Background: an optimization exercise with open tools, aiming at small area and a short achievable clock period. Do not read the settings as production practice. RTL that was checked went through simulation tests only; none was proved equivalent to the original. Some runs may be left out. An edit can pass the tests and still lose a function that they never use. The RTL of runs 2 to 6 and 8 was laid out without a check of its function.

**Run 1: power grid**

Scale bar: 50 µm. Pins as bars on the die edge.
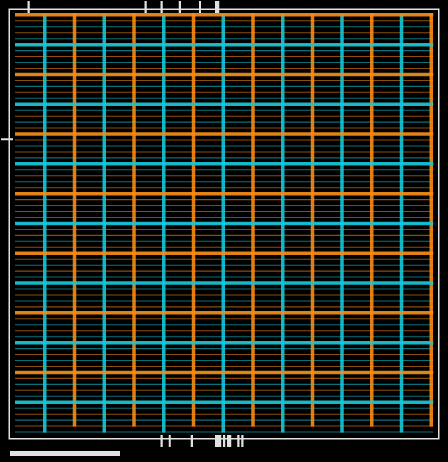
**Run 1: cells coloured by class**

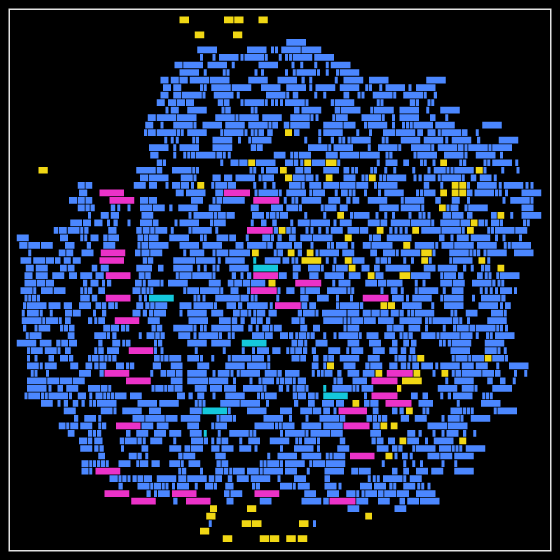
**Run 1: clock network drawn from the DEF**

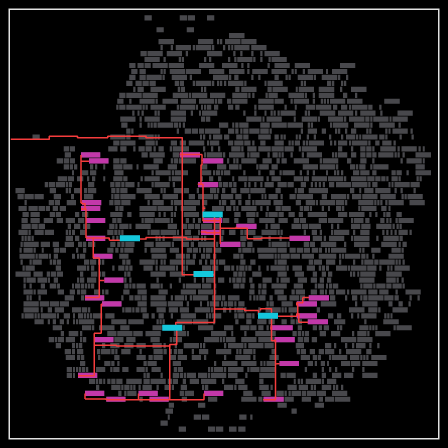
==> flow/design.v <==
module izhikevich_neuron #(parameter DT = 16'h0100)  
(
    input wire clk,
    input wire rst,
    input wire [15:0] I,           
    output reg spike               
);
    reg signed [15:0] v, u;
    wire signed [15:0] a = 16'h0051;    
    wire signed [15:0] b = 16'h0200;    
    wire signed [15:0] c = -16'sd16640;  
    wire signed [15:0] d = 16'h0800;    
    wire signed [15:0] v_sq;
    wire signed [15:0] term1, term2, term3, dv_raw, du_raw;
    wire signed [15:0] bv;
    localparam signed [15:0] V_THRESH = 16'd7680;  
    cordic_mult sq_v (.x(v), .y(v), .out(v_sq));
    cordic_mult mul_004 (.x(16'h0148), .y(v_sq), .out(term1));
    cordic_mult mul_5v (.x(16'h0500), .y(v), .out(term2));
    assign term3 = 16'd35840;  
    assign dv_raw = term1 + term2 + term3 - u + I;
    cordic_mult mul_bv (.x(b), .y(v), .out(bv));
    assign du_raw = (bv - u);
    wire signed [15:0] du;
    cordic_mult mul_a (.x(a), .y(du_raw), .out(du));
    wire signed [31:0] dv_dt = dv_raw * $signed(DT);
    wire signed [31:0] du_dt = du * $signed(DT);
    always @(posedge clk or posedge rst) begin
        if (rst) begin
            v <= c;
            u <= 0;
            spike <= 0;
        end else begin
            if (v >= V_THRESH) begin
                v <= c;
                u <= u + d;
                spike <= 1;
            end else begin
                v <= v + dv_dt[23:8];  
                u <= u + du_dt[23:8];
                spike <= 0;
            end
        end
    end
endmodule
module cordic_mult(
    input signed [15:0] x,
    input signed [15:0] y,
    output signed [15:0] out
);
    wire signed [31:0] temp;
    assign temp = x * y;
    assign out = temp[23:8];  
endmodule
==> flow/run.sh <==
#!/bin/bash
# synth_recipe.tcl (not shown) runs the flow's synth.tcl, then flattens the netlist and writes it again
# the make line also repeats each setting of config.mk as NAME=value (left out here)
make -C /OpenROAD-flow-scripts/flow DESIGN_CONFIG=/design/flow/config.mk WORK_HOME=/design/flow/orfs CLKGATE_MAP_FILE= SYNTH_SCRIPT=/design/flow/synth_recipe.tcl finish
==> flow/config.mk <==
export PLATFORM = sky130hd
export DESIGN_NAME = izhikevich_neuron
export DESIGN_NICKNAME = izhikevich_neuron
export VERILOG_FILES = /design/flow/design.v
export SDC_FILE = /design/flow/constraint.sdc
export NUM_CORES = 4
export LEC_CHECK = 0
export CAP_MARGIN = 20
export CORE_MARGIN = 2
export CORE_UTILIZATION = 40
export PLACE_DENSITY = 0.6
export SLEW_MARGIN = 20
==> flow/constraint.sdc <==
create_clock -name core_clock -period 12.0 [get_ports {clk}]
set_input_delay 2.4000 -clock core_clock [delete_from_list [all_inputs] [get_ports {clk}]]
set_output_delay 2.4000 -clock core_clock [all_outputs]
set_load 0.01 [all_outputs]
==> run summary, run 1 <==
outcome finished clean; dominant kind of cell multi-input combinational cells; DP Area 15600 µm²; dpl cells 2136; clock network share of area 0.842%; Worst EP arrival 11.77 ns; met3 WL 649 µm; initial antenna violation count 1; highest metal used met4; min-delay worst type register to register; count of state elements after synthesis 33; post-CTS setup buffer count 0; hpwl dp 27400 µm; total number of vias 10500; fin util 44.6%; full die area 38200 µm²; layout cells sized above 1 7.84%; Syn-to-layout area delta 10.6%; Max Fclk 0.0865 GHz; Hold Path Sink u[9]; clk_buf instances 8; Longest Clk Path Bufs 2; Synth Area in Adders 55.7%; Crit Path Class register to register; biggest regs u x16, v x16, spike x1; Synth Instances 1637; Setup crit end kind register; Remaining DRCs 0; Via density 4.85; Hold Path Depth 2; Slowest Stage Delay on Critical Path 0.55 ns; ANT cells 0; Synth Cell Area 14600 µm²; Post-Layout Inst Area 16200 µm²; Final Cycle Share 96.3%; number of max-cap violations 0; area taken by multi-input logic gates 12200 µm²; ys flop type dfrtp_1; most frequent CP cell fa_1; WL met2 16000 µm; Hold Slack 0.527 ns; M1 WL 14900 µm; root buf cell clkbuf_16; Worst path slowest cell fa_1; #MultiIn Comb 1110; HP Start u[9]; tap cells 468; Crit path max-delay family adder cells; M2 GR Usage 32.2%; CTS sink cnt 33; I/O pin count 19; CTS tree yes; Yosys top cell by area fa_1; count of cell types in the netlist 56; Commonest cells post-synth 467 x inv_1, 252 x fa_1, 249 x ha_1; RePlAce Congestion 0.842; GR Overflow Total 0; FF-to-FF path depth 46; GRT Util Overall 18.2%; Clock Latency Late Sink 0.29 ns; Signal buffers 76; CP max FO 5; drt pass-1 iters 4; global route hottest layer met2; Startpoint Class register; CTS resizes 4; # H-tree levels 2; Die Ht 195 µm; largest net degree at the start of global routing 34; fin crit period 11.56 ns; cts-stage hold buffer count 0; flop2flop setup slack 0.44 ns; Non-Filler Instances 2164; first-pass GRT wire length 55900 µm; share of the synthesized area in the top cell type 34.5%; count leader, synth inv_1; FF-to-FF End v[15]; post-synthesis sequential area ratio 5.70%; # port buffers 18; Compound-Gate Fraction of Synth Area 8.07%; Slew HR 33.0%; commonest non-fill, non-tap cell in the layout inv_1; Final non-clock buffer share 4.01%; Setup Viol. Count Final 0; mux contribution to synthesized area 0.291%; reg2reg start v[5]; net count after synthesis 2156; drt total wl 32200 µm; Critical Path Sink v[15]; worst slew pin tran 0.999 ns; Bufs and invs on worst path 9; FF+latch count 33; most frequent cells in the layout 467 x inv_1, 251 x fa_1, 241 x ha_1, 89 x nand2_1, 86 x xnor2_1; fillers 3557; count of pins over their slew limit 0; Worst EP required 12.21 ns; Setup TNS 0 ns; Setup WS post-layout 0.441 ns; Post-synth EDFFs 0; Inverters 469; Avg Inst Size Synth 8.94 µm²; total core area 36300 µm²; cts bufs inserted 5; Antenna Nets Post-Route 0
## Picture notes: 'power grid'
legend:
  VSS:
    colour: cyan
  VDD:
    colour: orange
met5 straps: 14
met4 straps: 14
met1 rails: 71
rows: 70

## Picture notes: 'cells coloured by class'
legend:
  combinational and other logic:
    colour: blue
    cells: 1579
    share_of_their_area: 90%
  other buffers and delay cells:
    colour: yellow
    cells: 76
    share_of_their_area: 4.2%
  flops:
    colour: magenta
    cells: 33
    share_of_their_area: 5.4%
  clock drivers and dummy loads:
    colour: cyan
    cells: 8
    share_of_their_area: 0.87%
sequential cell area share: 5.22%
row count: 70

## Picture notes: 'clock network drawn from the DEF'
legend:
  flip-flops:
    colour: magenta
    count: 33
  clock wires:
    colour: red
    length: 784 µm
  clock drivers:
    colour: cyan
    count: 5
routed clock nets: 6
skew final: 0.00778 ns

## Run 2: files that changed since run 1, shown whole
==> flow/design.v <==
module izhikevich_neuron #(parameter DT = 16'h0100)
(
    input wire clk,
    input wire rst,
    input wire [15:0] I,
    output reg spike
);
    reg [15:0] v, u;
    wire sp = ~v[15] & (v[14:0] >= 15'd7680);
  wire pp1 = v[0] & v[1];
  wire pp2 = v[0] & v[2];
  wire pp3 = v[0] & v[3];
  wire pp4 = v[0] & v[4];
  wire pp5 = v[0] & v[5];
  wire pp6 = v[0] & v[6];
  wire pp7 = v[0] & v[7];
  wire pp8 = v[0] & v[8];
  wire pp9 = v[0] & v[9];
  wire pp10 = v[0] & v[10];
  wire pp11 = v[0] & v[11];
  wire pp12 = v[0] & v[12];
  wire pp13 = v[0] & v[13];
  wire pp14 = v[0] & v[14];
  wire pp15 = v[1] & v[2];
  wire pp16 = v[1] & v[3];
  wire pp17 = v[1] & v[4];
  wire pp18 = v[1] & v[5];
  wire pp19 = v[1] & v[6];
  wire pp20 = v[1] & v[7];
  wire pp21 = v[1] & v[8];
  wire pp22 = v[1] & v[9];
  wire pp23 = v[1] & v[10];
  wire pp24 = v[1] & v[11];
  wire pp25 = v[1] & v[12];
  wire pp26 = v[1] & v[13];
  wire pp27 = v[1] & v[14];
  wire pp28 = v[2] & v[3];
  wire pp29 = v[2] & v[4];
  wire pp30 = v[2] & v[5];
  wire pp31 = v[2] & v[6];
  wire pp32 = v[2] & v[7];
  wire pp33 = v[2] & v[8];
  wire pp34 = v[2] & v[9];
  wire pp35 = v[2] & v[10];
  wire pp36 = v[2] & v[11];
  wire pp37 = v[2] & v[12];
  wire pp38 = v[2] & v[13];
  wire pp39 = v[2] & v[14];
  wire pp40 = v[3] & v[4];
  wire pp41 = v[3] & v[5];
  wire pp42 = v[3] & v[6];
  wire pp43 = v[3] & v[7];
  wire pp44 = v[3] & v[8];
  wire pp45 = v[3] & v[9];
  wire pp46 = v[3] & v[10];
  wire pp47 = v[3] & v[11];
  wire pp48 = v[3] & v[12];
  wire pp49 = v[3] & v[13];
  wire pp50 = v[3] & v[14];
  wire pp51 = v[4] & v[5];
  wire pp52 = v[4] & v[6];
  wire pp53 = v[4] & v[7];
  wire pp54 = v[4] & v[8];
  wire pp55 = v[4] & v[9];
  wire pp56 = v[4] & v[10];
  wire pp57 = v[4] & v[11];
  wire pp58 = v[4] & v[12];
  wire pp59 = v[4] & v[13];
  wire pp60 = v[4] & v[14];
  wire pp61 = v[5] & v[6];
  wire pp62 = v[5] & v[7];
  wire pp63 = v[5] & v[8];
  wire pp64 = v[5] & v[9];
  wire pp65 = v[5] & v[10];
  wire pp66 = v[5] & v[11];
  wire pp67 = v[5] & v[12];
  wire pp68 = v[5] & v[13];
  wire pp69 = v[5] & v[14];
  wire pp70 = v[6] & v[7];
  wire pp71 = v[6] & v[8];
  wire pp72 = v[6] & v[9];
  wire pp73 = v[6] & v[10];
  wire pp74 = v[6] & v[11];
  wire pp75 = v[6] & v[12];
  wire pp76 = v[6] & v[13];
  wire pp77 = v[6] & v[14];
  wire pp78 = v[7] & v[8];
  wire pp79 = v[7] & v[9];
  wire pp80 = v[7] & v[10];
  wire pp81 = v[7] & v[11];
  wire pp82 = v[7] & v[12];
  wire pp83 = v[7] & v[13];
  wire pp84 = v[7] & v[14];
  wire pp85 = v[8] & v[9];
  wire pp86 = v[8] & v[10];
  wire pp87 = v[8] & v[11];
  wire pp88 = v[8] & v[12];
  wire pp89 = v[8] & v[13];
  wire pp90 = v[8] & v[14];
  wire pp91 = v[9] & v[10];
  wire pp92 = v[9] & v[11];
  wire pp93 = v[9] & v[12];
  wire pp94 = v[9] & v[13];
  wire pp95 = v[10] & v[11];
  wire pp96 = v[10] & v[12];
  wire pn97 = ~(v[15] & v[0]);
  wire pn98 = ~(v[15] & v[1]);
  wire pn99 = ~(v[15] & v[2]);
  wire pn100 = ~(v[15] & v[3]);
  wire pn101 = ~(v[15] & v[4]);
  wire pn102 = ~(v[15] & v[5]);
  wire pn103 = ~(v[15] & v[6]);
  wire pn104 = ~(v[15] & v[7]);
  wire qs105 = 1'b1 ^ v[8];
  wire qc106 = 1'b1 & v[8];
  wire qs107 = v[6] ^ pp11;
  wire qc108 = v[6] & pp11;
  wire qs109 = pp12 ^ pp24;
  wire qc110 = pp12 & pp24;
  wire qs111 = v[7] ^ pp13 ^ pp25;
  wire qc112 = (v[7] & pp13) | (v[7] & pp25) | (pp13 & pp25);
  wire qs113 = pp36 ^ pp46;
  wire qc114 = pp36 & pp46;
  wire qs115 = pp14 ^ pp26 ^ pp37;
  wire qc116 = (pp14 & pp26) | (pp14 & pp37) | (pp26 & pp37);
  wire qs117 = pp47 ^ pp56;
  wire qc118 = pp47 & pp56;
  wire qs119 = pp27 ^ pp38 ^ pp48;
  wire qc120 = (pp27 & pp38) | (pp27 & pp48) | (pp38 & pp48);
  wire qs121 = pp57 ^ pp65 ^ pp72;
  wire qc122 = (pp57 & pp65) | (pp57 & pp72) | (pp65 & pp72);
  wire qs123 = pp78 ^ pn97;
  wire qc124 = pp78 & pn97;
  wire qs125 = pp39 ^ pp49 ^ pp58;
  wire qc126 = (pp39 & pp49) | (pp39 & pp58) | (pp49 & pp58);
  wire qs127 = pp66 ^ pp73 ^ pp79;
  wire qc128 = (pp66 & pp73) | (pp66 & pp79) | (pp73 & pp79);
  wire qs129 = pn98 ^ qc106;
  wire qc130 = pn98 & qc106;
  wire qs131 = v[9] ^ pp50 ^ pp59;
  wire qc132 = (v[9] & pp50) | (v[9] & pp59) | (pp50 & pp59);
  wire qs133 = pp67 ^ pp74 ^ pp80;
  wire qc134 = (pp67 & pp74) | (pp67 & pp80) | (pp74 & pp80);
  wire qs135 = pp85 ^ pn99;
  wire qc136 = pp85 & pn99;
  wire qs137 = pp60 ^ pp68 ^ pp75;
  wire qc138 = (pp60 & pp68) | (pp60 & pp75) | (pp68 & pp75);
  wire qs139 = pp81 ^ pp86;
  wire qc140 = pp81 & pp86;
  wire qs141 = v[10] ^ pp69 ^ pp76;
  wire qc142 = (v[10] & pp69) | (v[10] & pp76) | (pp69 & pp76);
  wire qs143 = pp82 ^ pp87;
  wire qc144 = pp82 & pp87;
  wire qs145 = pp77 ^ pp83;
  wire qc146 = pp77 & pp83;
  wire qs147 = v[11] ^ pp84;
  wire qc148 = v[11] & pp84;
  wire qs149 = v[4] ^ pp7;
  wire qc150 = v[4] & pp7;
  wire qs151 = pp8 ^ pp20;
  wire qc152 = pp8 & pp20;
  wire qs153 = v[5] ^ pp9 ^ pp21;
  wire qc154 = (v[5] & pp9) | (v[5] & pp21) | (pp9 & pp21);
  wire qs155 = pp32 ^ pp42;
  wire qc156 = pp32 & pp42;
  wire qs157 = pp10 ^ pp22 ^ pp33;
  wire qc158 = (pp10 & pp22) | (pp10 & pp33) | (pp22 & pp33);
  wire qs159 = pp43 ^ pp52;
  wire qc160 = pp43 & pp52;
  wire qs161 = pp23 ^ pp34 ^ pp44;
  wire qc162 = (pp23 & pp34) | (pp23 & pp44) | (pp34 & pp44);
  wire qs163 = pp53 ^ pp61 ^ qs107;
  wire qc164 = (pp53 & pp61) | (pp53 & qs107) | (pp61 & qs107);
  wire qs165 = pp35 ^ pp45 ^ pp54;
  wire qc166 = (pp35 & pp45) | (pp35 & pp54) | (pp45 & pp54);
  wire qs167 = pp62 ^ qc108 ^ qs109;
  wire qc168 = (pp62 & qc108) | (pp62 & qs109) | (qc108 & qs109);
  wire qs169 = pp55 ^ pp63 ^ pp70;
  wire qc170 = (pp55 & pp63) | (pp55 & pp70) | (pp63 & pp70);
  wire qs171 = qc110 ^ qs113 ^ qs111;
  wire qc172 = (qc110 & qs113) | (qc110 & qs111) | (qs113 & qs111);
  wire qs173 = pp64 ^ pp71 ^ qc114;
  wire qc174 = (pp64 & pp71) | (pp64 & qc114) | (pp71 & qc114);
  wire qs175 = qs117 ^ qc112 ^ qs115;
  wire qc176 = (qs117 & qc112) | (qs117 & qs115) | (qc112 & qs115);
  wire qs177 = qs105 ^ qc118 ^ qs123;
  wire qc178 = (qs105 & qc118) | (qs105 & qs123) | (qc118 & qs123);
  wire qs179 = qc116 ^ qs119 ^ qs121;
  wire qc180 = (qc116 & qs119) | (qc116 & qs121) | (qs119 & qs121);
  wire qs181 = qc124 ^ qs129 ^ qc120;
  wire qc182 = (qc124 & qs129) | (qc124 & qc120) | (qs129 & qc120);
  wire qs183 = qc122 ^ qs125 ^ qs127;
  wire qc184 = (qc122 & qs125) | (qc122 & qs127) | (qs125 & qs127);
  wire qs185 = qs135 ^ qc130 ^ qc126;
  wire qc186 = (qs135 & qc130) | (qs135 & qc126) | (qc130 & qc126);
  wire qs187 = qc128 ^ qs131 ^ qs133;
  wire qc188 = (qc128 & qs131) | (qc128 & qs133) | (qs131 & qs133);
  wire qs189 = pn100 ^ qc136 ^ qs139;
  wire qc190 = (pn100 & qc136) | (pn100 & qs139) | (qc136 & qs139);
  wire qs191 = qc132 ^ qc134 ^ qs137;
  wire qc192 = (qc132 & qc134) | (qc132 & qs137) | (qc134 & qs137);
  wire qs193 = pp91 ^ pn101 ^ qc140;
  wire qc194 = (pp91 & pn101) | (pp91 & qc140) | (pn101 & qc140);
  wire qs195 = qs143 ^ qc138 ^ qs141;
  wire qc196 = (qs143 & qc138) | (qs143 & qs141) | (qc138 & qs141);
  wire qs197 = pp88 ^ pp92 ^ pn102;
  wire qc198 = (pp88 & pp92) | (pp88 & pn102) | (pp92 & pn102);
  wire qs199 = qc144 ^ qs145 ^ qc142;
  wire qc200 = (qc144 & qs145) | (qc144 & qc142) | (qs145 & qc142);
  wire qs201 = pp89 ^ pp93 ^ pp95;
  wire qc202 = (pp89 & pp93) | (pp89 & pp95) | (pp93 & pp95);
  wire qs203 = pn103 ^ qc146 ^ qs147;
  wire qc204 = (pn103 & qc146) | (pn103 & qs147) | (qc146 & qs147);
  wire qs205 = pp90 ^ pp94 ^ pp96;
  wire qc206 = (pp90 & pp94) | (pp90 & pp96) | (pp94 & pp96);
  wire qs207 = pn104 ^ qc148;
  wire qc208 = pn104 & qc148;
  wire qs209 = v[3] ^ pp5;
  wire qc210 = v[3] & pp5;
  wire qs211 = pp6 ^ pp18;
  wire qc212 = pp6 & pp18;
  wire qs213 = pp19 ^ pp30 ^ pp40;
  wire qc214 = (pp19 & pp30) | (pp19 & pp40) | (pp30 & pp40);
  wire qs215 = pp31 ^ pp41 ^ qc150;
  wire qc216 = (pp31 & pp41) | (pp31 & qc150) | (pp41 & qc150);
  wire qs217 = pp51 ^ qc152 ^ qs155;
  wire qc218 = (pp51 & qc152) | (pp51 & qs155) | (qc152 & qs155);
  wire qs219 = qc156 ^ qs159 ^ qc154;
  wire qc220 = (qc156 & qs159) | (qc156 & qc154) | (qs159 & qc154);
  wire qs221 = qc160 ^ qc158 ^ qs161;
  wire qc222 = (qc160 & qc158) | (qc160 & qs161) | (qc158 & qs161);
  wire qs223 = qc162 ^ qs165 ^ qc164;
  wire qc224 = (qc162 & qs165) | (qc162 & qc164) | (qs165 & qc164);
  wire qs225 = qc166 ^ qs169 ^ qc168;
  wire qc226 = (qc166 & qs169) | (qc166 & qc168) | (qs169 & qc168);
  wire qs227 = qc170 ^ qs173 ^ qc172;
  wire qc228 = (qc170 & qs173) | (qc170 & qc172) | (qs173 & qc172);
  wire qs229 = qc174 ^ qs177 ^ qc176;
  wire qc230 = (qc174 & qs177) | (qc174 & qc176) | (qs177 & qc176);
  wire qs231 = qc178 ^ qc180 ^ qs181;
  wire qc232 = (qc178 & qc180) | (qc178 & qs181) | (qc180 & qs181);
  wire qs233 = qc182 ^ qc184 ^ qs185;
  wire qc234 = (qc182 & qc184) | (qc182 & qs185) | (qc184 & qs185);
  wire qs235 = qs189 ^ qc186 ^ qc188;
  wire qc236 = (qs189 & qc186) | (qs189 & qc188) | (qc186 & qc188);
  wire qs237 = qc190 ^ qs193 ^ qc192;
  wire qc238 = (qc190 & qs193) | (qc190 & qc192) | (qs193 & qc192);
  wire qs239 = qs197 ^ qc194 ^ qc196;
  wire qc240 = (qs197 & qc194) | (qs197 & qc196) | (qc194 & qc196);
  wire qs241 = qc198 ^ qs201 ^ qs203;
  wire qc242 = (qc198 & qs201) | (qc198 & qs203) | (qs201 & qs203);
  wire qs243 = qc202 ^ qs205 ^ qs207;
  wire qc244 = (qc202 & qs205) | (qc202 & qs207) | (qs205 & qs207);
  wire qs245 = v[2] ^ pp3;
  wire qc246 = v[2] & pp3;
  wire qs247 = pp4 ^ pp16;
  wire qc248 = pp4 & pp16;
  wire qs249 = pp17 ^ pp28 ^ qs209;
  wire qc250 = (pp17 & pp28) | (pp17 & qs209) | (pp28 & qs209);
  wire qs251 = pp29 ^ qc210 ^ qs211;
  wire qc252 = (pp29 & qc210) | (pp29 & qs211) | (qc210 & qs211);
  wire qs253 = qc212 ^ qs149 ^ qs213;
  wire qc254 = (qc212 & qs149) | (qc212 & qs213) | (qs149 & qs213);
  wire qs255 = qs151 ^ qc214 ^ qs215;
  wire qc256 = (qs151 & qc214) | (qs151 & qs215) | (qc214 & qs215);
  wire qs257 = qs153 ^ qc216 ^ qs217;
  wire qc258 = (qs153 & qc216) | (qs153 & qs217) | (qc216 & qs217);
  wire qs259 = qs157 ^ qc218 ^ qs219;
  wire qc260 = (qs157 & qc218) | (qs157 & qs219) | (qc218 & qs219);
  wire qs261 = qs163 ^ qc220 ^ qs221;
  wire qc262 = (qs163 & qc220) | (qs163 & qs221) | (qc220 & qs221);
  wire qs263 = qs167 ^ qc222 ^ qs223;
  wire qc264 = (qs167 & qc222) | (qs167 & qs223) | (qc222 & qs223);
  wire qs265 = qs171 ^ qc224 ^ qs225;
  wire qc266 = (qs171 & qc224) | (qs171 & qs225) | (qc224 & qs225);
  wire qs267 = qs175 ^ qc226 ^ qs227;
  wire qc268 = (qs175 & qc226) | (qs175 & qs227) | (qc226 & qs227);
  wire qs269 = qs179 ^ qc228 ^ qs229;
  wire qc270 = (qs179 & qc228) | (qs179 & qs229) | (qc228 & qs229);
  wire qs271 = qs183 ^ qc230 ^ qs231;
  wire qc272 = (qs183 & qc230) | (qs183 & qs231) | (qc230 & qs231);
  wire qs273 = qs187 ^ qc232 ^ qs233;
  wire qc274 = (qs187 & qc232) | (qs187 & qs233) | (qc232 & qs233);
  wire qs275 = qs191 ^ qc234 ^ qs235;
  wire qc276 = (qs191 & qc234) | (qs191 & qs235) | (qc234 & qs235);
  wire qs277 = qs195 ^ qc236 ^ qs237;
  wire qc278 = (qs195 & qc236) | (qs195 & qs237) | (qc236 & qs237);
  wire qs279 = qs199 ^ qc238 ^ qs239;
  wire qc280 = (qs199 & qc238) | (qs199 & qs239) | (qc238 & qs239);
  wire qs281 = qc200 ^ qs241 ^ qc240;
  wire qc282 = (qc200 & qs241) | (qc200 & qc240) | (qs241 & qc240);
  wire qs283 = qc204 ^ qs243 ^ qc242;
  wire qc284 = (qc204 & qs243) | (qc204 & qc242) | (qs243 & qc242);
  wire ag285 = v[1] & pp1;
  wire ap286 = v[1] ^ pp1;
  wire ag287 = qs245 & pp15;
  wire ap288 = qs245 ^ pp15;
  wire ag289 = qc246 & qs247;
  wire ap290 = qc246 ^ qs247;
  wire ag291 = qc248 & qs249;
  wire ap292 = qc248 ^ qs249;
  wire ag293 = qc250 & qs251;
  wire ap294 = qc250 ^ qs251;
  wire ag295 = qc252 & qs253;
  wire ap296 = qc252 ^ qs253;
  wire ag297 = qc254 & qs255;
  wire ap298 = qc254 ^ qs255;
  wire ag299 = qc256 & qs257;
  wire ap300 = qc256 ^ qs257;
  wire ag301 = qc258 & qs259;
  wire ap302 = qc258 ^ qs259;
  wire ag303 = qc260 & qs261;
  wire ap304 = qc260 ^ qs261;
  wire ag305 = qc262 & qs263;
  wire ap306 = qc262 ^ qs263;
  wire ag307 = qc264 & qs265;
  wire ap308 = qc264 ^ qs265;
  wire ag309 = qc266 & qs267;
  wire ap310 = qc266 ^ qs267;
  wire ag311 = qc268 & qs269;
  wire ap312 = qc268 ^ qs269;
  wire ag313 = qc270 & qs271;
  wire ap314 = qc270 ^ qs271;
  wire ag315 = qc272 & qs273;
  wire ap316 = qc272 ^ qs273;
  wire ag317 = qc274 & qs275;
  wire ap318 = qc274 ^ qs275;
  wire ag319 = qc276 & qs277;
  wire ap320 = qc276 ^ qs277;
  wire ag321 = qc278 & qs279;
  wire ap322 = qc278 ^ qs279;
  wire ag323 = qc280 & qs281;
  wire ap324 = qc280 ^ qs281;
  wire ag325 = qc282 & qs283;
  wire ap326 = qc282 ^ qs283;
  wire aG327 = pp2 & ag285;
  wire aP328 = pp2 & ap286;
  wire aG329 = ag289 | (ap290 & ag287);
  wire aP330 = ap290 & ap288;
  wire aG331 = ag293 | (ap294 & ag291);
  wire aP332 = ap294 & ap292;
  wire aG333 = ag297 | (ap298 & ag295);
  wire aP334 = ap298 & ap296;
  wire aG335 = ag301 | (ap302 & ag299);
  wire aP336 = ap302 & ap300;
  wire aG337 = ag305 | (ap306 & ag303);
  wire aP338 = ap306 & ap304;
  wire aG339 = ag309 | (ap310 & ag307);
  wire aP340 = ap310 & ap308;
  wire aG341 = ag313 | (ap314 & ag311);
  wire aP342 = ap314 & ap312;
  wire aG343 = ag317 | (ap318 & ag315);
  wire aP344 = ap318 & ap316;
  wire aG345 = ag321 | (ap322 & ag319);
  wire aP346 = ap322 & ap320;
  wire aG347 = ag325 | (ap326 & ag323);
  wire aP348 = ap326 & ap324;
  wire aG349 = ag291 | (ap292 & aG329);
  wire aP350 = ap292 & aP330;
  wire aG351 = aG331 | (aP332 & aG329);
  wire aP352 = aP332 & aP330;
  wire aG353 = ag299 | (ap300 & aG333);
  wire aP354 = ap300 & aP334;
  wire aG355 = aG335 | (aP336 & aG333);
  wire aP356 = aP336 & aP334;
  wire aG357 = ag307 | (ap308 & aG337);
  wire aP358 = ap308 & aP338;
  wire aG359 = aG339 | (aP340 & aG337);
  wire aP360 = aP340 & aP338;
  wire aG361 = ag315 | (ap316 & aG341);
  wire aP362 = ap316 & aP342;
  wire aG363 = aG343 | (aP344 & aG341);
  wire aP364 = aP344 & aP342;
  wire aG365 = ag323 | (ap324 & aG345);
  wire aP366 = ap324 & aP346;
  wire aG367 = aG347 | (aP348 & aG345);
  wire aP368 = aP348 & aP346;
  wire aG369 = ag287 | (ap288 & aG327);
  wire aP370 = ap288 & aP328;
  wire aG371 = aG329 | (aP330 & aG327);
  wire aP372 = aP330 & aP328;
  wire aG373 = aG349 | (aP350 & aG327);
  wire aP374 = aP350 & aP328;
  wire aG375 = aG351 | (aP352 & aG327);
  wire aP376 = aP352 & aP328;
  wire aG377 = ag303 | (ap304 & aG355);
  wire aP378 = ap304 & aP356;
  wire aG379 = aG337 | (aP338 & aG355);
  wire aP380 = aP338 & aP356;
  wire aG381 = aG357 | (aP358 & aG355);
  wire aP382 = aP358 & aP356;
  wire aG383 = aG359 | (aP360 & aG355);
  wire aP384 = aP360 & aP356;
  wire aG385 = ag319 | (ap320 & aG363);
  wire aP386 = ap320 & aP364;
  wire aG387 = aG345 | (aP346 & aG363);
  wire aP388 = aP346 & aP364;
  wire aG389 = aG365 | (aP366 & aG363);
  wire aP390 = aP366 & aP364;
  wire aG391 = aG367 | (aP368 & aG363);
  wire aP392 = aP368 & aP364;
  wire aG393 = ag295 | (ap296 & aG375);
  wire aP394 = ap296 & aP376;
  wire aG395 = aG333 | (aP334 & aG375);
  wire aP396 = aP334 & aP376;
  wire aG397 = aG353 | (aP354 & aG375);
  wire aP398 = aP354 & aP376;
  wire aG399 = aG355 | (aP356 & aG375);
  wire aP400 = aP356 & aP376;
  wire aG401 = aG377 | (aP378 & aG375);
  wire aP402 = aP378 & aP376;
  wire aG403 = aG379 | (aP380 & aG375);
  wire aP404 = aP380 & aP376;
  wire aG405 = aG381 | (aP382 & aG375);
  wire aP406 = aP382 & aP376;
  wire aG407 = aG383 | (aP384 & aG375);
  wire aP408 = aP384 & aP376;
  wire aG409 = ag311 | (ap312 & aG407);
  wire aP410 = ap312 & aP408;
  wire aG411 = aG341 | (aP342 & aG407);
  wire aP412 = aP342 & aP408;
  wire aG413 = aG361 | (aP362 & aG407);
  wire aP414 = aP362 & aP408;
  wire aG415 = aG363 | (aP364 & aG407);
  wire aP416 = aP364 & aP408;
  wire aG417 = aG385 | (aP386 & aG407);
  wire aP418 = aP386 & aP408;
  wire aG419 = aG387 | (aP388 & aG407);
  wire aP420 = aP388 & aP408;
  wire aG421 = aG389 | (aP390 & aG407);
  wire aP422 = aP390 & aP408;
  wire aG423 = aG391 | (aP392 & aG407);
  wire aP424 = aP392 & aP408;
  wire as425 = ap296 ^ aG375;
  wire as426 = ap298 ^ aG393;
  wire as427 = ap300 ^ aG395;
  wire as428 = ap302 ^ aG397;
  wire as429 = ap304 ^ aG399;
  wire as430 = ap306 ^ aG401;
  wire as431 = ap308 ^ aG403;
  wire as432 = ap310 ^ aG405;
  wire as433 = ap312 ^ aG407;
  wire as434 = ap314 ^ aG409;
  wire as435 = ap316 ^ aG411;
  wire as436 = ap318 ^ aG413;
  wire as437 = ap320 ^ aG415;
  wire as438 = ap322 ^ aG417;
  wire as439 = ap324 ^ aG419;
  wire as440 = ap326 ^ aG421;
  wire [15:0] vsq = {as440, as439, as438, as437, as436, as435, as434, as433, as432, as431, as430, as429, as428, as427, as426, as425};
  wire [15:0] x;
  assign x[0] = u[0];
  wire xg441 = v[0] & ~u[1];
  wire xp442 = v[0] ^ ~u[1];
  wire xg443 = v[1] & ~u[2];
  wire xp444 = v[1] ^ ~u[2];
  wire xg445 = v[2] & ~u[3];
  wire xp446 = v[2] ^ ~u[3];
  wire xg447 = v[3] & ~u[4];
  wire xp448 = v[3] ^ ~u[4];
  wire xg449 = v[4] & ~u[5];
  wire xp450 = v[4] ^ ~u[5];
  wire xg451 = v[5] & ~u[6];
  wire xp452 = v[5] ^ ~u[6];
  wire xg453 = v[6] & ~u[7];
  wire xp454 = v[6] ^ ~u[7];
  wire xg455 = v[7] & ~u[8];
  wire xp456 = v[7] ^ ~u[8];
  wire xg457 = v[8] & ~u[9];
  wire xp458 = v[8] ^ ~u[9];
  wire xg459 = v[9] & ~u[10];
  wire xp460 = v[9] ^ ~u[10];
  wire xg461 = v[10] & ~u[11];
  wire xp462 = v[10] ^ ~u[11];
  wire xg463 = v[11] & ~u[12];
  wire xp464 = v[11] ^ ~u[12];
  wire xg465 = v[12] & ~u[13];
  wire xp466 = v[12] ^ ~u[13];
  wire xg467 = v[13] & ~u[14];
  wire xp468 = v[13] ^ ~u[14];
  wire xg469 = v[14] & ~u[15];
  wire xp470 = v[14] ^ ~u[15];
  wire xG471 = xg441 | (xp442 & ~u[0]);
  wire xP472 = xp442 & 1'b0;
  wire xG473 = xg445 | (xp446 & xg443);
  wire xP474 = xp446 & xp444;
  wire xG475 = xg449 | (xp450 & xg447);
  wire xP476 = xp450 & xp448;
  wire xG477 = xg453 | (xp454 & xg451);
  wire xP478 = xp454 & xp452;
  wire xG479 = xg457 | (xp458 & xg455);
  wire xP480 = xp458 & xp456;
  wire xG481 = xg461 | (xp462 & xg459);
  wire xP482 = xp462 & xp460;
  wire xG483 = xg465 | (xp466 & xg463);
  wire xP484 = xp466 & xp464;
  wire xG485 = xg469 | (xp470 & xg467);
  wire xP486 = xp470 & xp468;
  wire xG487 = xg443 | (xp444 & xG471);
  wire xP488 = xp444 & xP472;
  wire xG489 = xG473 | (xP474 & xG471);
  wire xP490 = xP474 & xP472;
  wire xG491 = xg451 | (xp452 & xG475);
  wire xP492 = xp452 & xP476;
  wire xG493 = xG477 | (xP478 & xG475);
  wire xP494 = xP478 & xP476;
  wire xG495 = xg459 | (xp460 & xG479);
  wire xP496 = xp460 & xP480;
  wire xG497 = xG481 | (xP482 & xG479);
  wire xP498 = xP482 & xP480;
  wire xG499 = xg467 | (xp468 & xG483);
  wire xP500 = xp468 & xP484;
  wire xG501 = xG485 | (xP486 & xG483);
  wire xP502 = xP486 & xP484;
  wire xG503 = xg447 | (xp448 & xG489);
  wire xP504 = xp448 & xP490;
  wire xG505 = xG475 | (xP476 & xG489);
  wire xP506 = xP476 & xP490;
  wire xG507 = xG491 | (xP492 & xG489);
  wire xP508 = xP492 & xP490;
  wire xG509 = xG493 | (xP494 & xG489);
  wire xP510 = xP494 & xP490;
  wire xG511 = xg463 | (xp464 & xG497);
  wire xP512 = xp464 & xP498;
  wire xG513 = xG483 | (xP484 & xG497);
  wire xP514 = xP484 & xP498;
  wire xG515 = xG499 | (xP500 & xG497);
  wire xP516 = xP500 & xP498;
  wire xG517 = xG501 | (xP502 & xG497);
  wire xP518 = xP502 & xP498;
  wire xG519 = xg455 | (xp456 & xG509);
  wire xP520 = xp456 & xP510;
  wire xG521 = xG479 | (xP480 & xG509);
  wire xP522 = xP480 & xP510;
  wire xG523 = xG495 | (xP496 & xG509);
  wire xP524 = xP496 & xP510;
  wire xG525 = xG497 | (xP498 & xG509);
  wire xP526 = xP498 & xP510;
  wire xG527 = xG511 | (xP512 & xG509);
  wire xP528 = xP512 & xP510;
  wire xG529 = xG513 | (xP514 & xG509);
  wire xP530 = xP514 & xP510;
  wire xG531 = xG515 | (xP516 & xG509);
  wire xP532 = xP516 & xP510;
  wire xG533 = xG517 | (xP518 & xG509);
  wire xP534 = xP518 & xP510;
  wire xs535 = xp442 ^ ~u[0];
  wire xs536 = xp444 ^ xG471;
  wire xs537 = xp446 ^ xG487;
  wire xs538 = xp448 ^ xG489;
  wire xs539 = xp450 ^ xG503;
  wire xs540 = xp452 ^ xG505;
  wire xs541 = xp454 ^ xG507;
  wire xs542 = xp456 ^ xG509;
  wire xs543 = xp458 ^ xG519;
  wire xs544 = xp460 ^ xG521;
  wire xs545 = xp462 ^ xG523;
  wire xs546 = xp464 ^ xG525;
  wire xs547 = xp466 ^ xG527;
  wire xs548 = xp468 ^ xG529;
  wire xs549 = xp470 ^ xG531;
  assign x[15:1] = {xs549, xs548, xs547, xs546, xs545, xs544, xs543, xs542, xs541, xs540, xs539, xs538, xs537, xs536, xs535};
  wire ws550 = x[0] ^ I[0];
  wire wc551 = x[0] & I[0];
  wire ws552 = x[1] ^ I[1] ^ vsq[1];
  wire wc553 = (x[1] & I[1]) | (x[1] & vsq[1]) | (I[1] & vsq[1]);
  wire ws554 = v[0] ^ x[2] ^ I[2];
  wire wc555 = (v[0] & x[2]) | (v[0] & I[2]) | (x[2] & I[2]);
  wire ws556 = vsq[2] ^ vsq[4];
  wire wc557 = vsq[2] & vsq[4];
  wire ws558 = v[1] ^ x[3] ^ I[3];
  wire wc559 = (v[1] & x[3]) | (v[1] & I[3]) | (x[3] & I[3]);
  wire ws560 = vsq[3] ^ vsq[5] ^ vsq[8];
  wire wc561 = (vsq[3] & vsq[5]) | (vsq[3] & vsq[8]) | (vsq[5] & vsq[8]);
  wire ws562 = v[2] ^ x[4] ^ I[4];
  wire wc563 = (v[2] & x[4]) | (v[2] & I[4]) | (x[4] & I[4]);
  wire ws564 = vsq[4] ^ vsq[6] ^ vsq[9];
  wire wc565 = (vsq[4] & vsq[6]) | (vsq[4] & vsq[9]) | (vsq[6] & vsq[9]);
  wire ws566 = v[3] ^ x[5] ^ I[5];
  wire wc567 = (v[3] & x[5]) | (v[3] & I[5]) | (x[5] & I[5]);
  wire ws568 = vsq[5] ^ vsq[7] ^ vsq[10];
  wire wc569 = (vsq[5] & vsq[7]) | (vsq[5] & vsq[10]) | (vsq[7] & vsq[10]);
  wire ws570 = v[4] ^ x[6] ^ I[6];
  wire wc571 = (v[4] & x[6]) | (v[4] & I[6]) | (x[6] & I[6]);
  wire ws572 = vsq[6] ^ vsq[8] ^ vsq[11];
  wire wc573 = (vsq[6] & vsq[8]) | (vsq[6] & vsq[11]) | (vsq[8] & vsq[11]);
  wire ws574 = v[5] ^ x[7] ^ I[7];
  wire wc575 = (v[5] & x[7]) | (v[5] & I[7]) | (x[7] & I[7]);
  wire ws576 = vsq[7] ^ vsq[9] ^ vsq[12];
  wire wc577 = (vsq[7] & vsq[9]) | (vsq[7] & vsq[12]) | (vsq[9] & vsq[12]);
  wire ws578 = v[6] ^ x[8] ^ I[8];
  wire wc579 = (v[6] & x[8]) | (v[6] & I[8]) | (x[8] & I[8]);
  wire ws580 = vsq[8] ^ vsq[10] ^ vsq[13];
  wire wc581 = (vsq[8] & vsq[10]) | (vsq[8] & vsq[13]) | (vsq[10] & vsq[13]);
  wire ws582 = v[7] ^ x[9] ^ I[9];
  wire wc583 = (v[7] & x[9]) | (v[7] & I[9]) | (x[9] & I[9]);
  wire ws584 = vsq[9] ^ vsq[11] ^ vsq[14];
  wire wc585 = (vsq[9] & vsq[11]) | (vsq[9] & vsq[14]) | (vsq[11] & vsq[14]);
  wire ws586 = v[8] ^ x[10] ^ I[10];
  wire wc587 = (v[8] & x[10]) | (v[8] & I[10]) | (x[10] & I[10]);
  wire ws588 = vsq[10] ^ vsq[12] ^ ~vsq[15];
  wire wc589 = (vsq[10] & vsq[12]) | (vsq[10] & ~vsq[15]) | (vsq[12] & ~vsq[15]);
  wire ws590 = 1'b1 ^ v[9] ^ x[11];
  wire wc591 = (1'b1 & v[9]) | (1'b1 & x[11]) | (v[9] & x[11]);
  wire ws592 = I[11] ^ vsq[11] ^ vsq[13];
  wire wc593 = (I[11] & vsq[11]) | (I[11] & vsq[13]) | (vsq[11] & vsq[13]);
  wire ws594 = v[10] ^ x[12] ^ I[12];
  wire wc595 = (v[10] & x[12]) | (v[10] & I[12]) | (x[12] & I[12]);
  wire ws596 = vsq[12] ^ vsq[14];
  wire wc597 = vsq[12] & vsq[14];
  wire ws598 = 1'b1 ^ v[11] ^ x[13];
  wire wc599 = (1'b1 & v[11]) | (1'b1 & x[13]) | (v[11] & x[13]);
  wire ws600 = I[13] ^ vsq[13] ^ ~vsq[15];
  wire wc601 = (I[13] & vsq[13]) | (I[13] & ~vsq[15]) | (vsq[13] & ~vsq[15]);
  wire ws602 = 1'b1 ^ v[12] ^ x[14];
  wire wc603 = (1'b1 & v[12]) | (1'b1 & x[14]) | (v[12] & x[14]);
  wire ws604 = I[14] ^ vsq[14];
  wire wc605 = I[14] & vsq[14];
  wire ws606 = 1'b1 ^ v[13] ^ x[15];
  wire wc607 = (1'b1 & v[13]) | (1'b1 & x[15]) | (v[13] & x[15]);
  wire ws608 = I[15] ^ ~vsq[15];
  wire wc609 = I[15] & ~vsq[15];
  wire ws610 = ws550 ^ vsq[0];
  wire wc611 = ws550 & vsq[0];
  wire ws612 = wc551 ^ vsq[3] ^ vsq[6];
  wire wc613 = (wc551 & vsq[3]) | (wc551 & vsq[6]) | (vsq[3] & vsq[6]);
  wire ws614 = ws554 ^ vsq[7] ^ ws556;
  wire wc615 = (ws554 & vsq[7]) | (ws554 & ws556) | (vsq[7] & ws556);
  wire ws616 = wc555 ^ ws558 ^ wc557;
  wire wc617 = (wc555 & ws558) | (wc555 & wc557) | (ws558 & wc557);
  wire ws618 = wc559 ^ ws562 ^ wc561;
  wire wc619 = (wc559 & ws562) | (wc559 & wc561) | (ws562 & wc561);
  wire ws620 = wc563 ^ ws566 ^ wc565;
  wire wc621 = (wc563 & ws566) | (wc563 & wc565) | (ws566 & wc565);
  wire ws622 = wc567 ^ ws570 ^ wc569;
  wire wc623 = (wc567 & ws570) | (wc567 & wc569) | (ws570 & wc569);
  wire ws624 = wc571 ^ ws574 ^ wc573;
  wire wc625 = (wc571 & ws574) | (wc571 & wc573) | (ws574 & wc573);
  wire ws626 = wc575 ^ ws578 ^ wc577;
  wire wc627 = (wc575 & ws578) | (wc575 & wc577) | (ws578 & wc577);
  wire ws628 = wc579 ^ ws582 ^ wc581;
  wire wc629 = (wc579 & ws582) | (wc579 & wc581) | (ws582 & wc581);
  wire ws630 = wc583 ^ ws586 ^ wc585;
  wire wc631 = (wc583 & ws586) | (wc583 & wc585) | (ws586 & wc585);
  wire ws632 = ws590 ^ wc587 ^ wc589;
  wire wc633 = (ws590 & wc587) | (ws590 & wc589) | (wc587 & wc589);
  wire ws634 = wc591 ^ ws594 ^ ws596;
  wire wc635 = (wc591 & ws594) | (wc591 & ws596) | (ws594 & ws596);
  wire ws636 = ws598 ^ wc595 ^ wc597;
  wire wc637 = (ws598 & wc595) | (ws598 & wc597) | (wc595 & wc597);
  wire ws638 = wc599 ^ ws602 ^ ws604;
  wire wc639 = (wc599 & ws602) | (wc599 & ws604) | (ws602 & ws604);
  wire ws640 = wc603 ^ ws606 ^ wc605;
  wire wc641 = (wc603 & ws606) | (wc603 & wc605) | (ws606 & wc605);
  wire ws642 = vsq[2] ^ vsq[5];
  wire wc643 = vsq[2] & vsq[5];
  wire ws644 = wc611 ^ ws612 ^ ws552;
  wire wc645 = (wc611 & ws612) | (wc611 & ws552) | (ws612 & ws552);
  wire ws646 = wc613 ^ wc553 ^ ws614;
  wire wc647 = (wc613 & wc553) | (wc613 & ws614) | (wc553 & ws614);
  wire ws648 = ws560 ^ wc615 ^ ws616;
  wire wc649 = (ws560 & wc615) | (ws560 & ws616) | (wc615 & ws616);
  wire ws650 = ws564 ^ wc617 ^ ws618;
  wire wc651 = (ws564 & wc617) | (ws564 & ws618) | (wc617 & ws618);
  wire ws652 = ws568 ^ wc619 ^ ws620;
  wire wc653 = (ws568 & wc619) | (ws568 & ws620) | (wc619 & ws620);
  wire ws654 = ws572 ^ wc621 ^ ws622;
  wire wc655 = (ws572 & wc621) | (ws572 & ws622) | (wc621 & ws622);
  wire ws656 = ws576 ^ wc623 ^ ws624;
  wire wc657 = (ws576 & wc623) | (ws576 & ws624) | (wc623 & ws624);
  wire ws658 = ws580 ^ wc625 ^ ws626;
  wire wc659 = (ws580 & wc625) | (ws580 & ws626) | (wc625 & ws626);
  wire ws660 = ws584 ^ wc627 ^ ws628;
  wire wc661 = (ws584 & wc627) | (ws584 & ws628) | (wc627 & ws628);
  wire ws662 = ws588 ^ wc629 ^ ws630;
  wire wc663 = (ws588 & wc629) | (ws588 & ws630) | (wc629 & ws630);
  wire ws664 = ws592 ^ wc631 ^ ws632;
  wire wc665 = (ws592 & wc631) | (ws592 & ws632) | (wc631 & ws632);
  wire ws666 = wc593 ^ ws634 ^ wc633;
  wire wc667 = (wc593 & ws634) | (wc593 & wc633) | (ws634 & wc633);
  wire ws668 = ws600 ^ wc635 ^ ws636;
  wire wc669 = (ws600 & wc635) | (ws600 & ws636) | (wc635 & ws636);
  wire ws670 = wc601 ^ wc637 ^ ws638;
  wire wc671 = (wc601 & wc637) | (wc601 & ws638) | (wc637 & ws638);
  wire ws672 = ws608 ^ wc639 ^ ws640;
  wire wc673 = (ws608 & wc639) | (ws608 & ws640) | (wc639 & ws640);
  wire bg674 = vsq[0] & vsq[3];
  wire bp675 = vsq[0] ^ vsq[3];
  wire bg676 = vsq[1] & vsq[4];
  wire bp677 = vsq[1] ^ vsq[4];
  wire bg678 = ws642 & ws610;
  wire bp679 = ws642 ^ ws610;
  wire bg680 = wc643 & ws644;
  wire bp681 = wc643 ^ ws644;
  wire bg682 = wc645 & ws646;
  wire bp683 = wc645 ^ ws646;
  wire bg684 = wc647 & ws648;
  wire bp685 = wc647 ^ ws648;
  wire bg686 = wc649 & ws650;
  wire bp687 = wc649 ^ ws650;
  wire bg688 = wc651 & ws652;
  wire bp689 = wc651 ^ ws652;
  wire bg690 = wc653 & ws654;
  wire bp691 = wc653 ^ ws654;
  wire bg692 = wc655 & ws656;
  wire bp693 = wc655 ^ ws656;
  wire bg694 = wc657 & ws658;
  wire bp695 = wc657 ^ ws658;
  wire bg696 = wc659 & ws660;
  wire bp697 = wc659 ^ ws660;
  wire bg698 = wc661 & ws662;
  wire bp699 = wc661 ^ ws662;
  wire bg700 = wc663 & ws664;
  wire bp701 = wc663 ^ ws664;
  wire bg702 = wc665 & ws666;
  wire bp703 = wc665 ^ ws666;
  wire bg704 = wc667 & ws668;
  wire bp705 = wc667 ^ ws668;
  wire bg706 = wc669 & ws670;
  wire bp707 = wc669 ^ ws670;
  wire bg708 = wc671 & ws672;
  wire bp709 = wc671 ^ ws672;
  wire bG710 = bg678 | (bp679 & bg676);
  wire bP711 = bp679 & bp677;
  wire bG712 = bg682 | (bp683 & bg680);
  wire bP713 = bp683 & bp681;
  wire bG714 = bg686 | (bp687 & bg684);
  wire bP715 = bp687 & bp685;
  wire bG716 = bg690 | (bp691 & bg688);
  wire bP717 = bp691 & bp689;
  wire bG718 = bg694 | (bp695 & bg692);
  wire bP719 = bp695 & bp693;
  wire bG720 = bg698 | (bp699 & bg696);
  wire bP721 = bp699 & bp697;
  wire bG722 = bg702 | (bp703 & bg700);
  wire bP723 = bp703 & bp701;
  wire bG724 = bg706 | (bp707 & bg704);
  wire bP725 = bp707 & bp705;
  wire bG726 = bg680 | (bp681 & bG710);
  wire bP727 = bp681 & bP711;
  wire bG728 = bG712 | (bP713 & bG710);
  wire bP729 = bP713 & bP711;
  wire bG730 = bg688 | (bp689 & bG714);
  wire bP731 = bp689 & bP715;
  wire bG732 = bG716 | (bP717 & bG714);
  wire bP733 = bP717 & bP715;
  wire bG734 = bg696 | (bp697 & bG718);
  wire bP735 = bp697 & bP719;
  wire bG736 = bG720 | (bP721 & bG718);
  wire bP737 = bP721 & bP719;
  wire bG738 = bg704 | (bp705 & bG722);
  wire bP739 = bp705 & bP723;
  wire bG740 = bG724 | (bP725 & bG722);
  wire bP741 = bP725 & bP723;
  wire bG742 = bg676 | (bp677 & bg674);
  wire bP743 = bp677 & bp675;
  wire bG744 = bG710 | (bP711 & bg674);
  wire bP745 = bP711 & bp675;
  wire bG746 = bG726 | (bP727 & bg674);
  wire bP747 = bP727 & bp675;
  wire bG748 = bG728 | (bP729 & bg674);
  wire bP749 = bP729 & bp675;
  wire bG750 = bg692 | (bp693 & bG732);
  wire bP751 = bp693 & bP733;
  wire bG752 = bG718 | (bP719 & bG732);
  wire bP753 = bP719 & bP733;
  wire bG754 = bG734 | (bP735 & bG732);
  wire bP755 = bP735 & bP733;
  wire bG756 = bG736 | (bP737 & bG732);
  wire bP757 = bP737 & bP733;
  wire bG758 = bg708 | (bp709 & bG740);
  wire bP759 = bp709 & bP741;
  wire bG760 = bg684 | (bp685 & bG748);
  wire bP761 = bp685 & bP749;
  wire bG762 = bG714 | (bP715 & bG748);
  wire bP763 = bP715 & bP749;
  wire bG764 = bG730 | (bP731 & bG748);
  wire bP765 = bP731 & bP749;
  wire bG766 = bG732 | (bP733 & bG748);
  wire bP767 = bP733 & bP749;
  wire bG768 = bG750 | (bP751 & bG748);
  wire bP769 = bP751 & bP749;
  wire bG770 = bG752 | (bP753 & bG748);
  wire bP771 = bP753 & bP749;
  wire bG772 = bG754 | (bP755 & bG748);
  wire bP773 = bP755 & bP749;
  wire bG774 = bG756 | (bP757 & bG748);
  wire bP775 = bP757 & bP749;
  wire bG776 = bg700 | (bp701 & bG774);
  wire bP777 = bp701 & bP775;
  wire bG778 = bG722 | (bP723 & bG774);
  wire bP779 = bP723 & bP775;
  wire bG780 = bG738 | (bP739 & bG774);
  wire bP781 = bP739 & bP775;
  wire bG782 = bG740 | (bP741 & bG774);
  wire bP783 = bP741 & bP775;
  wire bG784 = bG758 | (bP759 & bG774);
  wire bP785 = bP759 & bP775;
  wire bs786 = bp679 ^ bG742;
  wire bs787 = bp681 ^ bG744;
  wire bs788 = bp683 ^ bG746;
  wire bs789 = bp685 ^ bG748;
  wire bs790 = bp687 ^ bG760;
  wire bs791 = bp689 ^ bG762;
  wire bs792 = bp691 ^ bG764;
  wire bs793 = bp693 ^ bG766;
  wire bs794 = bp695 ^ bG768;
  wire bs795 = bp697 ^ bG770;
  wire bs796 = bp699 ^ bG772;
  wire bs797 = bp701 ^ bG774;
  wire bs798 = bp703 ^ bG776;
  wire bs799 = bp705 ^ bG778;
  wire bs800 = bp707 ^ bG780;
  wire bs801 = bp709 ^ bG782;
  wire [15:0] vn = {bs801, bs800, bs799, bs798, bs797, bs796, bs795, bs794, bs793, bs792, bs791, bs790, bs789, bs788, bs787, bs786};
  wire [15:0] xg = x & {16{~sp}};
  wire ys802 = 1'b1 ^ u[7];
  wire yc803 = 1'b1 & u[7];
  wire ys804 = 1'b1 ^ u[8];
  wire yc805 = 1'b1 & u[8];
  wire ys806 = 1'b1 ^ u[9];
  wire yc807 = 1'b1 & u[9];
  wire ys808 = 1'b1 ^ u[10];
  wire yc809 = 1'b1 & u[10];
  wire ys810 = u[11] ^ sp;
  wire yc811 = u[11] & sp;
  wire ys812 = u[0] ^ xg[2];
  wire yc813 = u[0] & xg[2];
  wire ys814 = u[1] ^ xg[3] ^ xg[5];
  wire yc815 = (u[1] & xg[3]) | (u[1] & xg[5]) | (xg[3] & xg[5]);
  wire ys816 = u[2] ^ xg[4] ^ xg[6];
  wire yc817 = (u[2] & xg[4]) | (u[2] & xg[6]) | (xg[4] & xg[6]);
  wire ys818 = u[3] ^ xg[5] ^ xg[7];
  wire yc819 = (u[3] & xg[5]) | (u[3] & xg[7]) | (xg[5] & xg[7]);
  wire ys820 = u[4] ^ xg[6] ^ xg[8];
  wire yc821 = (u[4] & xg[6]) | (u[4] & xg[8]) | (xg[6] & xg[8]);
  wire ys822 = u[5] ^ xg[7] ^ xg[9];
  wire yc823 = (u[5] & xg[7]) | (u[5] & xg[9]) | (xg[7] & xg[9]);
  wire ys824 = u[6] ^ xg[8] ^ xg[10];
  wire yc825 = (u[6] & xg[8]) | (u[6] & xg[10]) | (xg[8] & xg[10]);
  wire ys826 = ys802 ^ xg[9] ^ xg[11];
  wire yc827 = (ys802 & xg[9]) | (ys802 & xg[11]) | (xg[9] & xg[11]);
  wire ys828 = yc803 ^ ys804 ^ xg[10];
  wire yc829 = (yc803 & ys804) | (yc803 & xg[10]) | (ys804 & xg[10]);
  wire ys830 = yc805 ^ ys806 ^ xg[11];
  wire yc831 = (yc805 & ys806) | (yc805 & xg[11]) | (ys806 & xg[11]);
  wire ys832 = yc807 ^ ys808 ^ xg[12];
  wire yc833 = (yc807 & ys808) | (yc807 & xg[12]) | (ys808 & xg[12]);
  wire ys834 = yc809 ^ ys810 ^ xg[13];
  wire yc835 = (yc809 & ys810) | (yc809 & xg[13]) | (ys810 & xg[13]);
  wire ys836 = 1'b1 ^ u[12] ^ yc811;
  wire yc837 = (1'b1 & u[12]) | (1'b1 & yc811) | (u[12] & yc811);
  wire ys838 = xg[0] ^ xg[2];
  wire yc839 = xg[0] & xg[2];
  wire ys840 = xg[1] ^ xg[3] ^ xg[7];
  wire yc841 = (xg[1] & xg[3]) | (xg[1] & xg[7]) | (xg[3] & xg[7]);
  wire ys842 = xg[4] ^ xg[8] ^ ys812;
  wire yc843 = (xg[4] & xg[8]) | (xg[4] & ys812) | (xg[8] & ys812);
  wire ys844 = xg[9] ^ yc813 ^ ys814;
  wire yc845 = (xg[9] & yc813) | (xg[9] & ys814) | (yc813 & ys814);
  wire ys846 = xg[10] ^ yc815 ^ ys816;
  wire yc847 = (xg[10] & yc815) | (xg[10] & ys816) | (yc815 & ys816);
  wire ys848 = xg[11] ^ yc817 ^ ys818;
  wire yc849 = (xg[11] & yc817) | (xg[11] & ys818) | (yc817 & ys818);
  wire ys850 = xg[12] ^ yc819 ^ ys820;
  wire yc851 = (xg[12] & yc819) | (xg[12] & ys820) | (yc819 & ys820);
  wire ys852 = xg[13] ^ yc821 ^ ys822;
  wire yc853 = (xg[13] & yc821) | (xg[13] & ys822) | (yc821 & ys822);
  wire ys854 = xg[14] ^ yc823 ^ ys824;
  wire yc855 = (xg[14] & yc823) | (xg[14] & ys824) | (yc823 & ys824);
  wire ys856 = ~xg[15] ^ yc825 ^ ys826;
  wire yc857 = (~xg[15] & yc825) | (~xg[15] & ys826) | (yc825 & ys826);
  wire ys858 = xg[12] ^ yc827 ^ ys828;
  wire yc859 = (xg[12] & yc827) | (xg[12] & ys828) | (yc827 & ys828);
  wire ys860 = xg[13] ^ yc829 ^ ys830;
  wire yc861 = (xg[13] & yc829) | (xg[13] & ys830) | (yc829 & ys830);
  wire ys862 = xg[14] ^ yc831 ^ ys832;
  wire yc863 = (xg[14] & yc831) | (xg[14] & ys832) | (yc831 & ys832);
  wire ys864 = ~xg[15] ^ yc833 ^ ys834;
  wire yc865 = (~xg[15] & yc833) | (~xg[15] & ys834) | (yc833 & ys834);
  wire ys866 = ys836 ^ xg[14] ^ yc835;
  wire yc867 = (ys836 & xg[14]) | (ys836 & yc835) | (xg[14] & yc835);
  wire ys868 = u[13] ^ yc837 ^ ~xg[15];
  wire yc869 = (u[13] & yc837) | (u[13] & ~xg[15]) | (yc837 & ~xg[15]);
  wire ys870 = 1'b1 ^ u[14];
  wire yc871 = 1'b1 & u[14];
  wire ys872 = 1'b1 ^ u[15];
  wire yc873 = 1'b1 & u[15];
  wire cg874 = xg[0] & xg[4];
  wire cp875 = xg[0] ^ xg[4];
  wire cg876 = xg[1] & xg[5];
  wire cp877 = xg[1] ^ xg[5];
  wire cg878 = ys838 & xg[6];
  wire cp879 = ys838 ^ xg[6];
  wire cg880 = yc839 & ys840;
  wire cp881 = yc839 ^ ys840;
  wire cg882 = yc841 & ys842;
  wire cp883 = yc841 ^ ys842;
  wire cg884 = yc843 & ys844;
  wire cp885 = yc843 ^ ys844;
  wire cg886 = yc845 & ys846;
  wire cp887 = yc845 ^ ys846;
  wire cg888 = yc847 & ys848;
  wire cp889 = yc847 ^ ys848;
  wire cg890 = yc849 & ys850;
  wire cp891 = yc849 ^ ys850;
  wire cg892 = yc851 & ys852;
  wire cp893 = yc851 ^ ys852;
  wire cg894 = yc853 & ys854;
  wire cp895 = yc853 ^ ys854;
  wire cg896 = yc855 & ys856;
  wire cp897 = yc855 ^ ys856;
  wire cg898 = yc857 & ys858;
  wire cp899 = yc857 ^ ys858;
  wire cg900 = yc859 & ys860;
  wire cp901 = yc859 ^ ys860;
  wire cg902 = yc861 & ys862;
  wire cp903 = yc861 ^ ys862;
  wire cg904 = yc863 & ys864;
  wire cp905 = yc863 ^ ys864;
  wire cg906 = yc865 & ys866;
  wire cp907 = yc865 ^ ys866;
  wire cg908 = yc867 & ys868;
  wire cp909 = yc867 ^ ys868;
  wire cg910 = yc869 & ys870;
  wire cp911 = yc869 ^ ys870;
  wire cg912 = yc871 & ys872;
  wire cp913 = yc871 ^ ys872;
  wire cG914 = cg876 | (cp877 & cg874);
  wire cP915 = cp877 & cp875;
  wire cG916 = cg880 | (cp881 & cg878);
  wire cP917 = cp881 & cp879;
  wire cG918 = cg884 | (cp885 & cg882);
  wire cP919 = cp885 & cp883;
  wire cG920 = cg888 | (cp889 & cg886);
  wire cP921 = cp889 & cp887;
  wire cG922 = cg892 | (cp893 & cg890);
  wire cP923 = cp893 & cp891;
  wire cG924 = cg896 | (cp897 & cg894);
  wire cP925 = cp897 & cp895;
  wire cG926 = cg900 | (cp901 & cg898);
  wire cP927 = cp901 & cp899;
  wire cG928 = cg904 | (cp905 & cg902);
  wire cP929 = cp905 & cp903;
  wire cG930 = cg908 | (cp909 & cg906);
  wire cP931 = cp909 & cp907;
  wire cG932 = cg912 | (cp913 & cg910);
  wire cP933 = cp913 & cp911;
  wire cG934 = cg878 | (cp879 & cG914);
  wire cP935 = cp879 & cP915;
  wire cG936 = cG916 | (cP917 & cG914);
  wire cP937 = cP917 & cP915;
  wire cG938 = cg886 | (cp887 & cG918);
  wire cP939 = cp887 & cP919;
  wire cG940 = cG920 | (cP921 & cG918);
  wire cP941 = cP921 & cP919;
  wire cG942 = cg894 | (cp895 & cG922);
  wire cP943 = cp895 & cP923;
  wire cG944 = cG924 | (cP925 & cG922);
  wire cP945 = cP925 & cP923;
  wire cG946 = cg902 | (cp903 & cG926);
  wire cP947 = cp903 & cP927;
  wire cG948 = cG928 | (cP929 & cG926);
  wire cP949 = cP929 & cP927;
  wire cG950 = cg910 | (cp911 & cG930);
  wire cP951 = cp911 & cP931;
  wire cG952 = cG932 | (cP933 & cG930);
  wire cP953 = cP933 & cP931;
  wire cG954 = cg890 | (cp891 & cG940);
  wire cP955 = cp891 & cP941;
  wire cG956 = cG922 | (cP923 & cG940);
  wire cP957 = cP923 & cP941;
  wire cG958 = cG942 | (cP943 & cG940);
  wire cP959 = cP943 & cP941;
  wire cG960 = cG944 | (cP945 & cG940);
  wire cP961 = cP945 & cP941;
  wire cG962 = cg906 | (cp907 & cG948);
  wire cP963 = cp907 & cP949;
  wire cG964 = cG930 | (cP931 & cG948);
  wire cP965 = cP931 & cP949;
  wire cG966 = cG950 | (cP951 & cG948);
  wire cP967 = cP951 & cP949;
  wire cG968 = cG952 | (cP953 & cG948);
  wire cP969 = cP953 & cP949;
  wire cG970 = cg882 | (cp883 & cG936);
  wire cP971 = cp883 & cP937;
  wire cG972 = cG918 | (cP919 & cG936);
  wire cP973 = cP919 & cP937;
  wire cG974 = cG938 | (cP939 & cG936);
  wire cP975 = cP939 & cP937;
  wire cG976 = cG940 | (cP941 & cG936);
  wire cP977 = cP941 & cP937;
  wire cG978 = cG954 | (cP955 & cG936);
  wire cP979 = cP955 & cP937;
  wire cG980 = cG956 | (cP957 & cG936);
  wire cP981 = cP957 & cP937;
  wire cG982 = cG958 | (cP959 & cG936);
  wire cP983 = cP959 & cP937;
  wire cG984 = cG960 | (cP961 & cG936);
  wire cP985 = cP961 & cP937;
  wire cG986 = cg898 | (cp899 & cG984);
  wire cP987 = cp899 & cP985;
  wire cG988 = cG926 | (cP927 & cG984);
  wire cP989 = cP927 & cP985;
  wire cG990 = cG946 | (cP947 & cG984);
  wire cP991 = cP947 & cP985;
  wire cG992 = cG948 | (cP949 & cG984);
  wire cP993 = cP949 & cP985;
  wire cG994 = cG962 | (cP963 & cG984);
  wire cP995 = cP963 & cP985;
  wire cG996 = cG964 | (cP965 & cG984);
  wire cP997 = cP965 & cP985;
  wire cG998 = cG966 | (cP967 & cG984);
  wire cP999 = cP967 & cP985;
  wire cG1000 = cG968 | (cP969 & cG984);
  wire cP1001 = cP969 & cP985;
  wire cs1002 = cp883 ^ cG936;
  wire cs1003 = cp885 ^ cG970;
  wire cs1004 = cp887 ^ cG972;
  wire cs1005 = cp889 ^ cG974;
  wire cs1006 = cp891 ^ cG976;
  wire cs1007 = cp893 ^ cG978;
  wire cs1008 = cp895 ^ cG980;
  wire cs1009 = cp897 ^ cG982;
  wire cs1010 = cp899 ^ cG984;
  wire cs1011 = cp901 ^ cG986;
  wire cs1012 = cp903 ^ cG988;
  wire cs1013 = cp905 ^ cG990;
  wire cs1014 = cp907 ^ cG992;
  wire cs1015 = cp909 ^ cG994;
  wire cs1016 = cp911 ^ cG996;
  wire cs1017 = cp913 ^ cG998;
  wire [15:0] un = {cs1017, cs1016, cs1015, cs1014, cs1013, cs1012, cs1011, cs1010, cs1009, cs1008, cs1007, cs1006, cs1005, cs1004, cs1003, cs1002};
    always @(posedge clk or posedge rst) begin
        if (rst) begin
            v <= 16'hBF00;
            u <= 16'h0000;
            spike <= 1'b0;
        end else begin
            v <= sp ? 16'hBF00 : vn;
            u <= un;
            spike <= sp;
        end
    end
endmodule
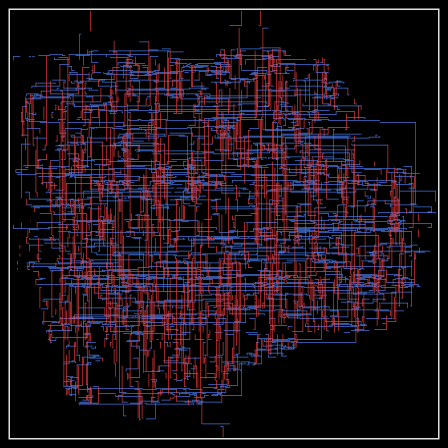
**Above:** run 2 (metal layers overlaid).
Only two layers are drawn.
legend:
  metal 2:
    colour: red
    wire_length: 8750 µm
  metal 1:
    colour: blue
    wire_length: 8740 µm
GRT Util Overall: 18.3%
total number of vias: 5696
drt total wl: 18200 µm

==> run summary, run 2 <==
biggest regs u x16, v x16, spike x1; multi-input logic portion of the cell area 75.4%; Area contributors post-synth fa_1 36%, ha_1 15%, inv_1 8.1%; vias in the first global route 6145; DP Area 8790 µm²; tap cells 270; first-pass GRT wire length 31500 µm; Post-Place Setup Slack 3.34 ns; most frequent cells in the layout 180 x inv_1, 148 x fa_1, 100 x ha_1, 63 x nor2_1, 58 x and2_1; Post-layout nets 1152; Setup Viol. Count Final 0; #MultiIn Comb 643; HP Start u[14]; I/O pin count 19; cts-stage hold buffer count 0; Worst EP arrival 8.87 ns; Via density 4.92; min-delay worst type register to register; XOR/XNOR share of the synthesized area 6.55%; hpwl dp 15500 µm; Setup TNS 0 ns; Synth Instances 876; mux contribution to synthesized area 0.120%; Commonest cells post-synth 180 x inv_1, 148 x fa_1, 100 x ha_1; Signal buffers 20; GR Overflow Total 0; Hold Violations, Final 0; Non-Filler Instances 1157; Syn-to-layout area delta 7.26%; Startpoint Class register; CP max FO 12; cts bufs inserted 5; Die Ht 148 µm; met1 GRT Util 26.0%; Crit. Startpoint v[7]; WL met2 8750 µm; worst slew pin tran 0.806 ns; Worst EP required 12.20 ns; Critical Path Stages 28; most frequent CP cell fa_1; Post-Layout Inst Area 8930 µm²; dominant kind of cell multi-input combinational cells; CTS clk-pin slew, worst paths 0.06 ns; # port buffers 18; count of cell types in the netlist 66; Crit path max-delay family adder cells; Synth Area in Adders 50.8%; CTS sink cnt 33; Setup crit end kind register; reg2reg start v[7]; largest family of logic cells by synthesized area adder cells; Async S/R FF share, synth 100%; flop2flop setup slack 3.32 ns; fin crit period 8.68 ns; ANT cells 0; Post-synth EDFFs 0; RePlAce Congestion 0.838; clock network share of area 1.60%; fillers 2046; number of max-cap violations 0; starting DRC count in detailed routing 250; commonest non-fill, non-tap cell in the layout inv_1; row count 52; skew final 0.00358 ns; met3 WL 509 µm; area taken by multi-input logic gates 6730 µm²; count of pins over their slew limit 0; Hold Path Sink u[15]; Hold Path Depth 2; Compound-Gate Fraction of Synth Area 8.33%; Hold Slack 0.608 ns; Final Cycle Share 72.3%; FF-to-FF path depth 28; Critical Path Sink v[12]; Antenna Nets Post-Route 0; post-synthesis sequential area ratio 10.0%; Worst path slowest cell dfrtp_1; Clock Latency Late Sink 0.29 ns; CTS tree yes; outcome finished clean; post-CTS setup buffer count 0; clk_buf instances 5; Slew HR 46.3%; FF-to-FF End v[12]; highest metal used met4; ys flop type dfrtp_1; drt pass-1 iters 4; Synth Cell Area 8320 µm²; root buf cell clkbuf_16; Setup WS post-layout 3.32 ns; Bufs and invs on worst path 5; count leader, synth inv_1; total core area 20300 µm²; unrepaired setup endpoints after global routing no; # H-tree levels 2; M1 WL 8740 µm; FF+latch count 33; layout cells sized above 1 4.74%; largest net degree at the start of global routing 34; count of state elements after synthesis 33; Slowest Stage Delay on Critical Path 0.63 ns; simple-gate area share of the yosys netlist 15.1%; Initial Utilization 41.0%; Inverters 183; Avg Inst Size Synth 9.50 µm²; share of the synthesized area in the top cell type 35.6%; initial antenna violation count 0; Final non-clock buffer share 2.19%; Ys Warns 1; Crit Path Class register to register; Storage cell area 835 µm²; Longest Clk Path Bufs 2; dpl cells 1149; full die area 22000 µm²; sequential cell area share 9.35%; Die Span X 148 µm; Max Fclk 0.115 GHz; global route hottest layer met2; Remaining DRCs 0; net count after synthesis 1142; Yosys top cell by area fa_1; CTS resizes 0
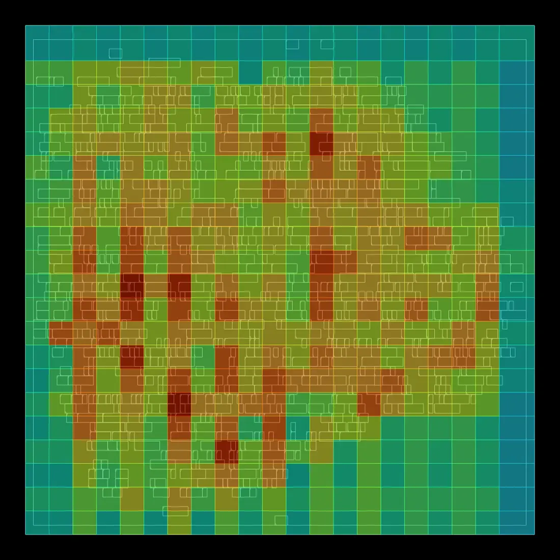
**Above:** run 2 (track usage over the die).
M2 GR Usage: 30.6%
post-DR wirelength/cell: 15.7 µm
fin util: 44.0%
met3 usage: 2.09%

==> inputs of run 3 (changes only) <==
--- a/flow/config.mk
+++ b/flow/config.mk
@@ -9,4 +9,5 @@
 export CORE_MARGIN = 2
 export CORE_UTILIZATION = 40
 export PLACE_DENSITY = 0.6
+export SETUP_SLACK_MARGIN = 3
 export SLEW_MARGIN = 20
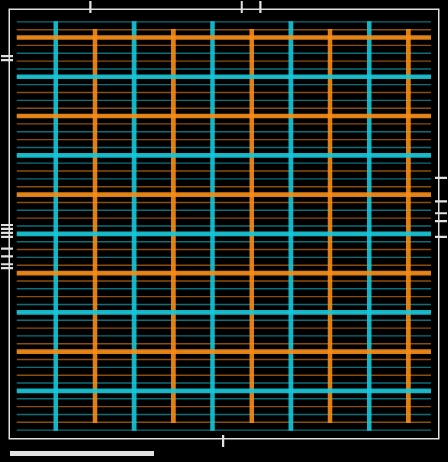
**Above:** run 3 (power grid).
Scale bar: 50 µm. Pins as bars on the die edge.
legend:
  VDD:
    colour: orange
  VSS:
    colour: cyan
met1 rails: 53
met5 straps: 10
rows: 52
Die Span X: 148 µm
total core area: 20300 µm²
Die Ht: 148 µm

==> run summary, run 3 <==
hpwl dp 15500 µm; biggest regs u x16, v x16, spike x1; M1 WL 8690 µm; Worst EP arrival 8.69 ns; Hold Slack 0.608 ns; initial antenna violation count 0; root buf cell clkbuf_16; starting DRC count in detailed routing 233; CTS clk-pin slew, worst paths 0.06 ns; DP Area 8790 µm²; Slowest Stage Delay on Critical Path 0.59 ns; share of the synthesized area in the top cell type 35.6%; Critical Path Stages 28; post-CTS setup buffer count 0; GR Overflow Total 0; I/O pin count 19; Post-synth EDFFs 0; Clock Latency Late Sink 0.29 ns; worst slew pin tran 0.790 ns; Yosys top cell by area fa_1; RePlAce Congestion 0.838; Longest Clk Path Bufs 2; Synth Area in Adders 50.8%; FF-to-FF End v[12]; count of state elements after synthesis 33; highest metal used met4; simple-gate area share of the yosys netlist 15.1%; Signal buffers 20; Synth Instances 876; largest net degree at the start of global routing 34; Worst path slowest cell fa_1; Inverters 183; CTS tree yes; outcome finished clean; ys flop type dfrtp_1; area taken by multi-input logic gates 6740 µm²; clock network share of area 1.60%; Remaining DRCs 0; Bufs and invs on worst path 5; largest family of logic cells by synthesized area adder cells; cts-stage hold buffer count 0; met3 WL 553 µm; Slew HR 47.3%; Async S/R FF share, synth 100%; Storage cell area 837 µm²; most frequent CP cell fa_1; Final non-clock buffer share 2.18%; drt pass-1 iters 4; # port buffers 18; net count after synthesis 1142; FF+latch count 33; Max Fclk 0.118 GHz; Crit Path Class register to register; tap cells 270; post-synthesis sequential area ratio 10.0%; CTS resizes 0; unrepaired setup endpoints after global routing no; fin crit period 8.49 ns; HP Start u[14]; met3 usage 2.09%; clk_buf instances 5; XOR/XNOR share of the synthesized area 6.55%; Initial Utilization 41.0%; Hold Path Depth 2; Commonest cells post-synth 180 x inv_1, 148 x fa_1, 100 x ha_1; min-delay worst type register to register; flop2flop setup slack 3.51 ns; sequential cell area share 9.36%; dominant kind of cell multi-input combinational cells; Crit path max-delay family adder cells; Post-Layout Inst Area 8940 µm²; fillers 2042; Hold Violations, Final 0; layout cells sized above 1 5.19%; Via density 4.91; first-pass GRT wire length 31500 µm; GRT Util Overall 18.3%; commonest non-fill, non-tap cell in the layout inv_1; total number of vias 5686; number of max-cap violations 0; row count 52; count of pins over their slew limit 0; count leader, synth inv_1; global route hottest layer met2; multi-input logic portion of the cell area 75.4%; Worst EP required 12.20 ns; met1 GRT Util 26.0%; reg2reg start v[7]; full die area 22000 µm²; Startpoint Class register; dpl cells 1149; Post-layout nets 1152; cts bufs inserted 5; fin util 44.1%; M2 GR Usage 30.6%; drt total wl 18200 µm; Area contributors post-synth fa_1 36%, ha_1 15%, inv_1 8.1%; most frequent cells in the layout 180 x inv_1, 148 x fa_1, 100 x ha_1, 63 x nor2_1, 58 x and2_1; Setup Viol. Count Final 0; Final Cycle Share 70.8%; CTS sink cnt 33; Avg Inst Size Synth 9.50 µm²; #MultiIn Comb 643; skew final 0.00321 ns; Setup crit end kind register; # H-tree levels 2; FF-to-FF path depth 28; post-DR wirelength/cell 15.7 µm; Crit. Startpoint v[7]; Hold Path Sink u[15]; count of cell types in the netlist 66; Critical Path Sink v[12]; Post-Place Setup Slack 3.34 ns; Ys Warns 1; Antenna Nets Post-Route 0; Syn-to-layout area delta 7.43%; Compound-Gate Fraction of Synth Area 8.33%; Non-Filler Instances 1157; Setup TNS 0 ns; vias in the first global route 6145; mux contribution to synthesized area 0.120%; Synth Cell Area 8320 µm²; WL met2 8760 µm; ANT cells 0; Setup WS post-layout 3.51 ns; CP max FO 12
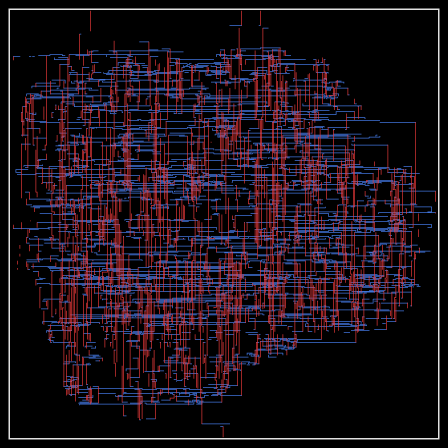
**Above:** run 3 (metal layers overlaid).
Only two layers are drawn.
legend:
  metal 2:
    colour: red
    wire_length: 8760 µm
  metal 1:
    colour: blue
    wire_length: 8690 µm

==> inputs of run 4 (changes only) <==
--- a/flow/config.mk
+++ b/flow/config.mk
@@ -9,5 +9,5 @@
 export CORE_MARGIN = 2
 export CORE_UTILIZATION = 40
 export PLACE_DENSITY = 0.6
-export SETUP_SLACK_MARGIN = 3
+export SETUP_SLACK_MARGIN = 5
 export SLEW_MARGIN = 20
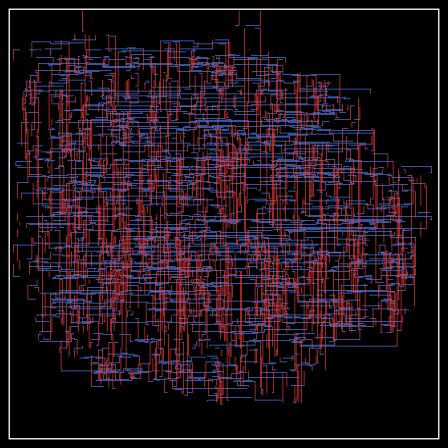
**Above:** run 4 (metal layers overlaid).
Only two layers are drawn.
legend:
  metal 2:
    colour: red
    wire_length: 9710 µm
  metal 1:
    colour: blue
    wire_length: 9070 µm

==> run summary, run 4 <==
Storage cell area 865 µm²; Setup crit end kind register; Hold Slack 0.606 ns; ANT cells 0; Critical Path Stages 27; total number of vias 6026; count of pins over their slew limit 0; WL met2 9710 µm; Setup Viol. Count Final 0; met3 usage 2.61%; fin crit period 7.74 ns; sequential cell area share 8.83%; Clock Latency Late Sink 0.29 ns; Async S/R FF share, synth 100%; root buf cell clkbuf_16; outcome finished clean; min-delay worst type register to register; Synth Cell Area 8320 µm²; dominant kind of cell multi-input combinational cells; Signal buffers 79; Remaining DRCs 0; Hold Path Sink u[15]; CTS resizes 43; post-synthesis sequential area ratio 10.0%; Commonest cells post-synth 180 x inv_1, 148 x fa_1, 100 x ha_1; tap cells 270; most frequent CP cell fa_1; cts-stage hold buffer count 0; clock network share of area 1.42%; met1 GRT Util 26.4%; Critical Path Sink v[11]; XOR/XNOR share of the synthesized area 6.55%; post-CTS setup buffer count 33; I/O pin count 19; drt total wl 19900 µm; Post-Place Setup Slack 3.61 ns; Final non-clock buffer share 6.68%; commonest non-fill, non-tap cell in the layout inv_1; worst slew pin tran 0.651 ns; Max Fclk 0.129 GHz; initial antenna violation count 0; FF-to-FF End v[11]; Compound-Gate Fraction of Synth Area 8.33%; Post-synth EDFFs 0; vias in the first global route 6370; Initial Utilization 41.0%; unrepaired setup endpoints after global routing yes; post-DR wirelength/cell 16.3 µm; Ys Warns 1; CTS sink cnt 33; Worst EP required 12.22 ns; Crit Path Class register to register; GR Overflow Total 0; Bufs and invs on worst path 4; drt pass-1 iters 4; largest net degree at the start of global routing 34; biggest regs u x16, v x16, spike x1; Area contributors post-synth fa_1 36%, ha_1 15%, inv_1 8.1%; Post-layout nets 1211; Final Cycle Share 64.5%; count leader, synth inv_1; reg2reg start v[12]; met3 WL 783 µm; Hold Path Depth 2; Post-Layout Inst Area 9790 µm²; FF+latch count 33; Slowest Stage Delay on Critical Path 0.62 ns; highest metal used met4; CTS tree yes; starting DRC count in detailed routing 330; GRT Util Overall 19.1%; Non-Filler Instances 1216
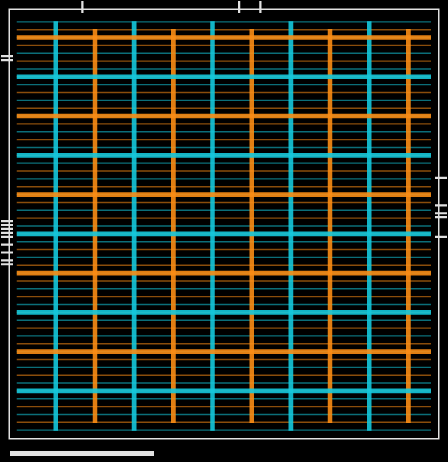
**Above:** run 4 (power grid).
Scale bar: 50 µm. Pins as bars on the die edge.
legend:
  VDD:
    colour: orange
  VSS:
    colour: cyan
met4 straps: 10
rows: 52
met5 straps: 10

## Run 5: large edit since run 4, in outline
flow/design.v: 1045 -> 1013 lines; modules unchanged: 0
  izhikevich_neuron: edited, 1045 -> 1013 lines
--- a/flow/config.mk
+++ b/flow/config.mk
@@ -10,4 +10,3 @@
 export CORE_UTILIZATION = 40
 export PLACE_DENSITY = 0.6
-export SETUP_SLACK_MARGIN = 5
 export SLEW_MARGIN = 20
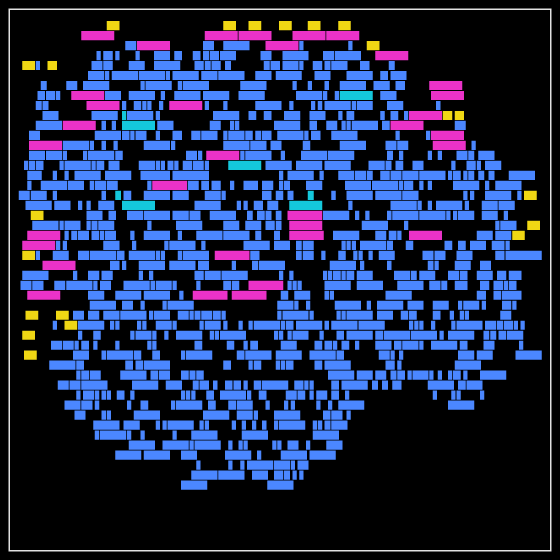
**Above:** run 5 (cells coloured by class).
sequential cell area share: 9.49%
Post-Layout Inst Area: 8800 µm²
row count: 52
fin util: 43.6%

==> run summary, run 5 <==
Hold Slack 0.592 ns; met3 WL 745 µm; most frequent cells in the layout 183 x inv_1, 158 x fa_1, 98 x ha_1, 60 x and2_1; met3 usage 1.65%; Crit Path Class register to register; Remaining DRCs 0; Syn-to-layout area delta 7.51%; I/O pin count 19; number of max-cap violations 0; GR Overflow Total 0; Critical Path Sink v[15]; DP Area 8660 µm²; Signal buffers 21; vias in the first global route 5983; cts-stage hold buffer count 0; Slew HR 46.6%; count of pins over their slew limit 0; hpwl dp 15500 µm; Antenna Nets Post-Route 0; Setup Viol. Count Final 0; dominant kind of cell multi-input combinational cells; starting DRC count in detailed routing 267; multi-input logic portion of the cell area 74.9%; CTS sink cnt 33; # H-tree levels 2; unrepaired setup endpoints after global routing no; Setup crit end kind register; Crit. Startpoint v[7]; root buf cell clkbuf_16; ys flop type dfrtp_1; CTS clk-pin slew, worst paths 0.06 ns; largest net degree at the start of global routing 34; worst slew pin tran 0.802 ns; outcome finished clean; first-pass GRT wire length 31100 µm; HP Start u[14]; fillers 2023; Crit path max-delay family adder cells; Via density 4.88; Inverters 184; layout cells sized above 1 3.04%; drt pass-1 iters 4; Startpoint Class register; Post-Place Setup Slack 3.46 ns; Storage cell area 835 µm²; Ys Warns 1; Final Cycle Share 70.6%; tap cells 270; post-CTS setup buffer count 0; initial antenna violation count 0; commonest non-fill, non-tap cell in the layout inv_1; Longest Clk Path Bufs 2; CP max FO 12; clock network share of area 1.58%; Slowest Stage Delay on Critical Path 0.72 ns; #MultiIn Comb 609; flop2flop setup slack 3.53 ns; Async S/R FF share, synth 100%; XOR/XNOR share of the synthesized area 6.27%; FF+latch count 33; share of the synthesized area in the top cell type 38.6%; Final non-clock buffer share 2.30%; cts bufs inserted 5; M2 GR Usage 32.1%; Setup WS post-layout 3.53 ns; WL met2 9120 µm; CTS resizes 0; Synth Cell Area 8180 µm²; most frequent CP cell fa_1; Non-Filler Instances 1125; Post-synth EDFFs 0; Hold Path Sink u[15]
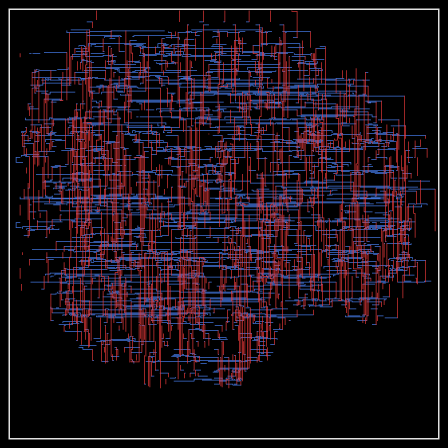
**Above:** run 5 (metal layers overlaid).
Only two layers are drawn.
post-DR wirelength/cell: 16.4 µm
GRT Util Overall: 18.5%
drt total wl: 18400 µm
total number of vias: 5492

==> inputs of run 6 (changes only) <==
==> flow/flow/run.sh (new file) <==
#!/bin/bash
# Standard ORFS layout, plus one netlist pass between synthesis and floorplan:
# flow/polar.py re-chooses the polarity of the full-adder cells that Yosys's
# extract_fa left behind, removing redundant inverters (see polar.py).
set -euo pipefail
W=$(pwd)
R=$W/orfs/results/${FLOW_PLATFORM}/izhikevich_neuron/base
bash standard.sh synth > $W/log_synth.txt 2>&1
cp $R/1_2_yosys.v $W/netlist_standard.v
python3 $W/flow/polar.py $W/netlist_standard.v $W/netlist_polar.v > $W/log_polar.txt 2>&1
cp $W/netlist_polar.v $R/1_2_yosys.v
touch $R/1_2_yosys.v
bash standard.sh finish > $W/log_finish.txt 2>&1
==> flow/flow/polar.py (new file) <==
#!/usr/bin/env python3
"""Re-choose the polarity of full adders in a mapped sky130 netlist.

A full adder is self-dual: FA(~a,~b,~c) = (~sum, ~cout).  Yosys's extract_fa
leaves many inverters between adder cells; this pass removes every inverter
(except ones driving ports), chooses for each fa cell whether it works on
inverted signals, and re-inserts one inverter per signal that is still needed
in the other polarity.  Registers and all other cells are unchanged.
usage: polar.py in.v out.v
"""
import re, sys, random

src = open(sys.argv[1]).read()
m = re.search(r'^\s*module\s+(\S+)\s*\(', src, re.M)
body_start = src.index(';', m.end()) + 1
end = src.rindex('endmodule')
body = src[body_start:end]

inst_re = re.compile(r'^\s*(sky130_fd_sc_hd__\w+)\s+(\S+)\s*\((.*?)\);\s*$', re.S | re.M)
pin_re = re.compile(r'\.(\w+)\(\s*(.*?)\s*\)\s*(?:,|$)', re.S)
OUTPINS = {'X', 'Y', 'Q', 'Q_N', 'SUM', 'COUT', 'HI', 'LO', 'GCLK'}

cells = []
decl_lines = []
pos = 0
for mm in inst_re.finditer(body):
    pre = body[pos:mm.start()]
    decl_lines.append(pre)
    pos = mm.end()
    typ, name, pins = mm.group(1), mm.group(2), mm.group(3)
    conns = [(p, n) for p, n in pin_re.findall(pins)]
    cells.append([typ, name, conns])
tail = body[pos:]
if 'assign' in ''.join(decl_lines) + tail:
    sys.exit('assign statements not supported')

out_ports = set()
for mm in re.finditer(r'^\s*output\s+(\[(\d+):(\d+)\]\s*)?(\S+?)\s*;', src[:end], re.M):
    if mm.group(1):
        hi, lo = int(mm.group(2)), int(mm.group(3))
        for i in range(min(hi, lo), max(hi, lo) + 1):
            out_ports.add(f"{mm.group(4)}[{i}]")
    else:
        out_ports.add(mm.group(4))

def is_inv(t):
    return re.fullmatch(r'sky130_fd_sc_hd__(clk)?inv_\d+', t) is not None

driver = {}
for ci, (t, n, conns) in enumerate(cells):
    for p, net in conns:
        if p in OUTPINS:
            driver[net] = (ci, p)

removable = set()
for ci, (t, n, conns) in enumerate(cells):
    if is_inv(t):
        d = dict(conns)
        if d['Y'] not in out_ports:
            removable.add(ci)

def root(net):
    par = 0
    seen = 0
    while net in driver and driver[net][0] in removable:
        ci = driver[net][0]
        net = dict(cells[ci][2])['A']
        par ^= 1
        seen += 1
        if seen > 100:
            sys.exit('inverter loop')
    return net, par

# consumers: (cell index, pin index) -> (root, parity)
fa_idx = [ci for ci, c in enumerate(cells) if c[0].startswith('sky130_fd_sc_hd__fa_')]
fa_set = set(fa_idx)
cons = {}   # root -> list of (ci, parity)
pinref = []
for ci, (t, n, conns) in enumerate(cells):
    if ci in removable:
        continue
    for k, (p, net) in enumerate(conns):
        if p in OUTPINS:
            continue
        r, par = root(net)
        pinref.append((ci, k, r, par))
        cons.setdefault(r, []).append((ci, par))
# output ports that are driven through removable inverters are protected above;
# ports driven directly are roots with a parity-0 "consumer"
for net in out_ports:
    r, par = root(net)
    assert par == 0 and r == net
    cons.setdefault(r, []).append((-1, 0))

def drv_fa(r):
    d = driver.get(r)
    if d is not None and d[0] in fa_set:
        return d[0]
    return None

flip = {ci: 0 for ci in fa_idx}
def root_cost(r):
    f = drv_fa(r)
    nat = flip[f] if f is not None else 0
    for ci, par in cons.get(r, []):
        need = par ^ (flip[ci] if ci in fa_set else 0)
        if need != nat:
            return 1
    return 0

roots_of_fa = {}
for ci in fa_idx:
    rs = set()
    for p, net in cells[ci][2]:
        if p in OUTPINS:
            rs.add(net)
        else:
            rs.add(root(net)[0])
    roots_of_fa[ci] = rs
all_roots = set(cons)
def total():
    return sum(root_cost(r) for r in all_roots)

before = len(removable)
best = total()
random.seed(1)
cur = best
best_flip = dict(flip)
for it in range(60):
    improved = True
    while improved:
        improved = False
        for ci in fa_idx:
            rs = roots_of_fa[ci]
            c0 = sum(root_cost(r) for r in rs)
            flip[ci] ^= 1
            c1 = sum(root_cost(r) for r in rs)
            if c1 < c0:
                cur += c1 - c0
                improved = True
            else:
                flip[ci] ^= 1
    if cur < best:
        best = cur
        best_flip = dict(flip)
    flip = dict(best_flip)
    cur = best
    for ci in random.sample(fa_idx, max(1, len(fa_idx) // 10)):
        flip[ci] ^= 1
    cur = total()
flip = best_flip
print(f"polar: {len(fa_idx)} fa cells, {before} inverters removed, {best} inserted, "
      f"{sum(flip.values())} fa cells flipped", file=sys.stderr)

def esc(n):
    return n + ' ' if n.startswith('\\') else n

# rewrite
newnets = []
invnet = {}
def inv_of(r):
    if r not in invnet:
        nn = f"_pol{len(invnet)}_"
        invnet[r] = nn
        newnets.append(nn)
    return invnet[r]
for ci, k, r, par in pinref:
    f = drv_fa(r)
    nat = flip[f] if f is not None else 0
    need = par ^ (flip[ci] if ci in fa_set else 0)
    p, net = cells[ci][2][k]
    cells[ci][2][k] = (p, r if need == nat else inv_of(r))
out = [src[:body_start]]
out.append(''.join(decl_lines).rstrip('\n') + '\n')
for nn in newnets:
    out.append(f"  wire {nn};\n")
for ci, (t, n, conns) in enumerate(cells):
    if ci in removable:
        continue
    pins = ",\n".join(f"    .{p}({esc(net)})" for p, net in conns)
    out.append(f"  {t} {n} (\n{pins}\n  );\n")
for i, (r, nn) in enumerate(invnet.items()):
    out.append(f"  sky130_fd_sc_hd__inv_1 _polinv{i}_ (\n    .A({esc(r)}),\n    .Y({nn})\n  );\n")
out.append(tail)
out.append(src[end:])
open(sys.argv[2], 'w').write(''.join(out))
==> flow/standard.sh (new file) <==
#!/bin/bash
# synth_recipe.tcl (not shown) runs the flow's synth.tcl, then flattens the netlist and writes it again
# the make line also repeats each setting of config.mk as NAME=value (left out here)
make -C /OpenROAD-flow-scripts/flow DESIGN_CONFIG=/design/flow/config.mk WORK_HOME=/design/flow/orfs CLKGATE_MAP_FILE= SYNTH_SCRIPT=/design/flow/synth_recipe.tcl "${@:-finish}"
removed: flow/run.sh
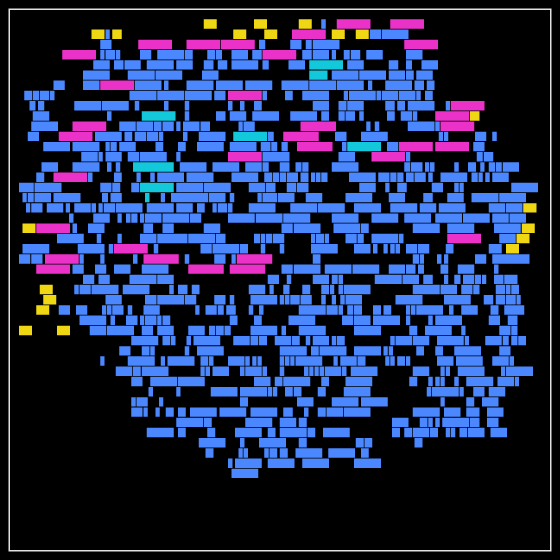
**Above:** run 6 (cells coloured by class).
total core area: 19300 µm²
Post-Layout Inst Area: 8450 µm²
fin util: 43.7%
sequential cell area share: 9.87%
row count: 51

==> run summary, run 6 <==
outcome finished clean; DP Area 8280 µm²; Syn-to-layout area delta 8.11%; clock network share of area 2.04%; Slowest Stage Delay on Critical Path 0.79 ns; total number of vias 5158; CTS sink cnt 33; initial antenna violation count 0; root buf cell clkbuf_16; Longest Clk Path Bufs 2; M1 WL 8670 µm; drt pass-1 iters 5; vias in the first global route 5698; met3 usage 2.07%; post-CTS setup buffer count 0; Hold Violations, Final 0; # H-tree levels 2; biggest regs u x16, v x16, spike x1; full die area 20700 µm²; global route hottest layer met2; fin crit period 8.41 ns; area taken by multi-input logic gates 6590 µm²; dpl cells 1014; Storage cell area 835 µm²; FF-to-FF path depth 24; Worst EP required 12.22 ns; Remaining DRCs 0; Hold Slack 0.580 ns; net count after synthesis 1020; GR Overflow Total 0; Setup WS post-layout 3.59 ns; ANT cells 0; Post-layout nets 1030; Setup Viol. Count Final 0; Crit path max-delay family adder cells; Ys Warns 1; CP max FO 13; Crit Path Class register to register; CTS tree yes; Critical Path Sink v[15]; Setup crit end kind register; Die Ht 144 µm; cts bufs inserted 5; #MultiIn Comb 609; Crit. Startpoint v[7]; flop2flop setup slack 3.59 ns; Setup TNS 0 ns; most frequent CP cell fa_1; Critical Path Stages 24; layout cells sized above 1 3.30%; largest net degree at the start of global routing 34; Hold Path Depth 2; Antenna Nets Post-Route 0; tap cells 265; drt total wl 17600 µm; reg2reg start v[7]; starting DRC count in detailed routing 247; FF-to-FF End v[15]; CTS resizes 0; clk_buf instances 7; CTS clk-pin slew, worst paths 0.06 ns; commonest non-fill, non-tap cell in the layout fa_1; Slew HR 42.1%; # port buffers 18; worst slew pin tran 0.868 ns
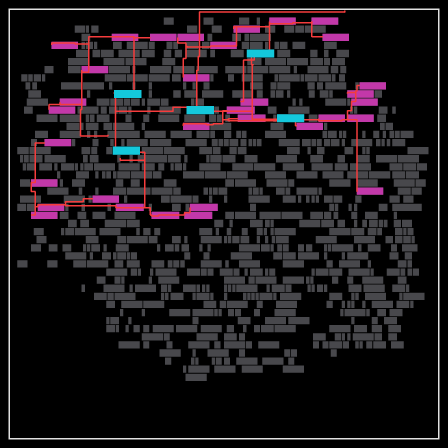
**Above:** run 6 (clock network drawn from the DEF).
legend:
  clock wires:
    colour: red
    length: 661 µm
  clock drivers:
    colour: cyan
    count: 5
  flip-flops:
    colour: magenta
    count: 33
routed clock nets: 6
Clock Latency Late Sink: 0.29 ns
skew final: 0.00431 ns

## Run 7: large edit since run 6, in outline
flow/design.v: 1013 -> 491 lines; modules unchanged: 0
  izhikevich_neuron: edited, 1013 -> 491 lines
==> flow/run.sh (new file) <==
#!/bin/bash
# synth_recipe.tcl (not shown) runs the flow's synth.tcl, then flattens the netlist and writes it again
# the make line also repeats each setting of config.mk as NAME=value (left out here)
make -C /OpenROAD-flow-scripts/flow DESIGN_CONFIG=/design/flow/config.mk WORK_HOME=/design/flow/orfs CLKGATE_MAP_FILE= SYNTH_SCRIPT=/design/flow/synth_recipe.tcl finish
removed: flow/flow/run.sh
removed: flow/flow/polar.py
removed: flow/standard.sh
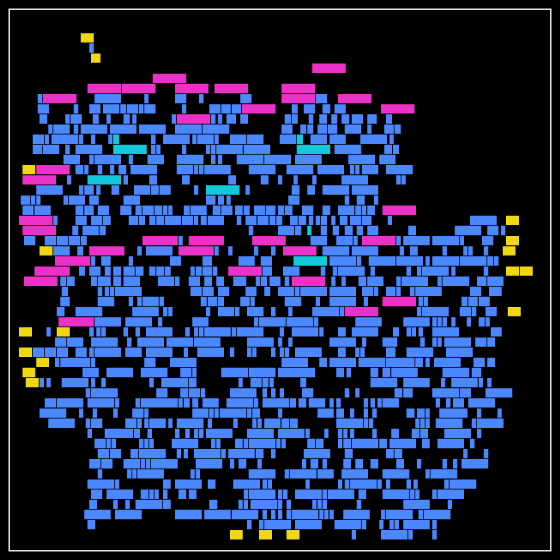
**Above:** run 7 (cells coloured by class).
legend:
  other buffers and delay cells:
    colour: yellow
    cells: 19
    share_of_their_area: 2.3%
  combinational and other logic:
    colour: blue
    cells: 804
    share_of_their_area: 86%
  clock drivers and dummy loads:
    colour: cyan
    cells: 8
    share_of_their_area: 1.7%
  flops:
    colour: magenta
    cells: 33
    share_of_their_area: 10%
total core area: 19500 µm²
fin util: 43.8%
Post-Layout Inst Area: 8530 µm²
sequential cell area share: 9.79%

==> run summary, run 7 <==
tap cells 265; #MultiIn Comb 584; Startpoint Class register; I/O pin count 19; Inverters 220; full die area 21000 µm²; Crit. Startpoint v[3]; Worst EP required 12.22 ns; Hold Path Sink u[15]; Ys Warns 1; Synth Cell Area 7930 µm²; Clock Latency Late Sink 0.29 ns; most frequent cells in the layout 219 x inv_1, 161 x fa_1, 60 x nand2_1, 55 x and2_1, 53 x ha_1; post-CTS setup buffer count 0; Signal buffers 19; CP max FO 13; worst slew pin tran 0.924 ns; met3 WL 687 µm; fillers 1923; RePlAce Congestion 0.862; Remaining DRCs 0; starting DRC count in detailed routing 242; Longest Clk Path Bufs 2; FF-to-FF End v[15]; Via density 4.80; Commonest cells post-synth 219 x inv_1, 161 x fa_1, 60 x nand2_1; dpl cells 1121; CTS resizes 0; Slowest Stage Delay on Critical Path 0.57 ns; post-DR wirelength/cell 15.8 µm; # H-tree levels 2; mux contribution to synthesized area 0%; clk_buf instances 6; Crit Path Class register to register; ANT cells 0; Hold Slack 0.615 ns; net count after synthesis 1086; Post-Place Setup Slack 1.56 ns; Initial Utilization 40.8%; FF-to-FF path depth 41; total number of vias 5414; M2 GR Usage 31.7%; DP Area 8390 µm²; CTS tree yes; Synth Instances 854; Setup crit end kind register; outcome finished clean; XOR/XNOR share of the synthesized area 7.24%; Avg Inst Size Synth 9.29 µm²; layout cells sized above 1 3.01%; WL met2 8530 µm; skew final 0.00845 ns; row count 51; Setup TNS 0 ns; post-synthesis sequential area ratio 10.5%; area taken by multi-input logic gates 6210 µm²; dominant kind of cell multi-input combinational cells; Post-synth EDFFs 0; Slew HR 38.4%; biggest regs u x16, v x16, spike x1; most frequent CP cell fa_1; hpwl dp 15200 µm; Area contributors post-synth fa_1 41%, inv_1 10%, ha_1 8.4%; Hold Violations, Final 0; Setup WS post-layout 1.56 ns; cts bufs inserted 5; met3 usage 2.24%; initial antenna violation count 0; Worst EP arrival 10.66 ns; # port buffers 18; CTS sink cnt 33; first-pass GRT wire length 30900 µm; simple-gate area share of the yosys netlist 14.3%; Syn-to-layout area delta 7.48%; M1 WL 8400 µm; Bufs and invs on worst path 8
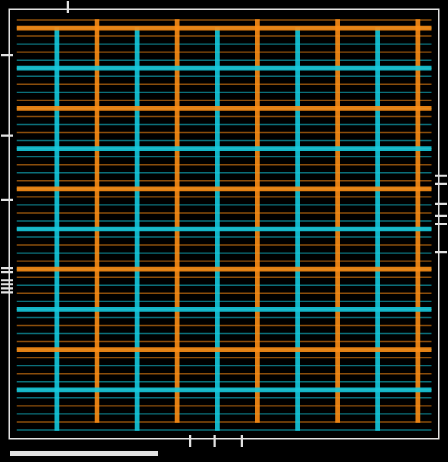
**Above:** run 7 (power grid).
Scale bar: 50 µm. Pins as bars on the die edge.
Die Span X: 145 µm
Die Ht: 145 µm

--- run 8: outline of the changes from run 7 ---
flow/design.v: 491 -> 917 lines; modules unchanged: 0
  izhikevich_neuron: edited, 491 -> 917 lines
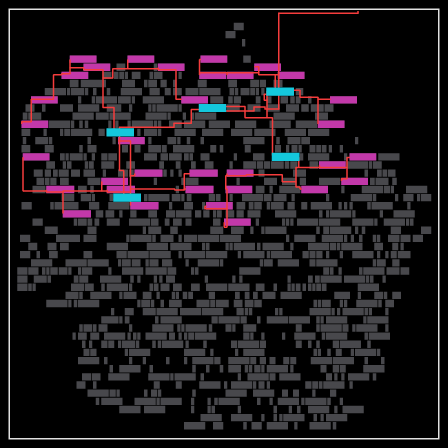
**Above:** run 8 (clock network drawn from the DEF).
skew final: 0.00600 ns
Clock Latency Late Sink: 0.28 ns

==> run summary, run 8 <==
fillers 1859; largest net degree at the start of global routing 34; layout cells sized above 1 3.51%; Slew HR 47.7%; share of the synthesized area in the top cell type 41.0%; largest family of logic cells by synthesized area adder cells; Crit. Startpoint v[5]; highest metal used met4; Via density 4.75; first-pass GRT wire length 29400 µm; Yosys top cell by area fa_1; CTS tree yes; cts bufs inserted 5; Inverters 207; Hold Path Depth 2; Commonest cells post-synth 206 x inv_1, 158 x fa_1, 61 x nand2_1; Post-Place Setup Slack 2.55 ns; most frequent CP cell fa_1; Final non-clock buffer share 2.26%; Hold Path Sink u[15]; Critical Path Stages 36; Crit path max-delay family adder cells; drt pass-1 iters 4; initial antenna violation count 0; count of cell types in the netlist 56; dpl cells 1079; Synth Instances 817; Setup Viol. Count Final 0; total core area 18800 µm²; mux contribution to synthesized area 0.276%; fin crit period 9.50 ns; ys flop type dfrtp_1; Worst EP arrival 9.68 ns; Die Span X 143 µm; Hold Violations, Final 0; Longest Clk Path Bufs 2; global route hottest layer met2; multi-input logic portion of the cell area 72.6%; CTS sink cnt 33; # H-tree levels 2; Slowest Stage Delay on Critical Path 0.83 ns; #MultiIn Comb 560; vias in the first global route 5619; Syn-to-layout area delta 7.82%; most frequent cells in the layout 206 x inv_1, 158 x fa_1, 61 x nand2_1, 56 x ha_1, 55 x and2_1; Worst EP required 12.19 ns; Ys Warns 1; Compound-Gate Fraction of Synth Area 6.12%; FF-to-FF End v[12]; WL met2 7970 µm; Post-synth EDFFs 0; Area contributors post-synth fa_1 41%, inv_1 10%, ha_1 9.1%; Non-Filler Instances 1087; Startpoint Class register; count of state elements after synthesis 33; fin util 44.2%; area taken by multi-input logic gates 6030 µm²; GR Overflow Total 0; Synth Cell Area 7710 µm²; commonest non-fill, non-tap cell in the layout inv_1; simple-gate area share of the yosys netlist 12.8%; post-CTS setup buffer count 0; Max Fclk 0.105 GHz; HP Start u[15]; Setup TNS 0 ns; post-DR wirelength/cell 15.6 µm; cts-stage hold buffer count 0; met1 GRT Util 27.0%; tap cells 260; min-delay worst type register to register; met3 usage 1.88%; Post-layout nets 1058; Crit Path Class register to register; unrepaired setup endpoints after global routing no; biggest regs u x16, v x16, spike x1; FF+latch count 33; I/O pin count 19; hpwl dp 14000 µm; clk_buf instances 7; Remaining DRCs 0; flop2flop setup slack 2.50 ns; # port buffers 18; starting DRC count in detailed routing 182; Avg Inst Size Synth 9.44 µm²; row count 50; count of pins over their slew limit 0; root buf cell clkbuf_16; post-synthesis sequential area ratio 10.8%; Antenna Nets Post-Route 0; Final Cycle Share 79.1%; FF-to-FF path depth 36; CP max FO 18; Worst path slowest cell dfrtp_1; Setup crit end kind register; M1 WL 8150 µm; Initial Utilization 41.0%; Signal buffers 19; Die Ht 143 µm; reg2reg start v[5]; outcome finished clean; number of max-cap violations 0; met3 WL 639 µm; total number of vias 5162; count leader, synth inv_1; dominant kind of cell multi-input combinational cells; sequential cell area share 10.0%; Synth Area in Adders 50.5%; Async S/R FF share, synth 100%; DP Area 8160 µm²; CTS resizes 0
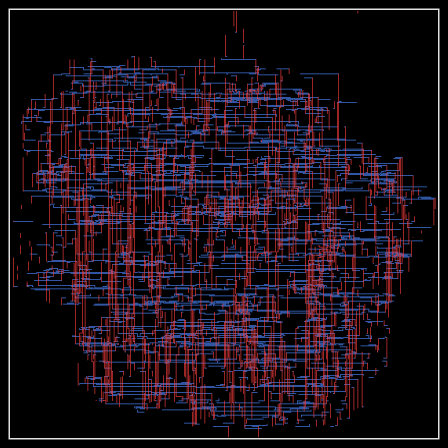
**Above:** run 8 (metal layers overlaid).
Only two layers are drawn.
GRT Util Overall: 18.6%
drt total wl: 16900 µm


==> gallery <==
Cells coloured by class.
(a)
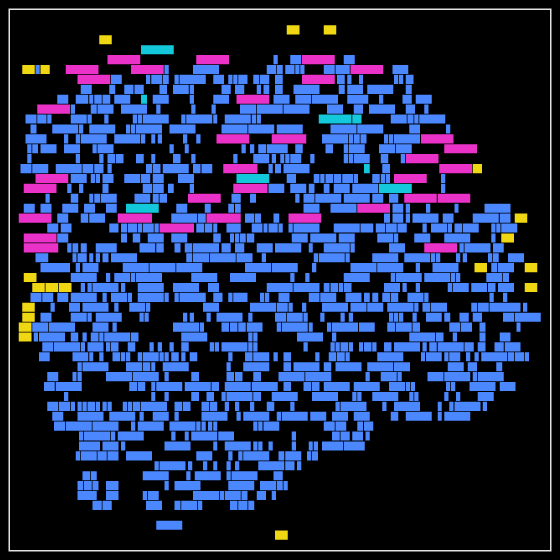
(b)
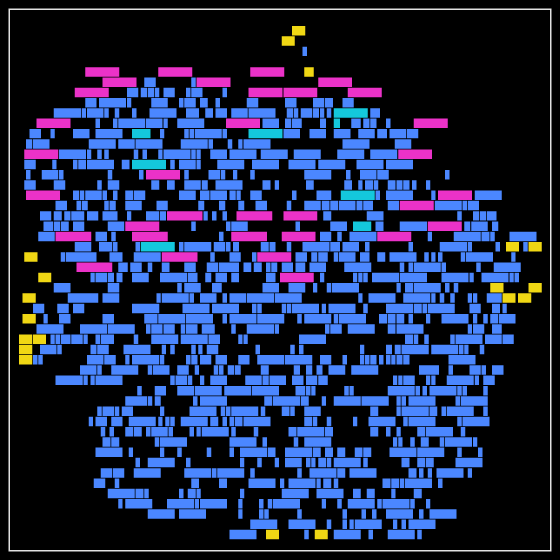
(a) comes from run 2.
(b) comes from run 8.

Key to (a):
legend:
  flops:
    colour: magenta
    cells: 33
    share_of_their_area: 9.7%
  clock drivers and dummy loads:
    colour: cyan
    cells: 8
    share_of_their_area: 1.7%
  other buffers and delay cells:
    colour: yellow
    cells: 20
    share_of_their_area: 2.3%
  combinational and other logic:
    colour: blue
    cells: 826
    share_of_their_area: 86%


==> gallery <==
Track usage over the die.
Plate I
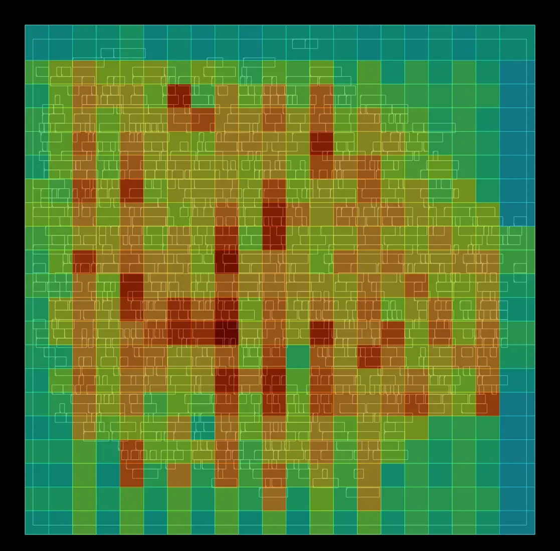
Plate II
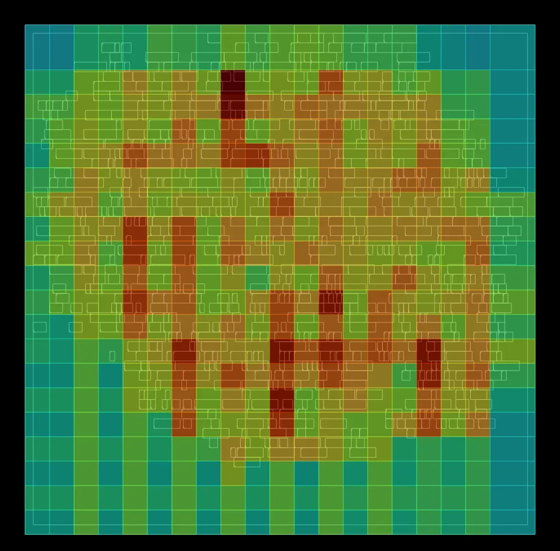
Plate III
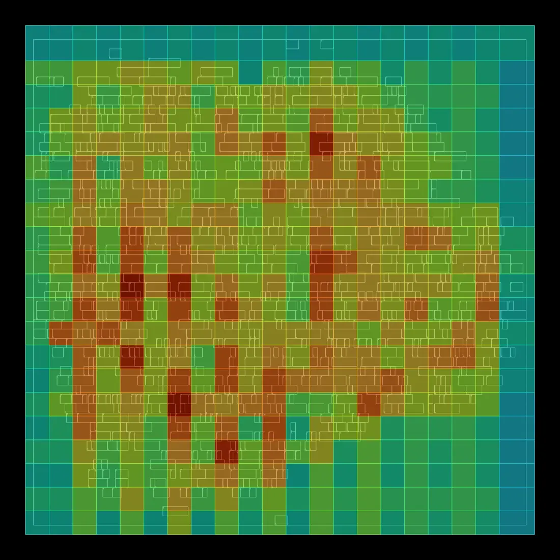
Plate IV
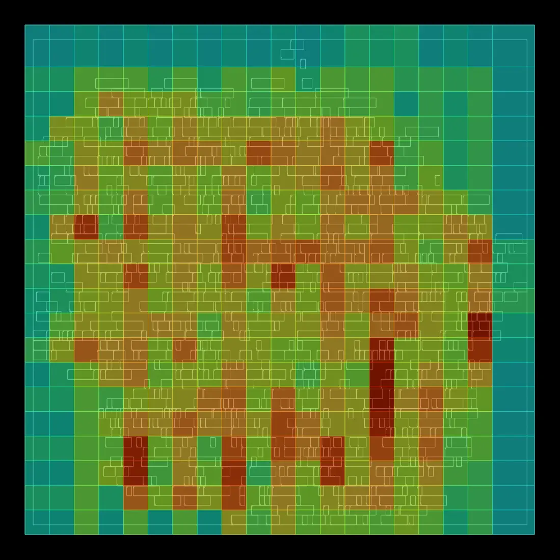
Plate V
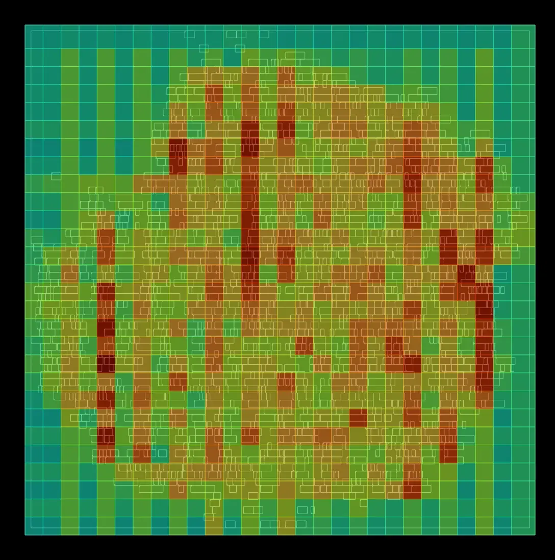
Plate VI
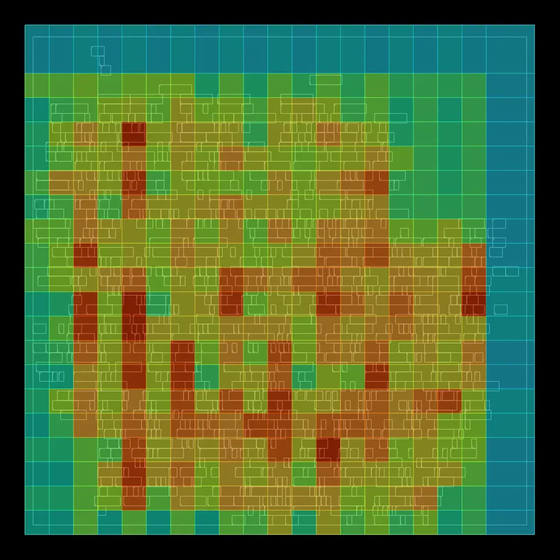
| picture | from |
|---|---|
| Plate III | run 3 |
| Plate V | run 1 |
| Plate II | run 6 |
| Plate VI | run 7 |
| Plate I | run 4 |
| Plate IV | run 8 |

-- port drivers added, routing unchanged --
The flow's constraints put no driver on any port. The routed layouts listed below were extracted and timed again, unchanged, in two steps.
Step 1, drivers: a clkbuf_16 drives clk and a buf_2 each remaining input, both assumed.
Step 2 adds t to the input delays and takes it off the output delays; t is the mean of the earliest and latest rising clock arrival at the registers after step 1. Input paths then give back, and output paths get back, about the clock's delay inside the block.
Three values: ideal, step 1, step 2; two values: the first two.
run | t (ns) | setup WS [ns] | slew at the worst register clock pin (ns) | worst data-port slew with drivers (ns)
run 1 | 0.335 | 0.441 / 0.441 / 0.441 | 0.06 / 0.06 | 0.05
run 2 | 0.325 | 3.323 / 3.323 / 3.323 | 0.06 / 0.06 | 0.04
run 3 | 0.326 | 3.508 / 3.508 / 3.508 | 0.06 / 0.06 | 0.04
run 4 | 0.317 | 4.257 / 4.257 / 4.257 | 0.06 / 0.06 | 0.03
run 5 | 0.321 | 3.526 / 3.526 / 3.526 | 0.06 / 0.06 | 0.03
run 6 | 0.317 | 3.593 / 3.593 / 3.593 | 0.06 / 0.06 | 0.04
run 7 | 0.316 | 1.559 / 1.559 / 1.559 | 0.06 / 0.06 | 0.03
run 8 | 0.313 | 2.504 / 2.504 / 2.504 | 0.06 / 0.06 | 0.04
After both steps every run listed still meets setup and hold.
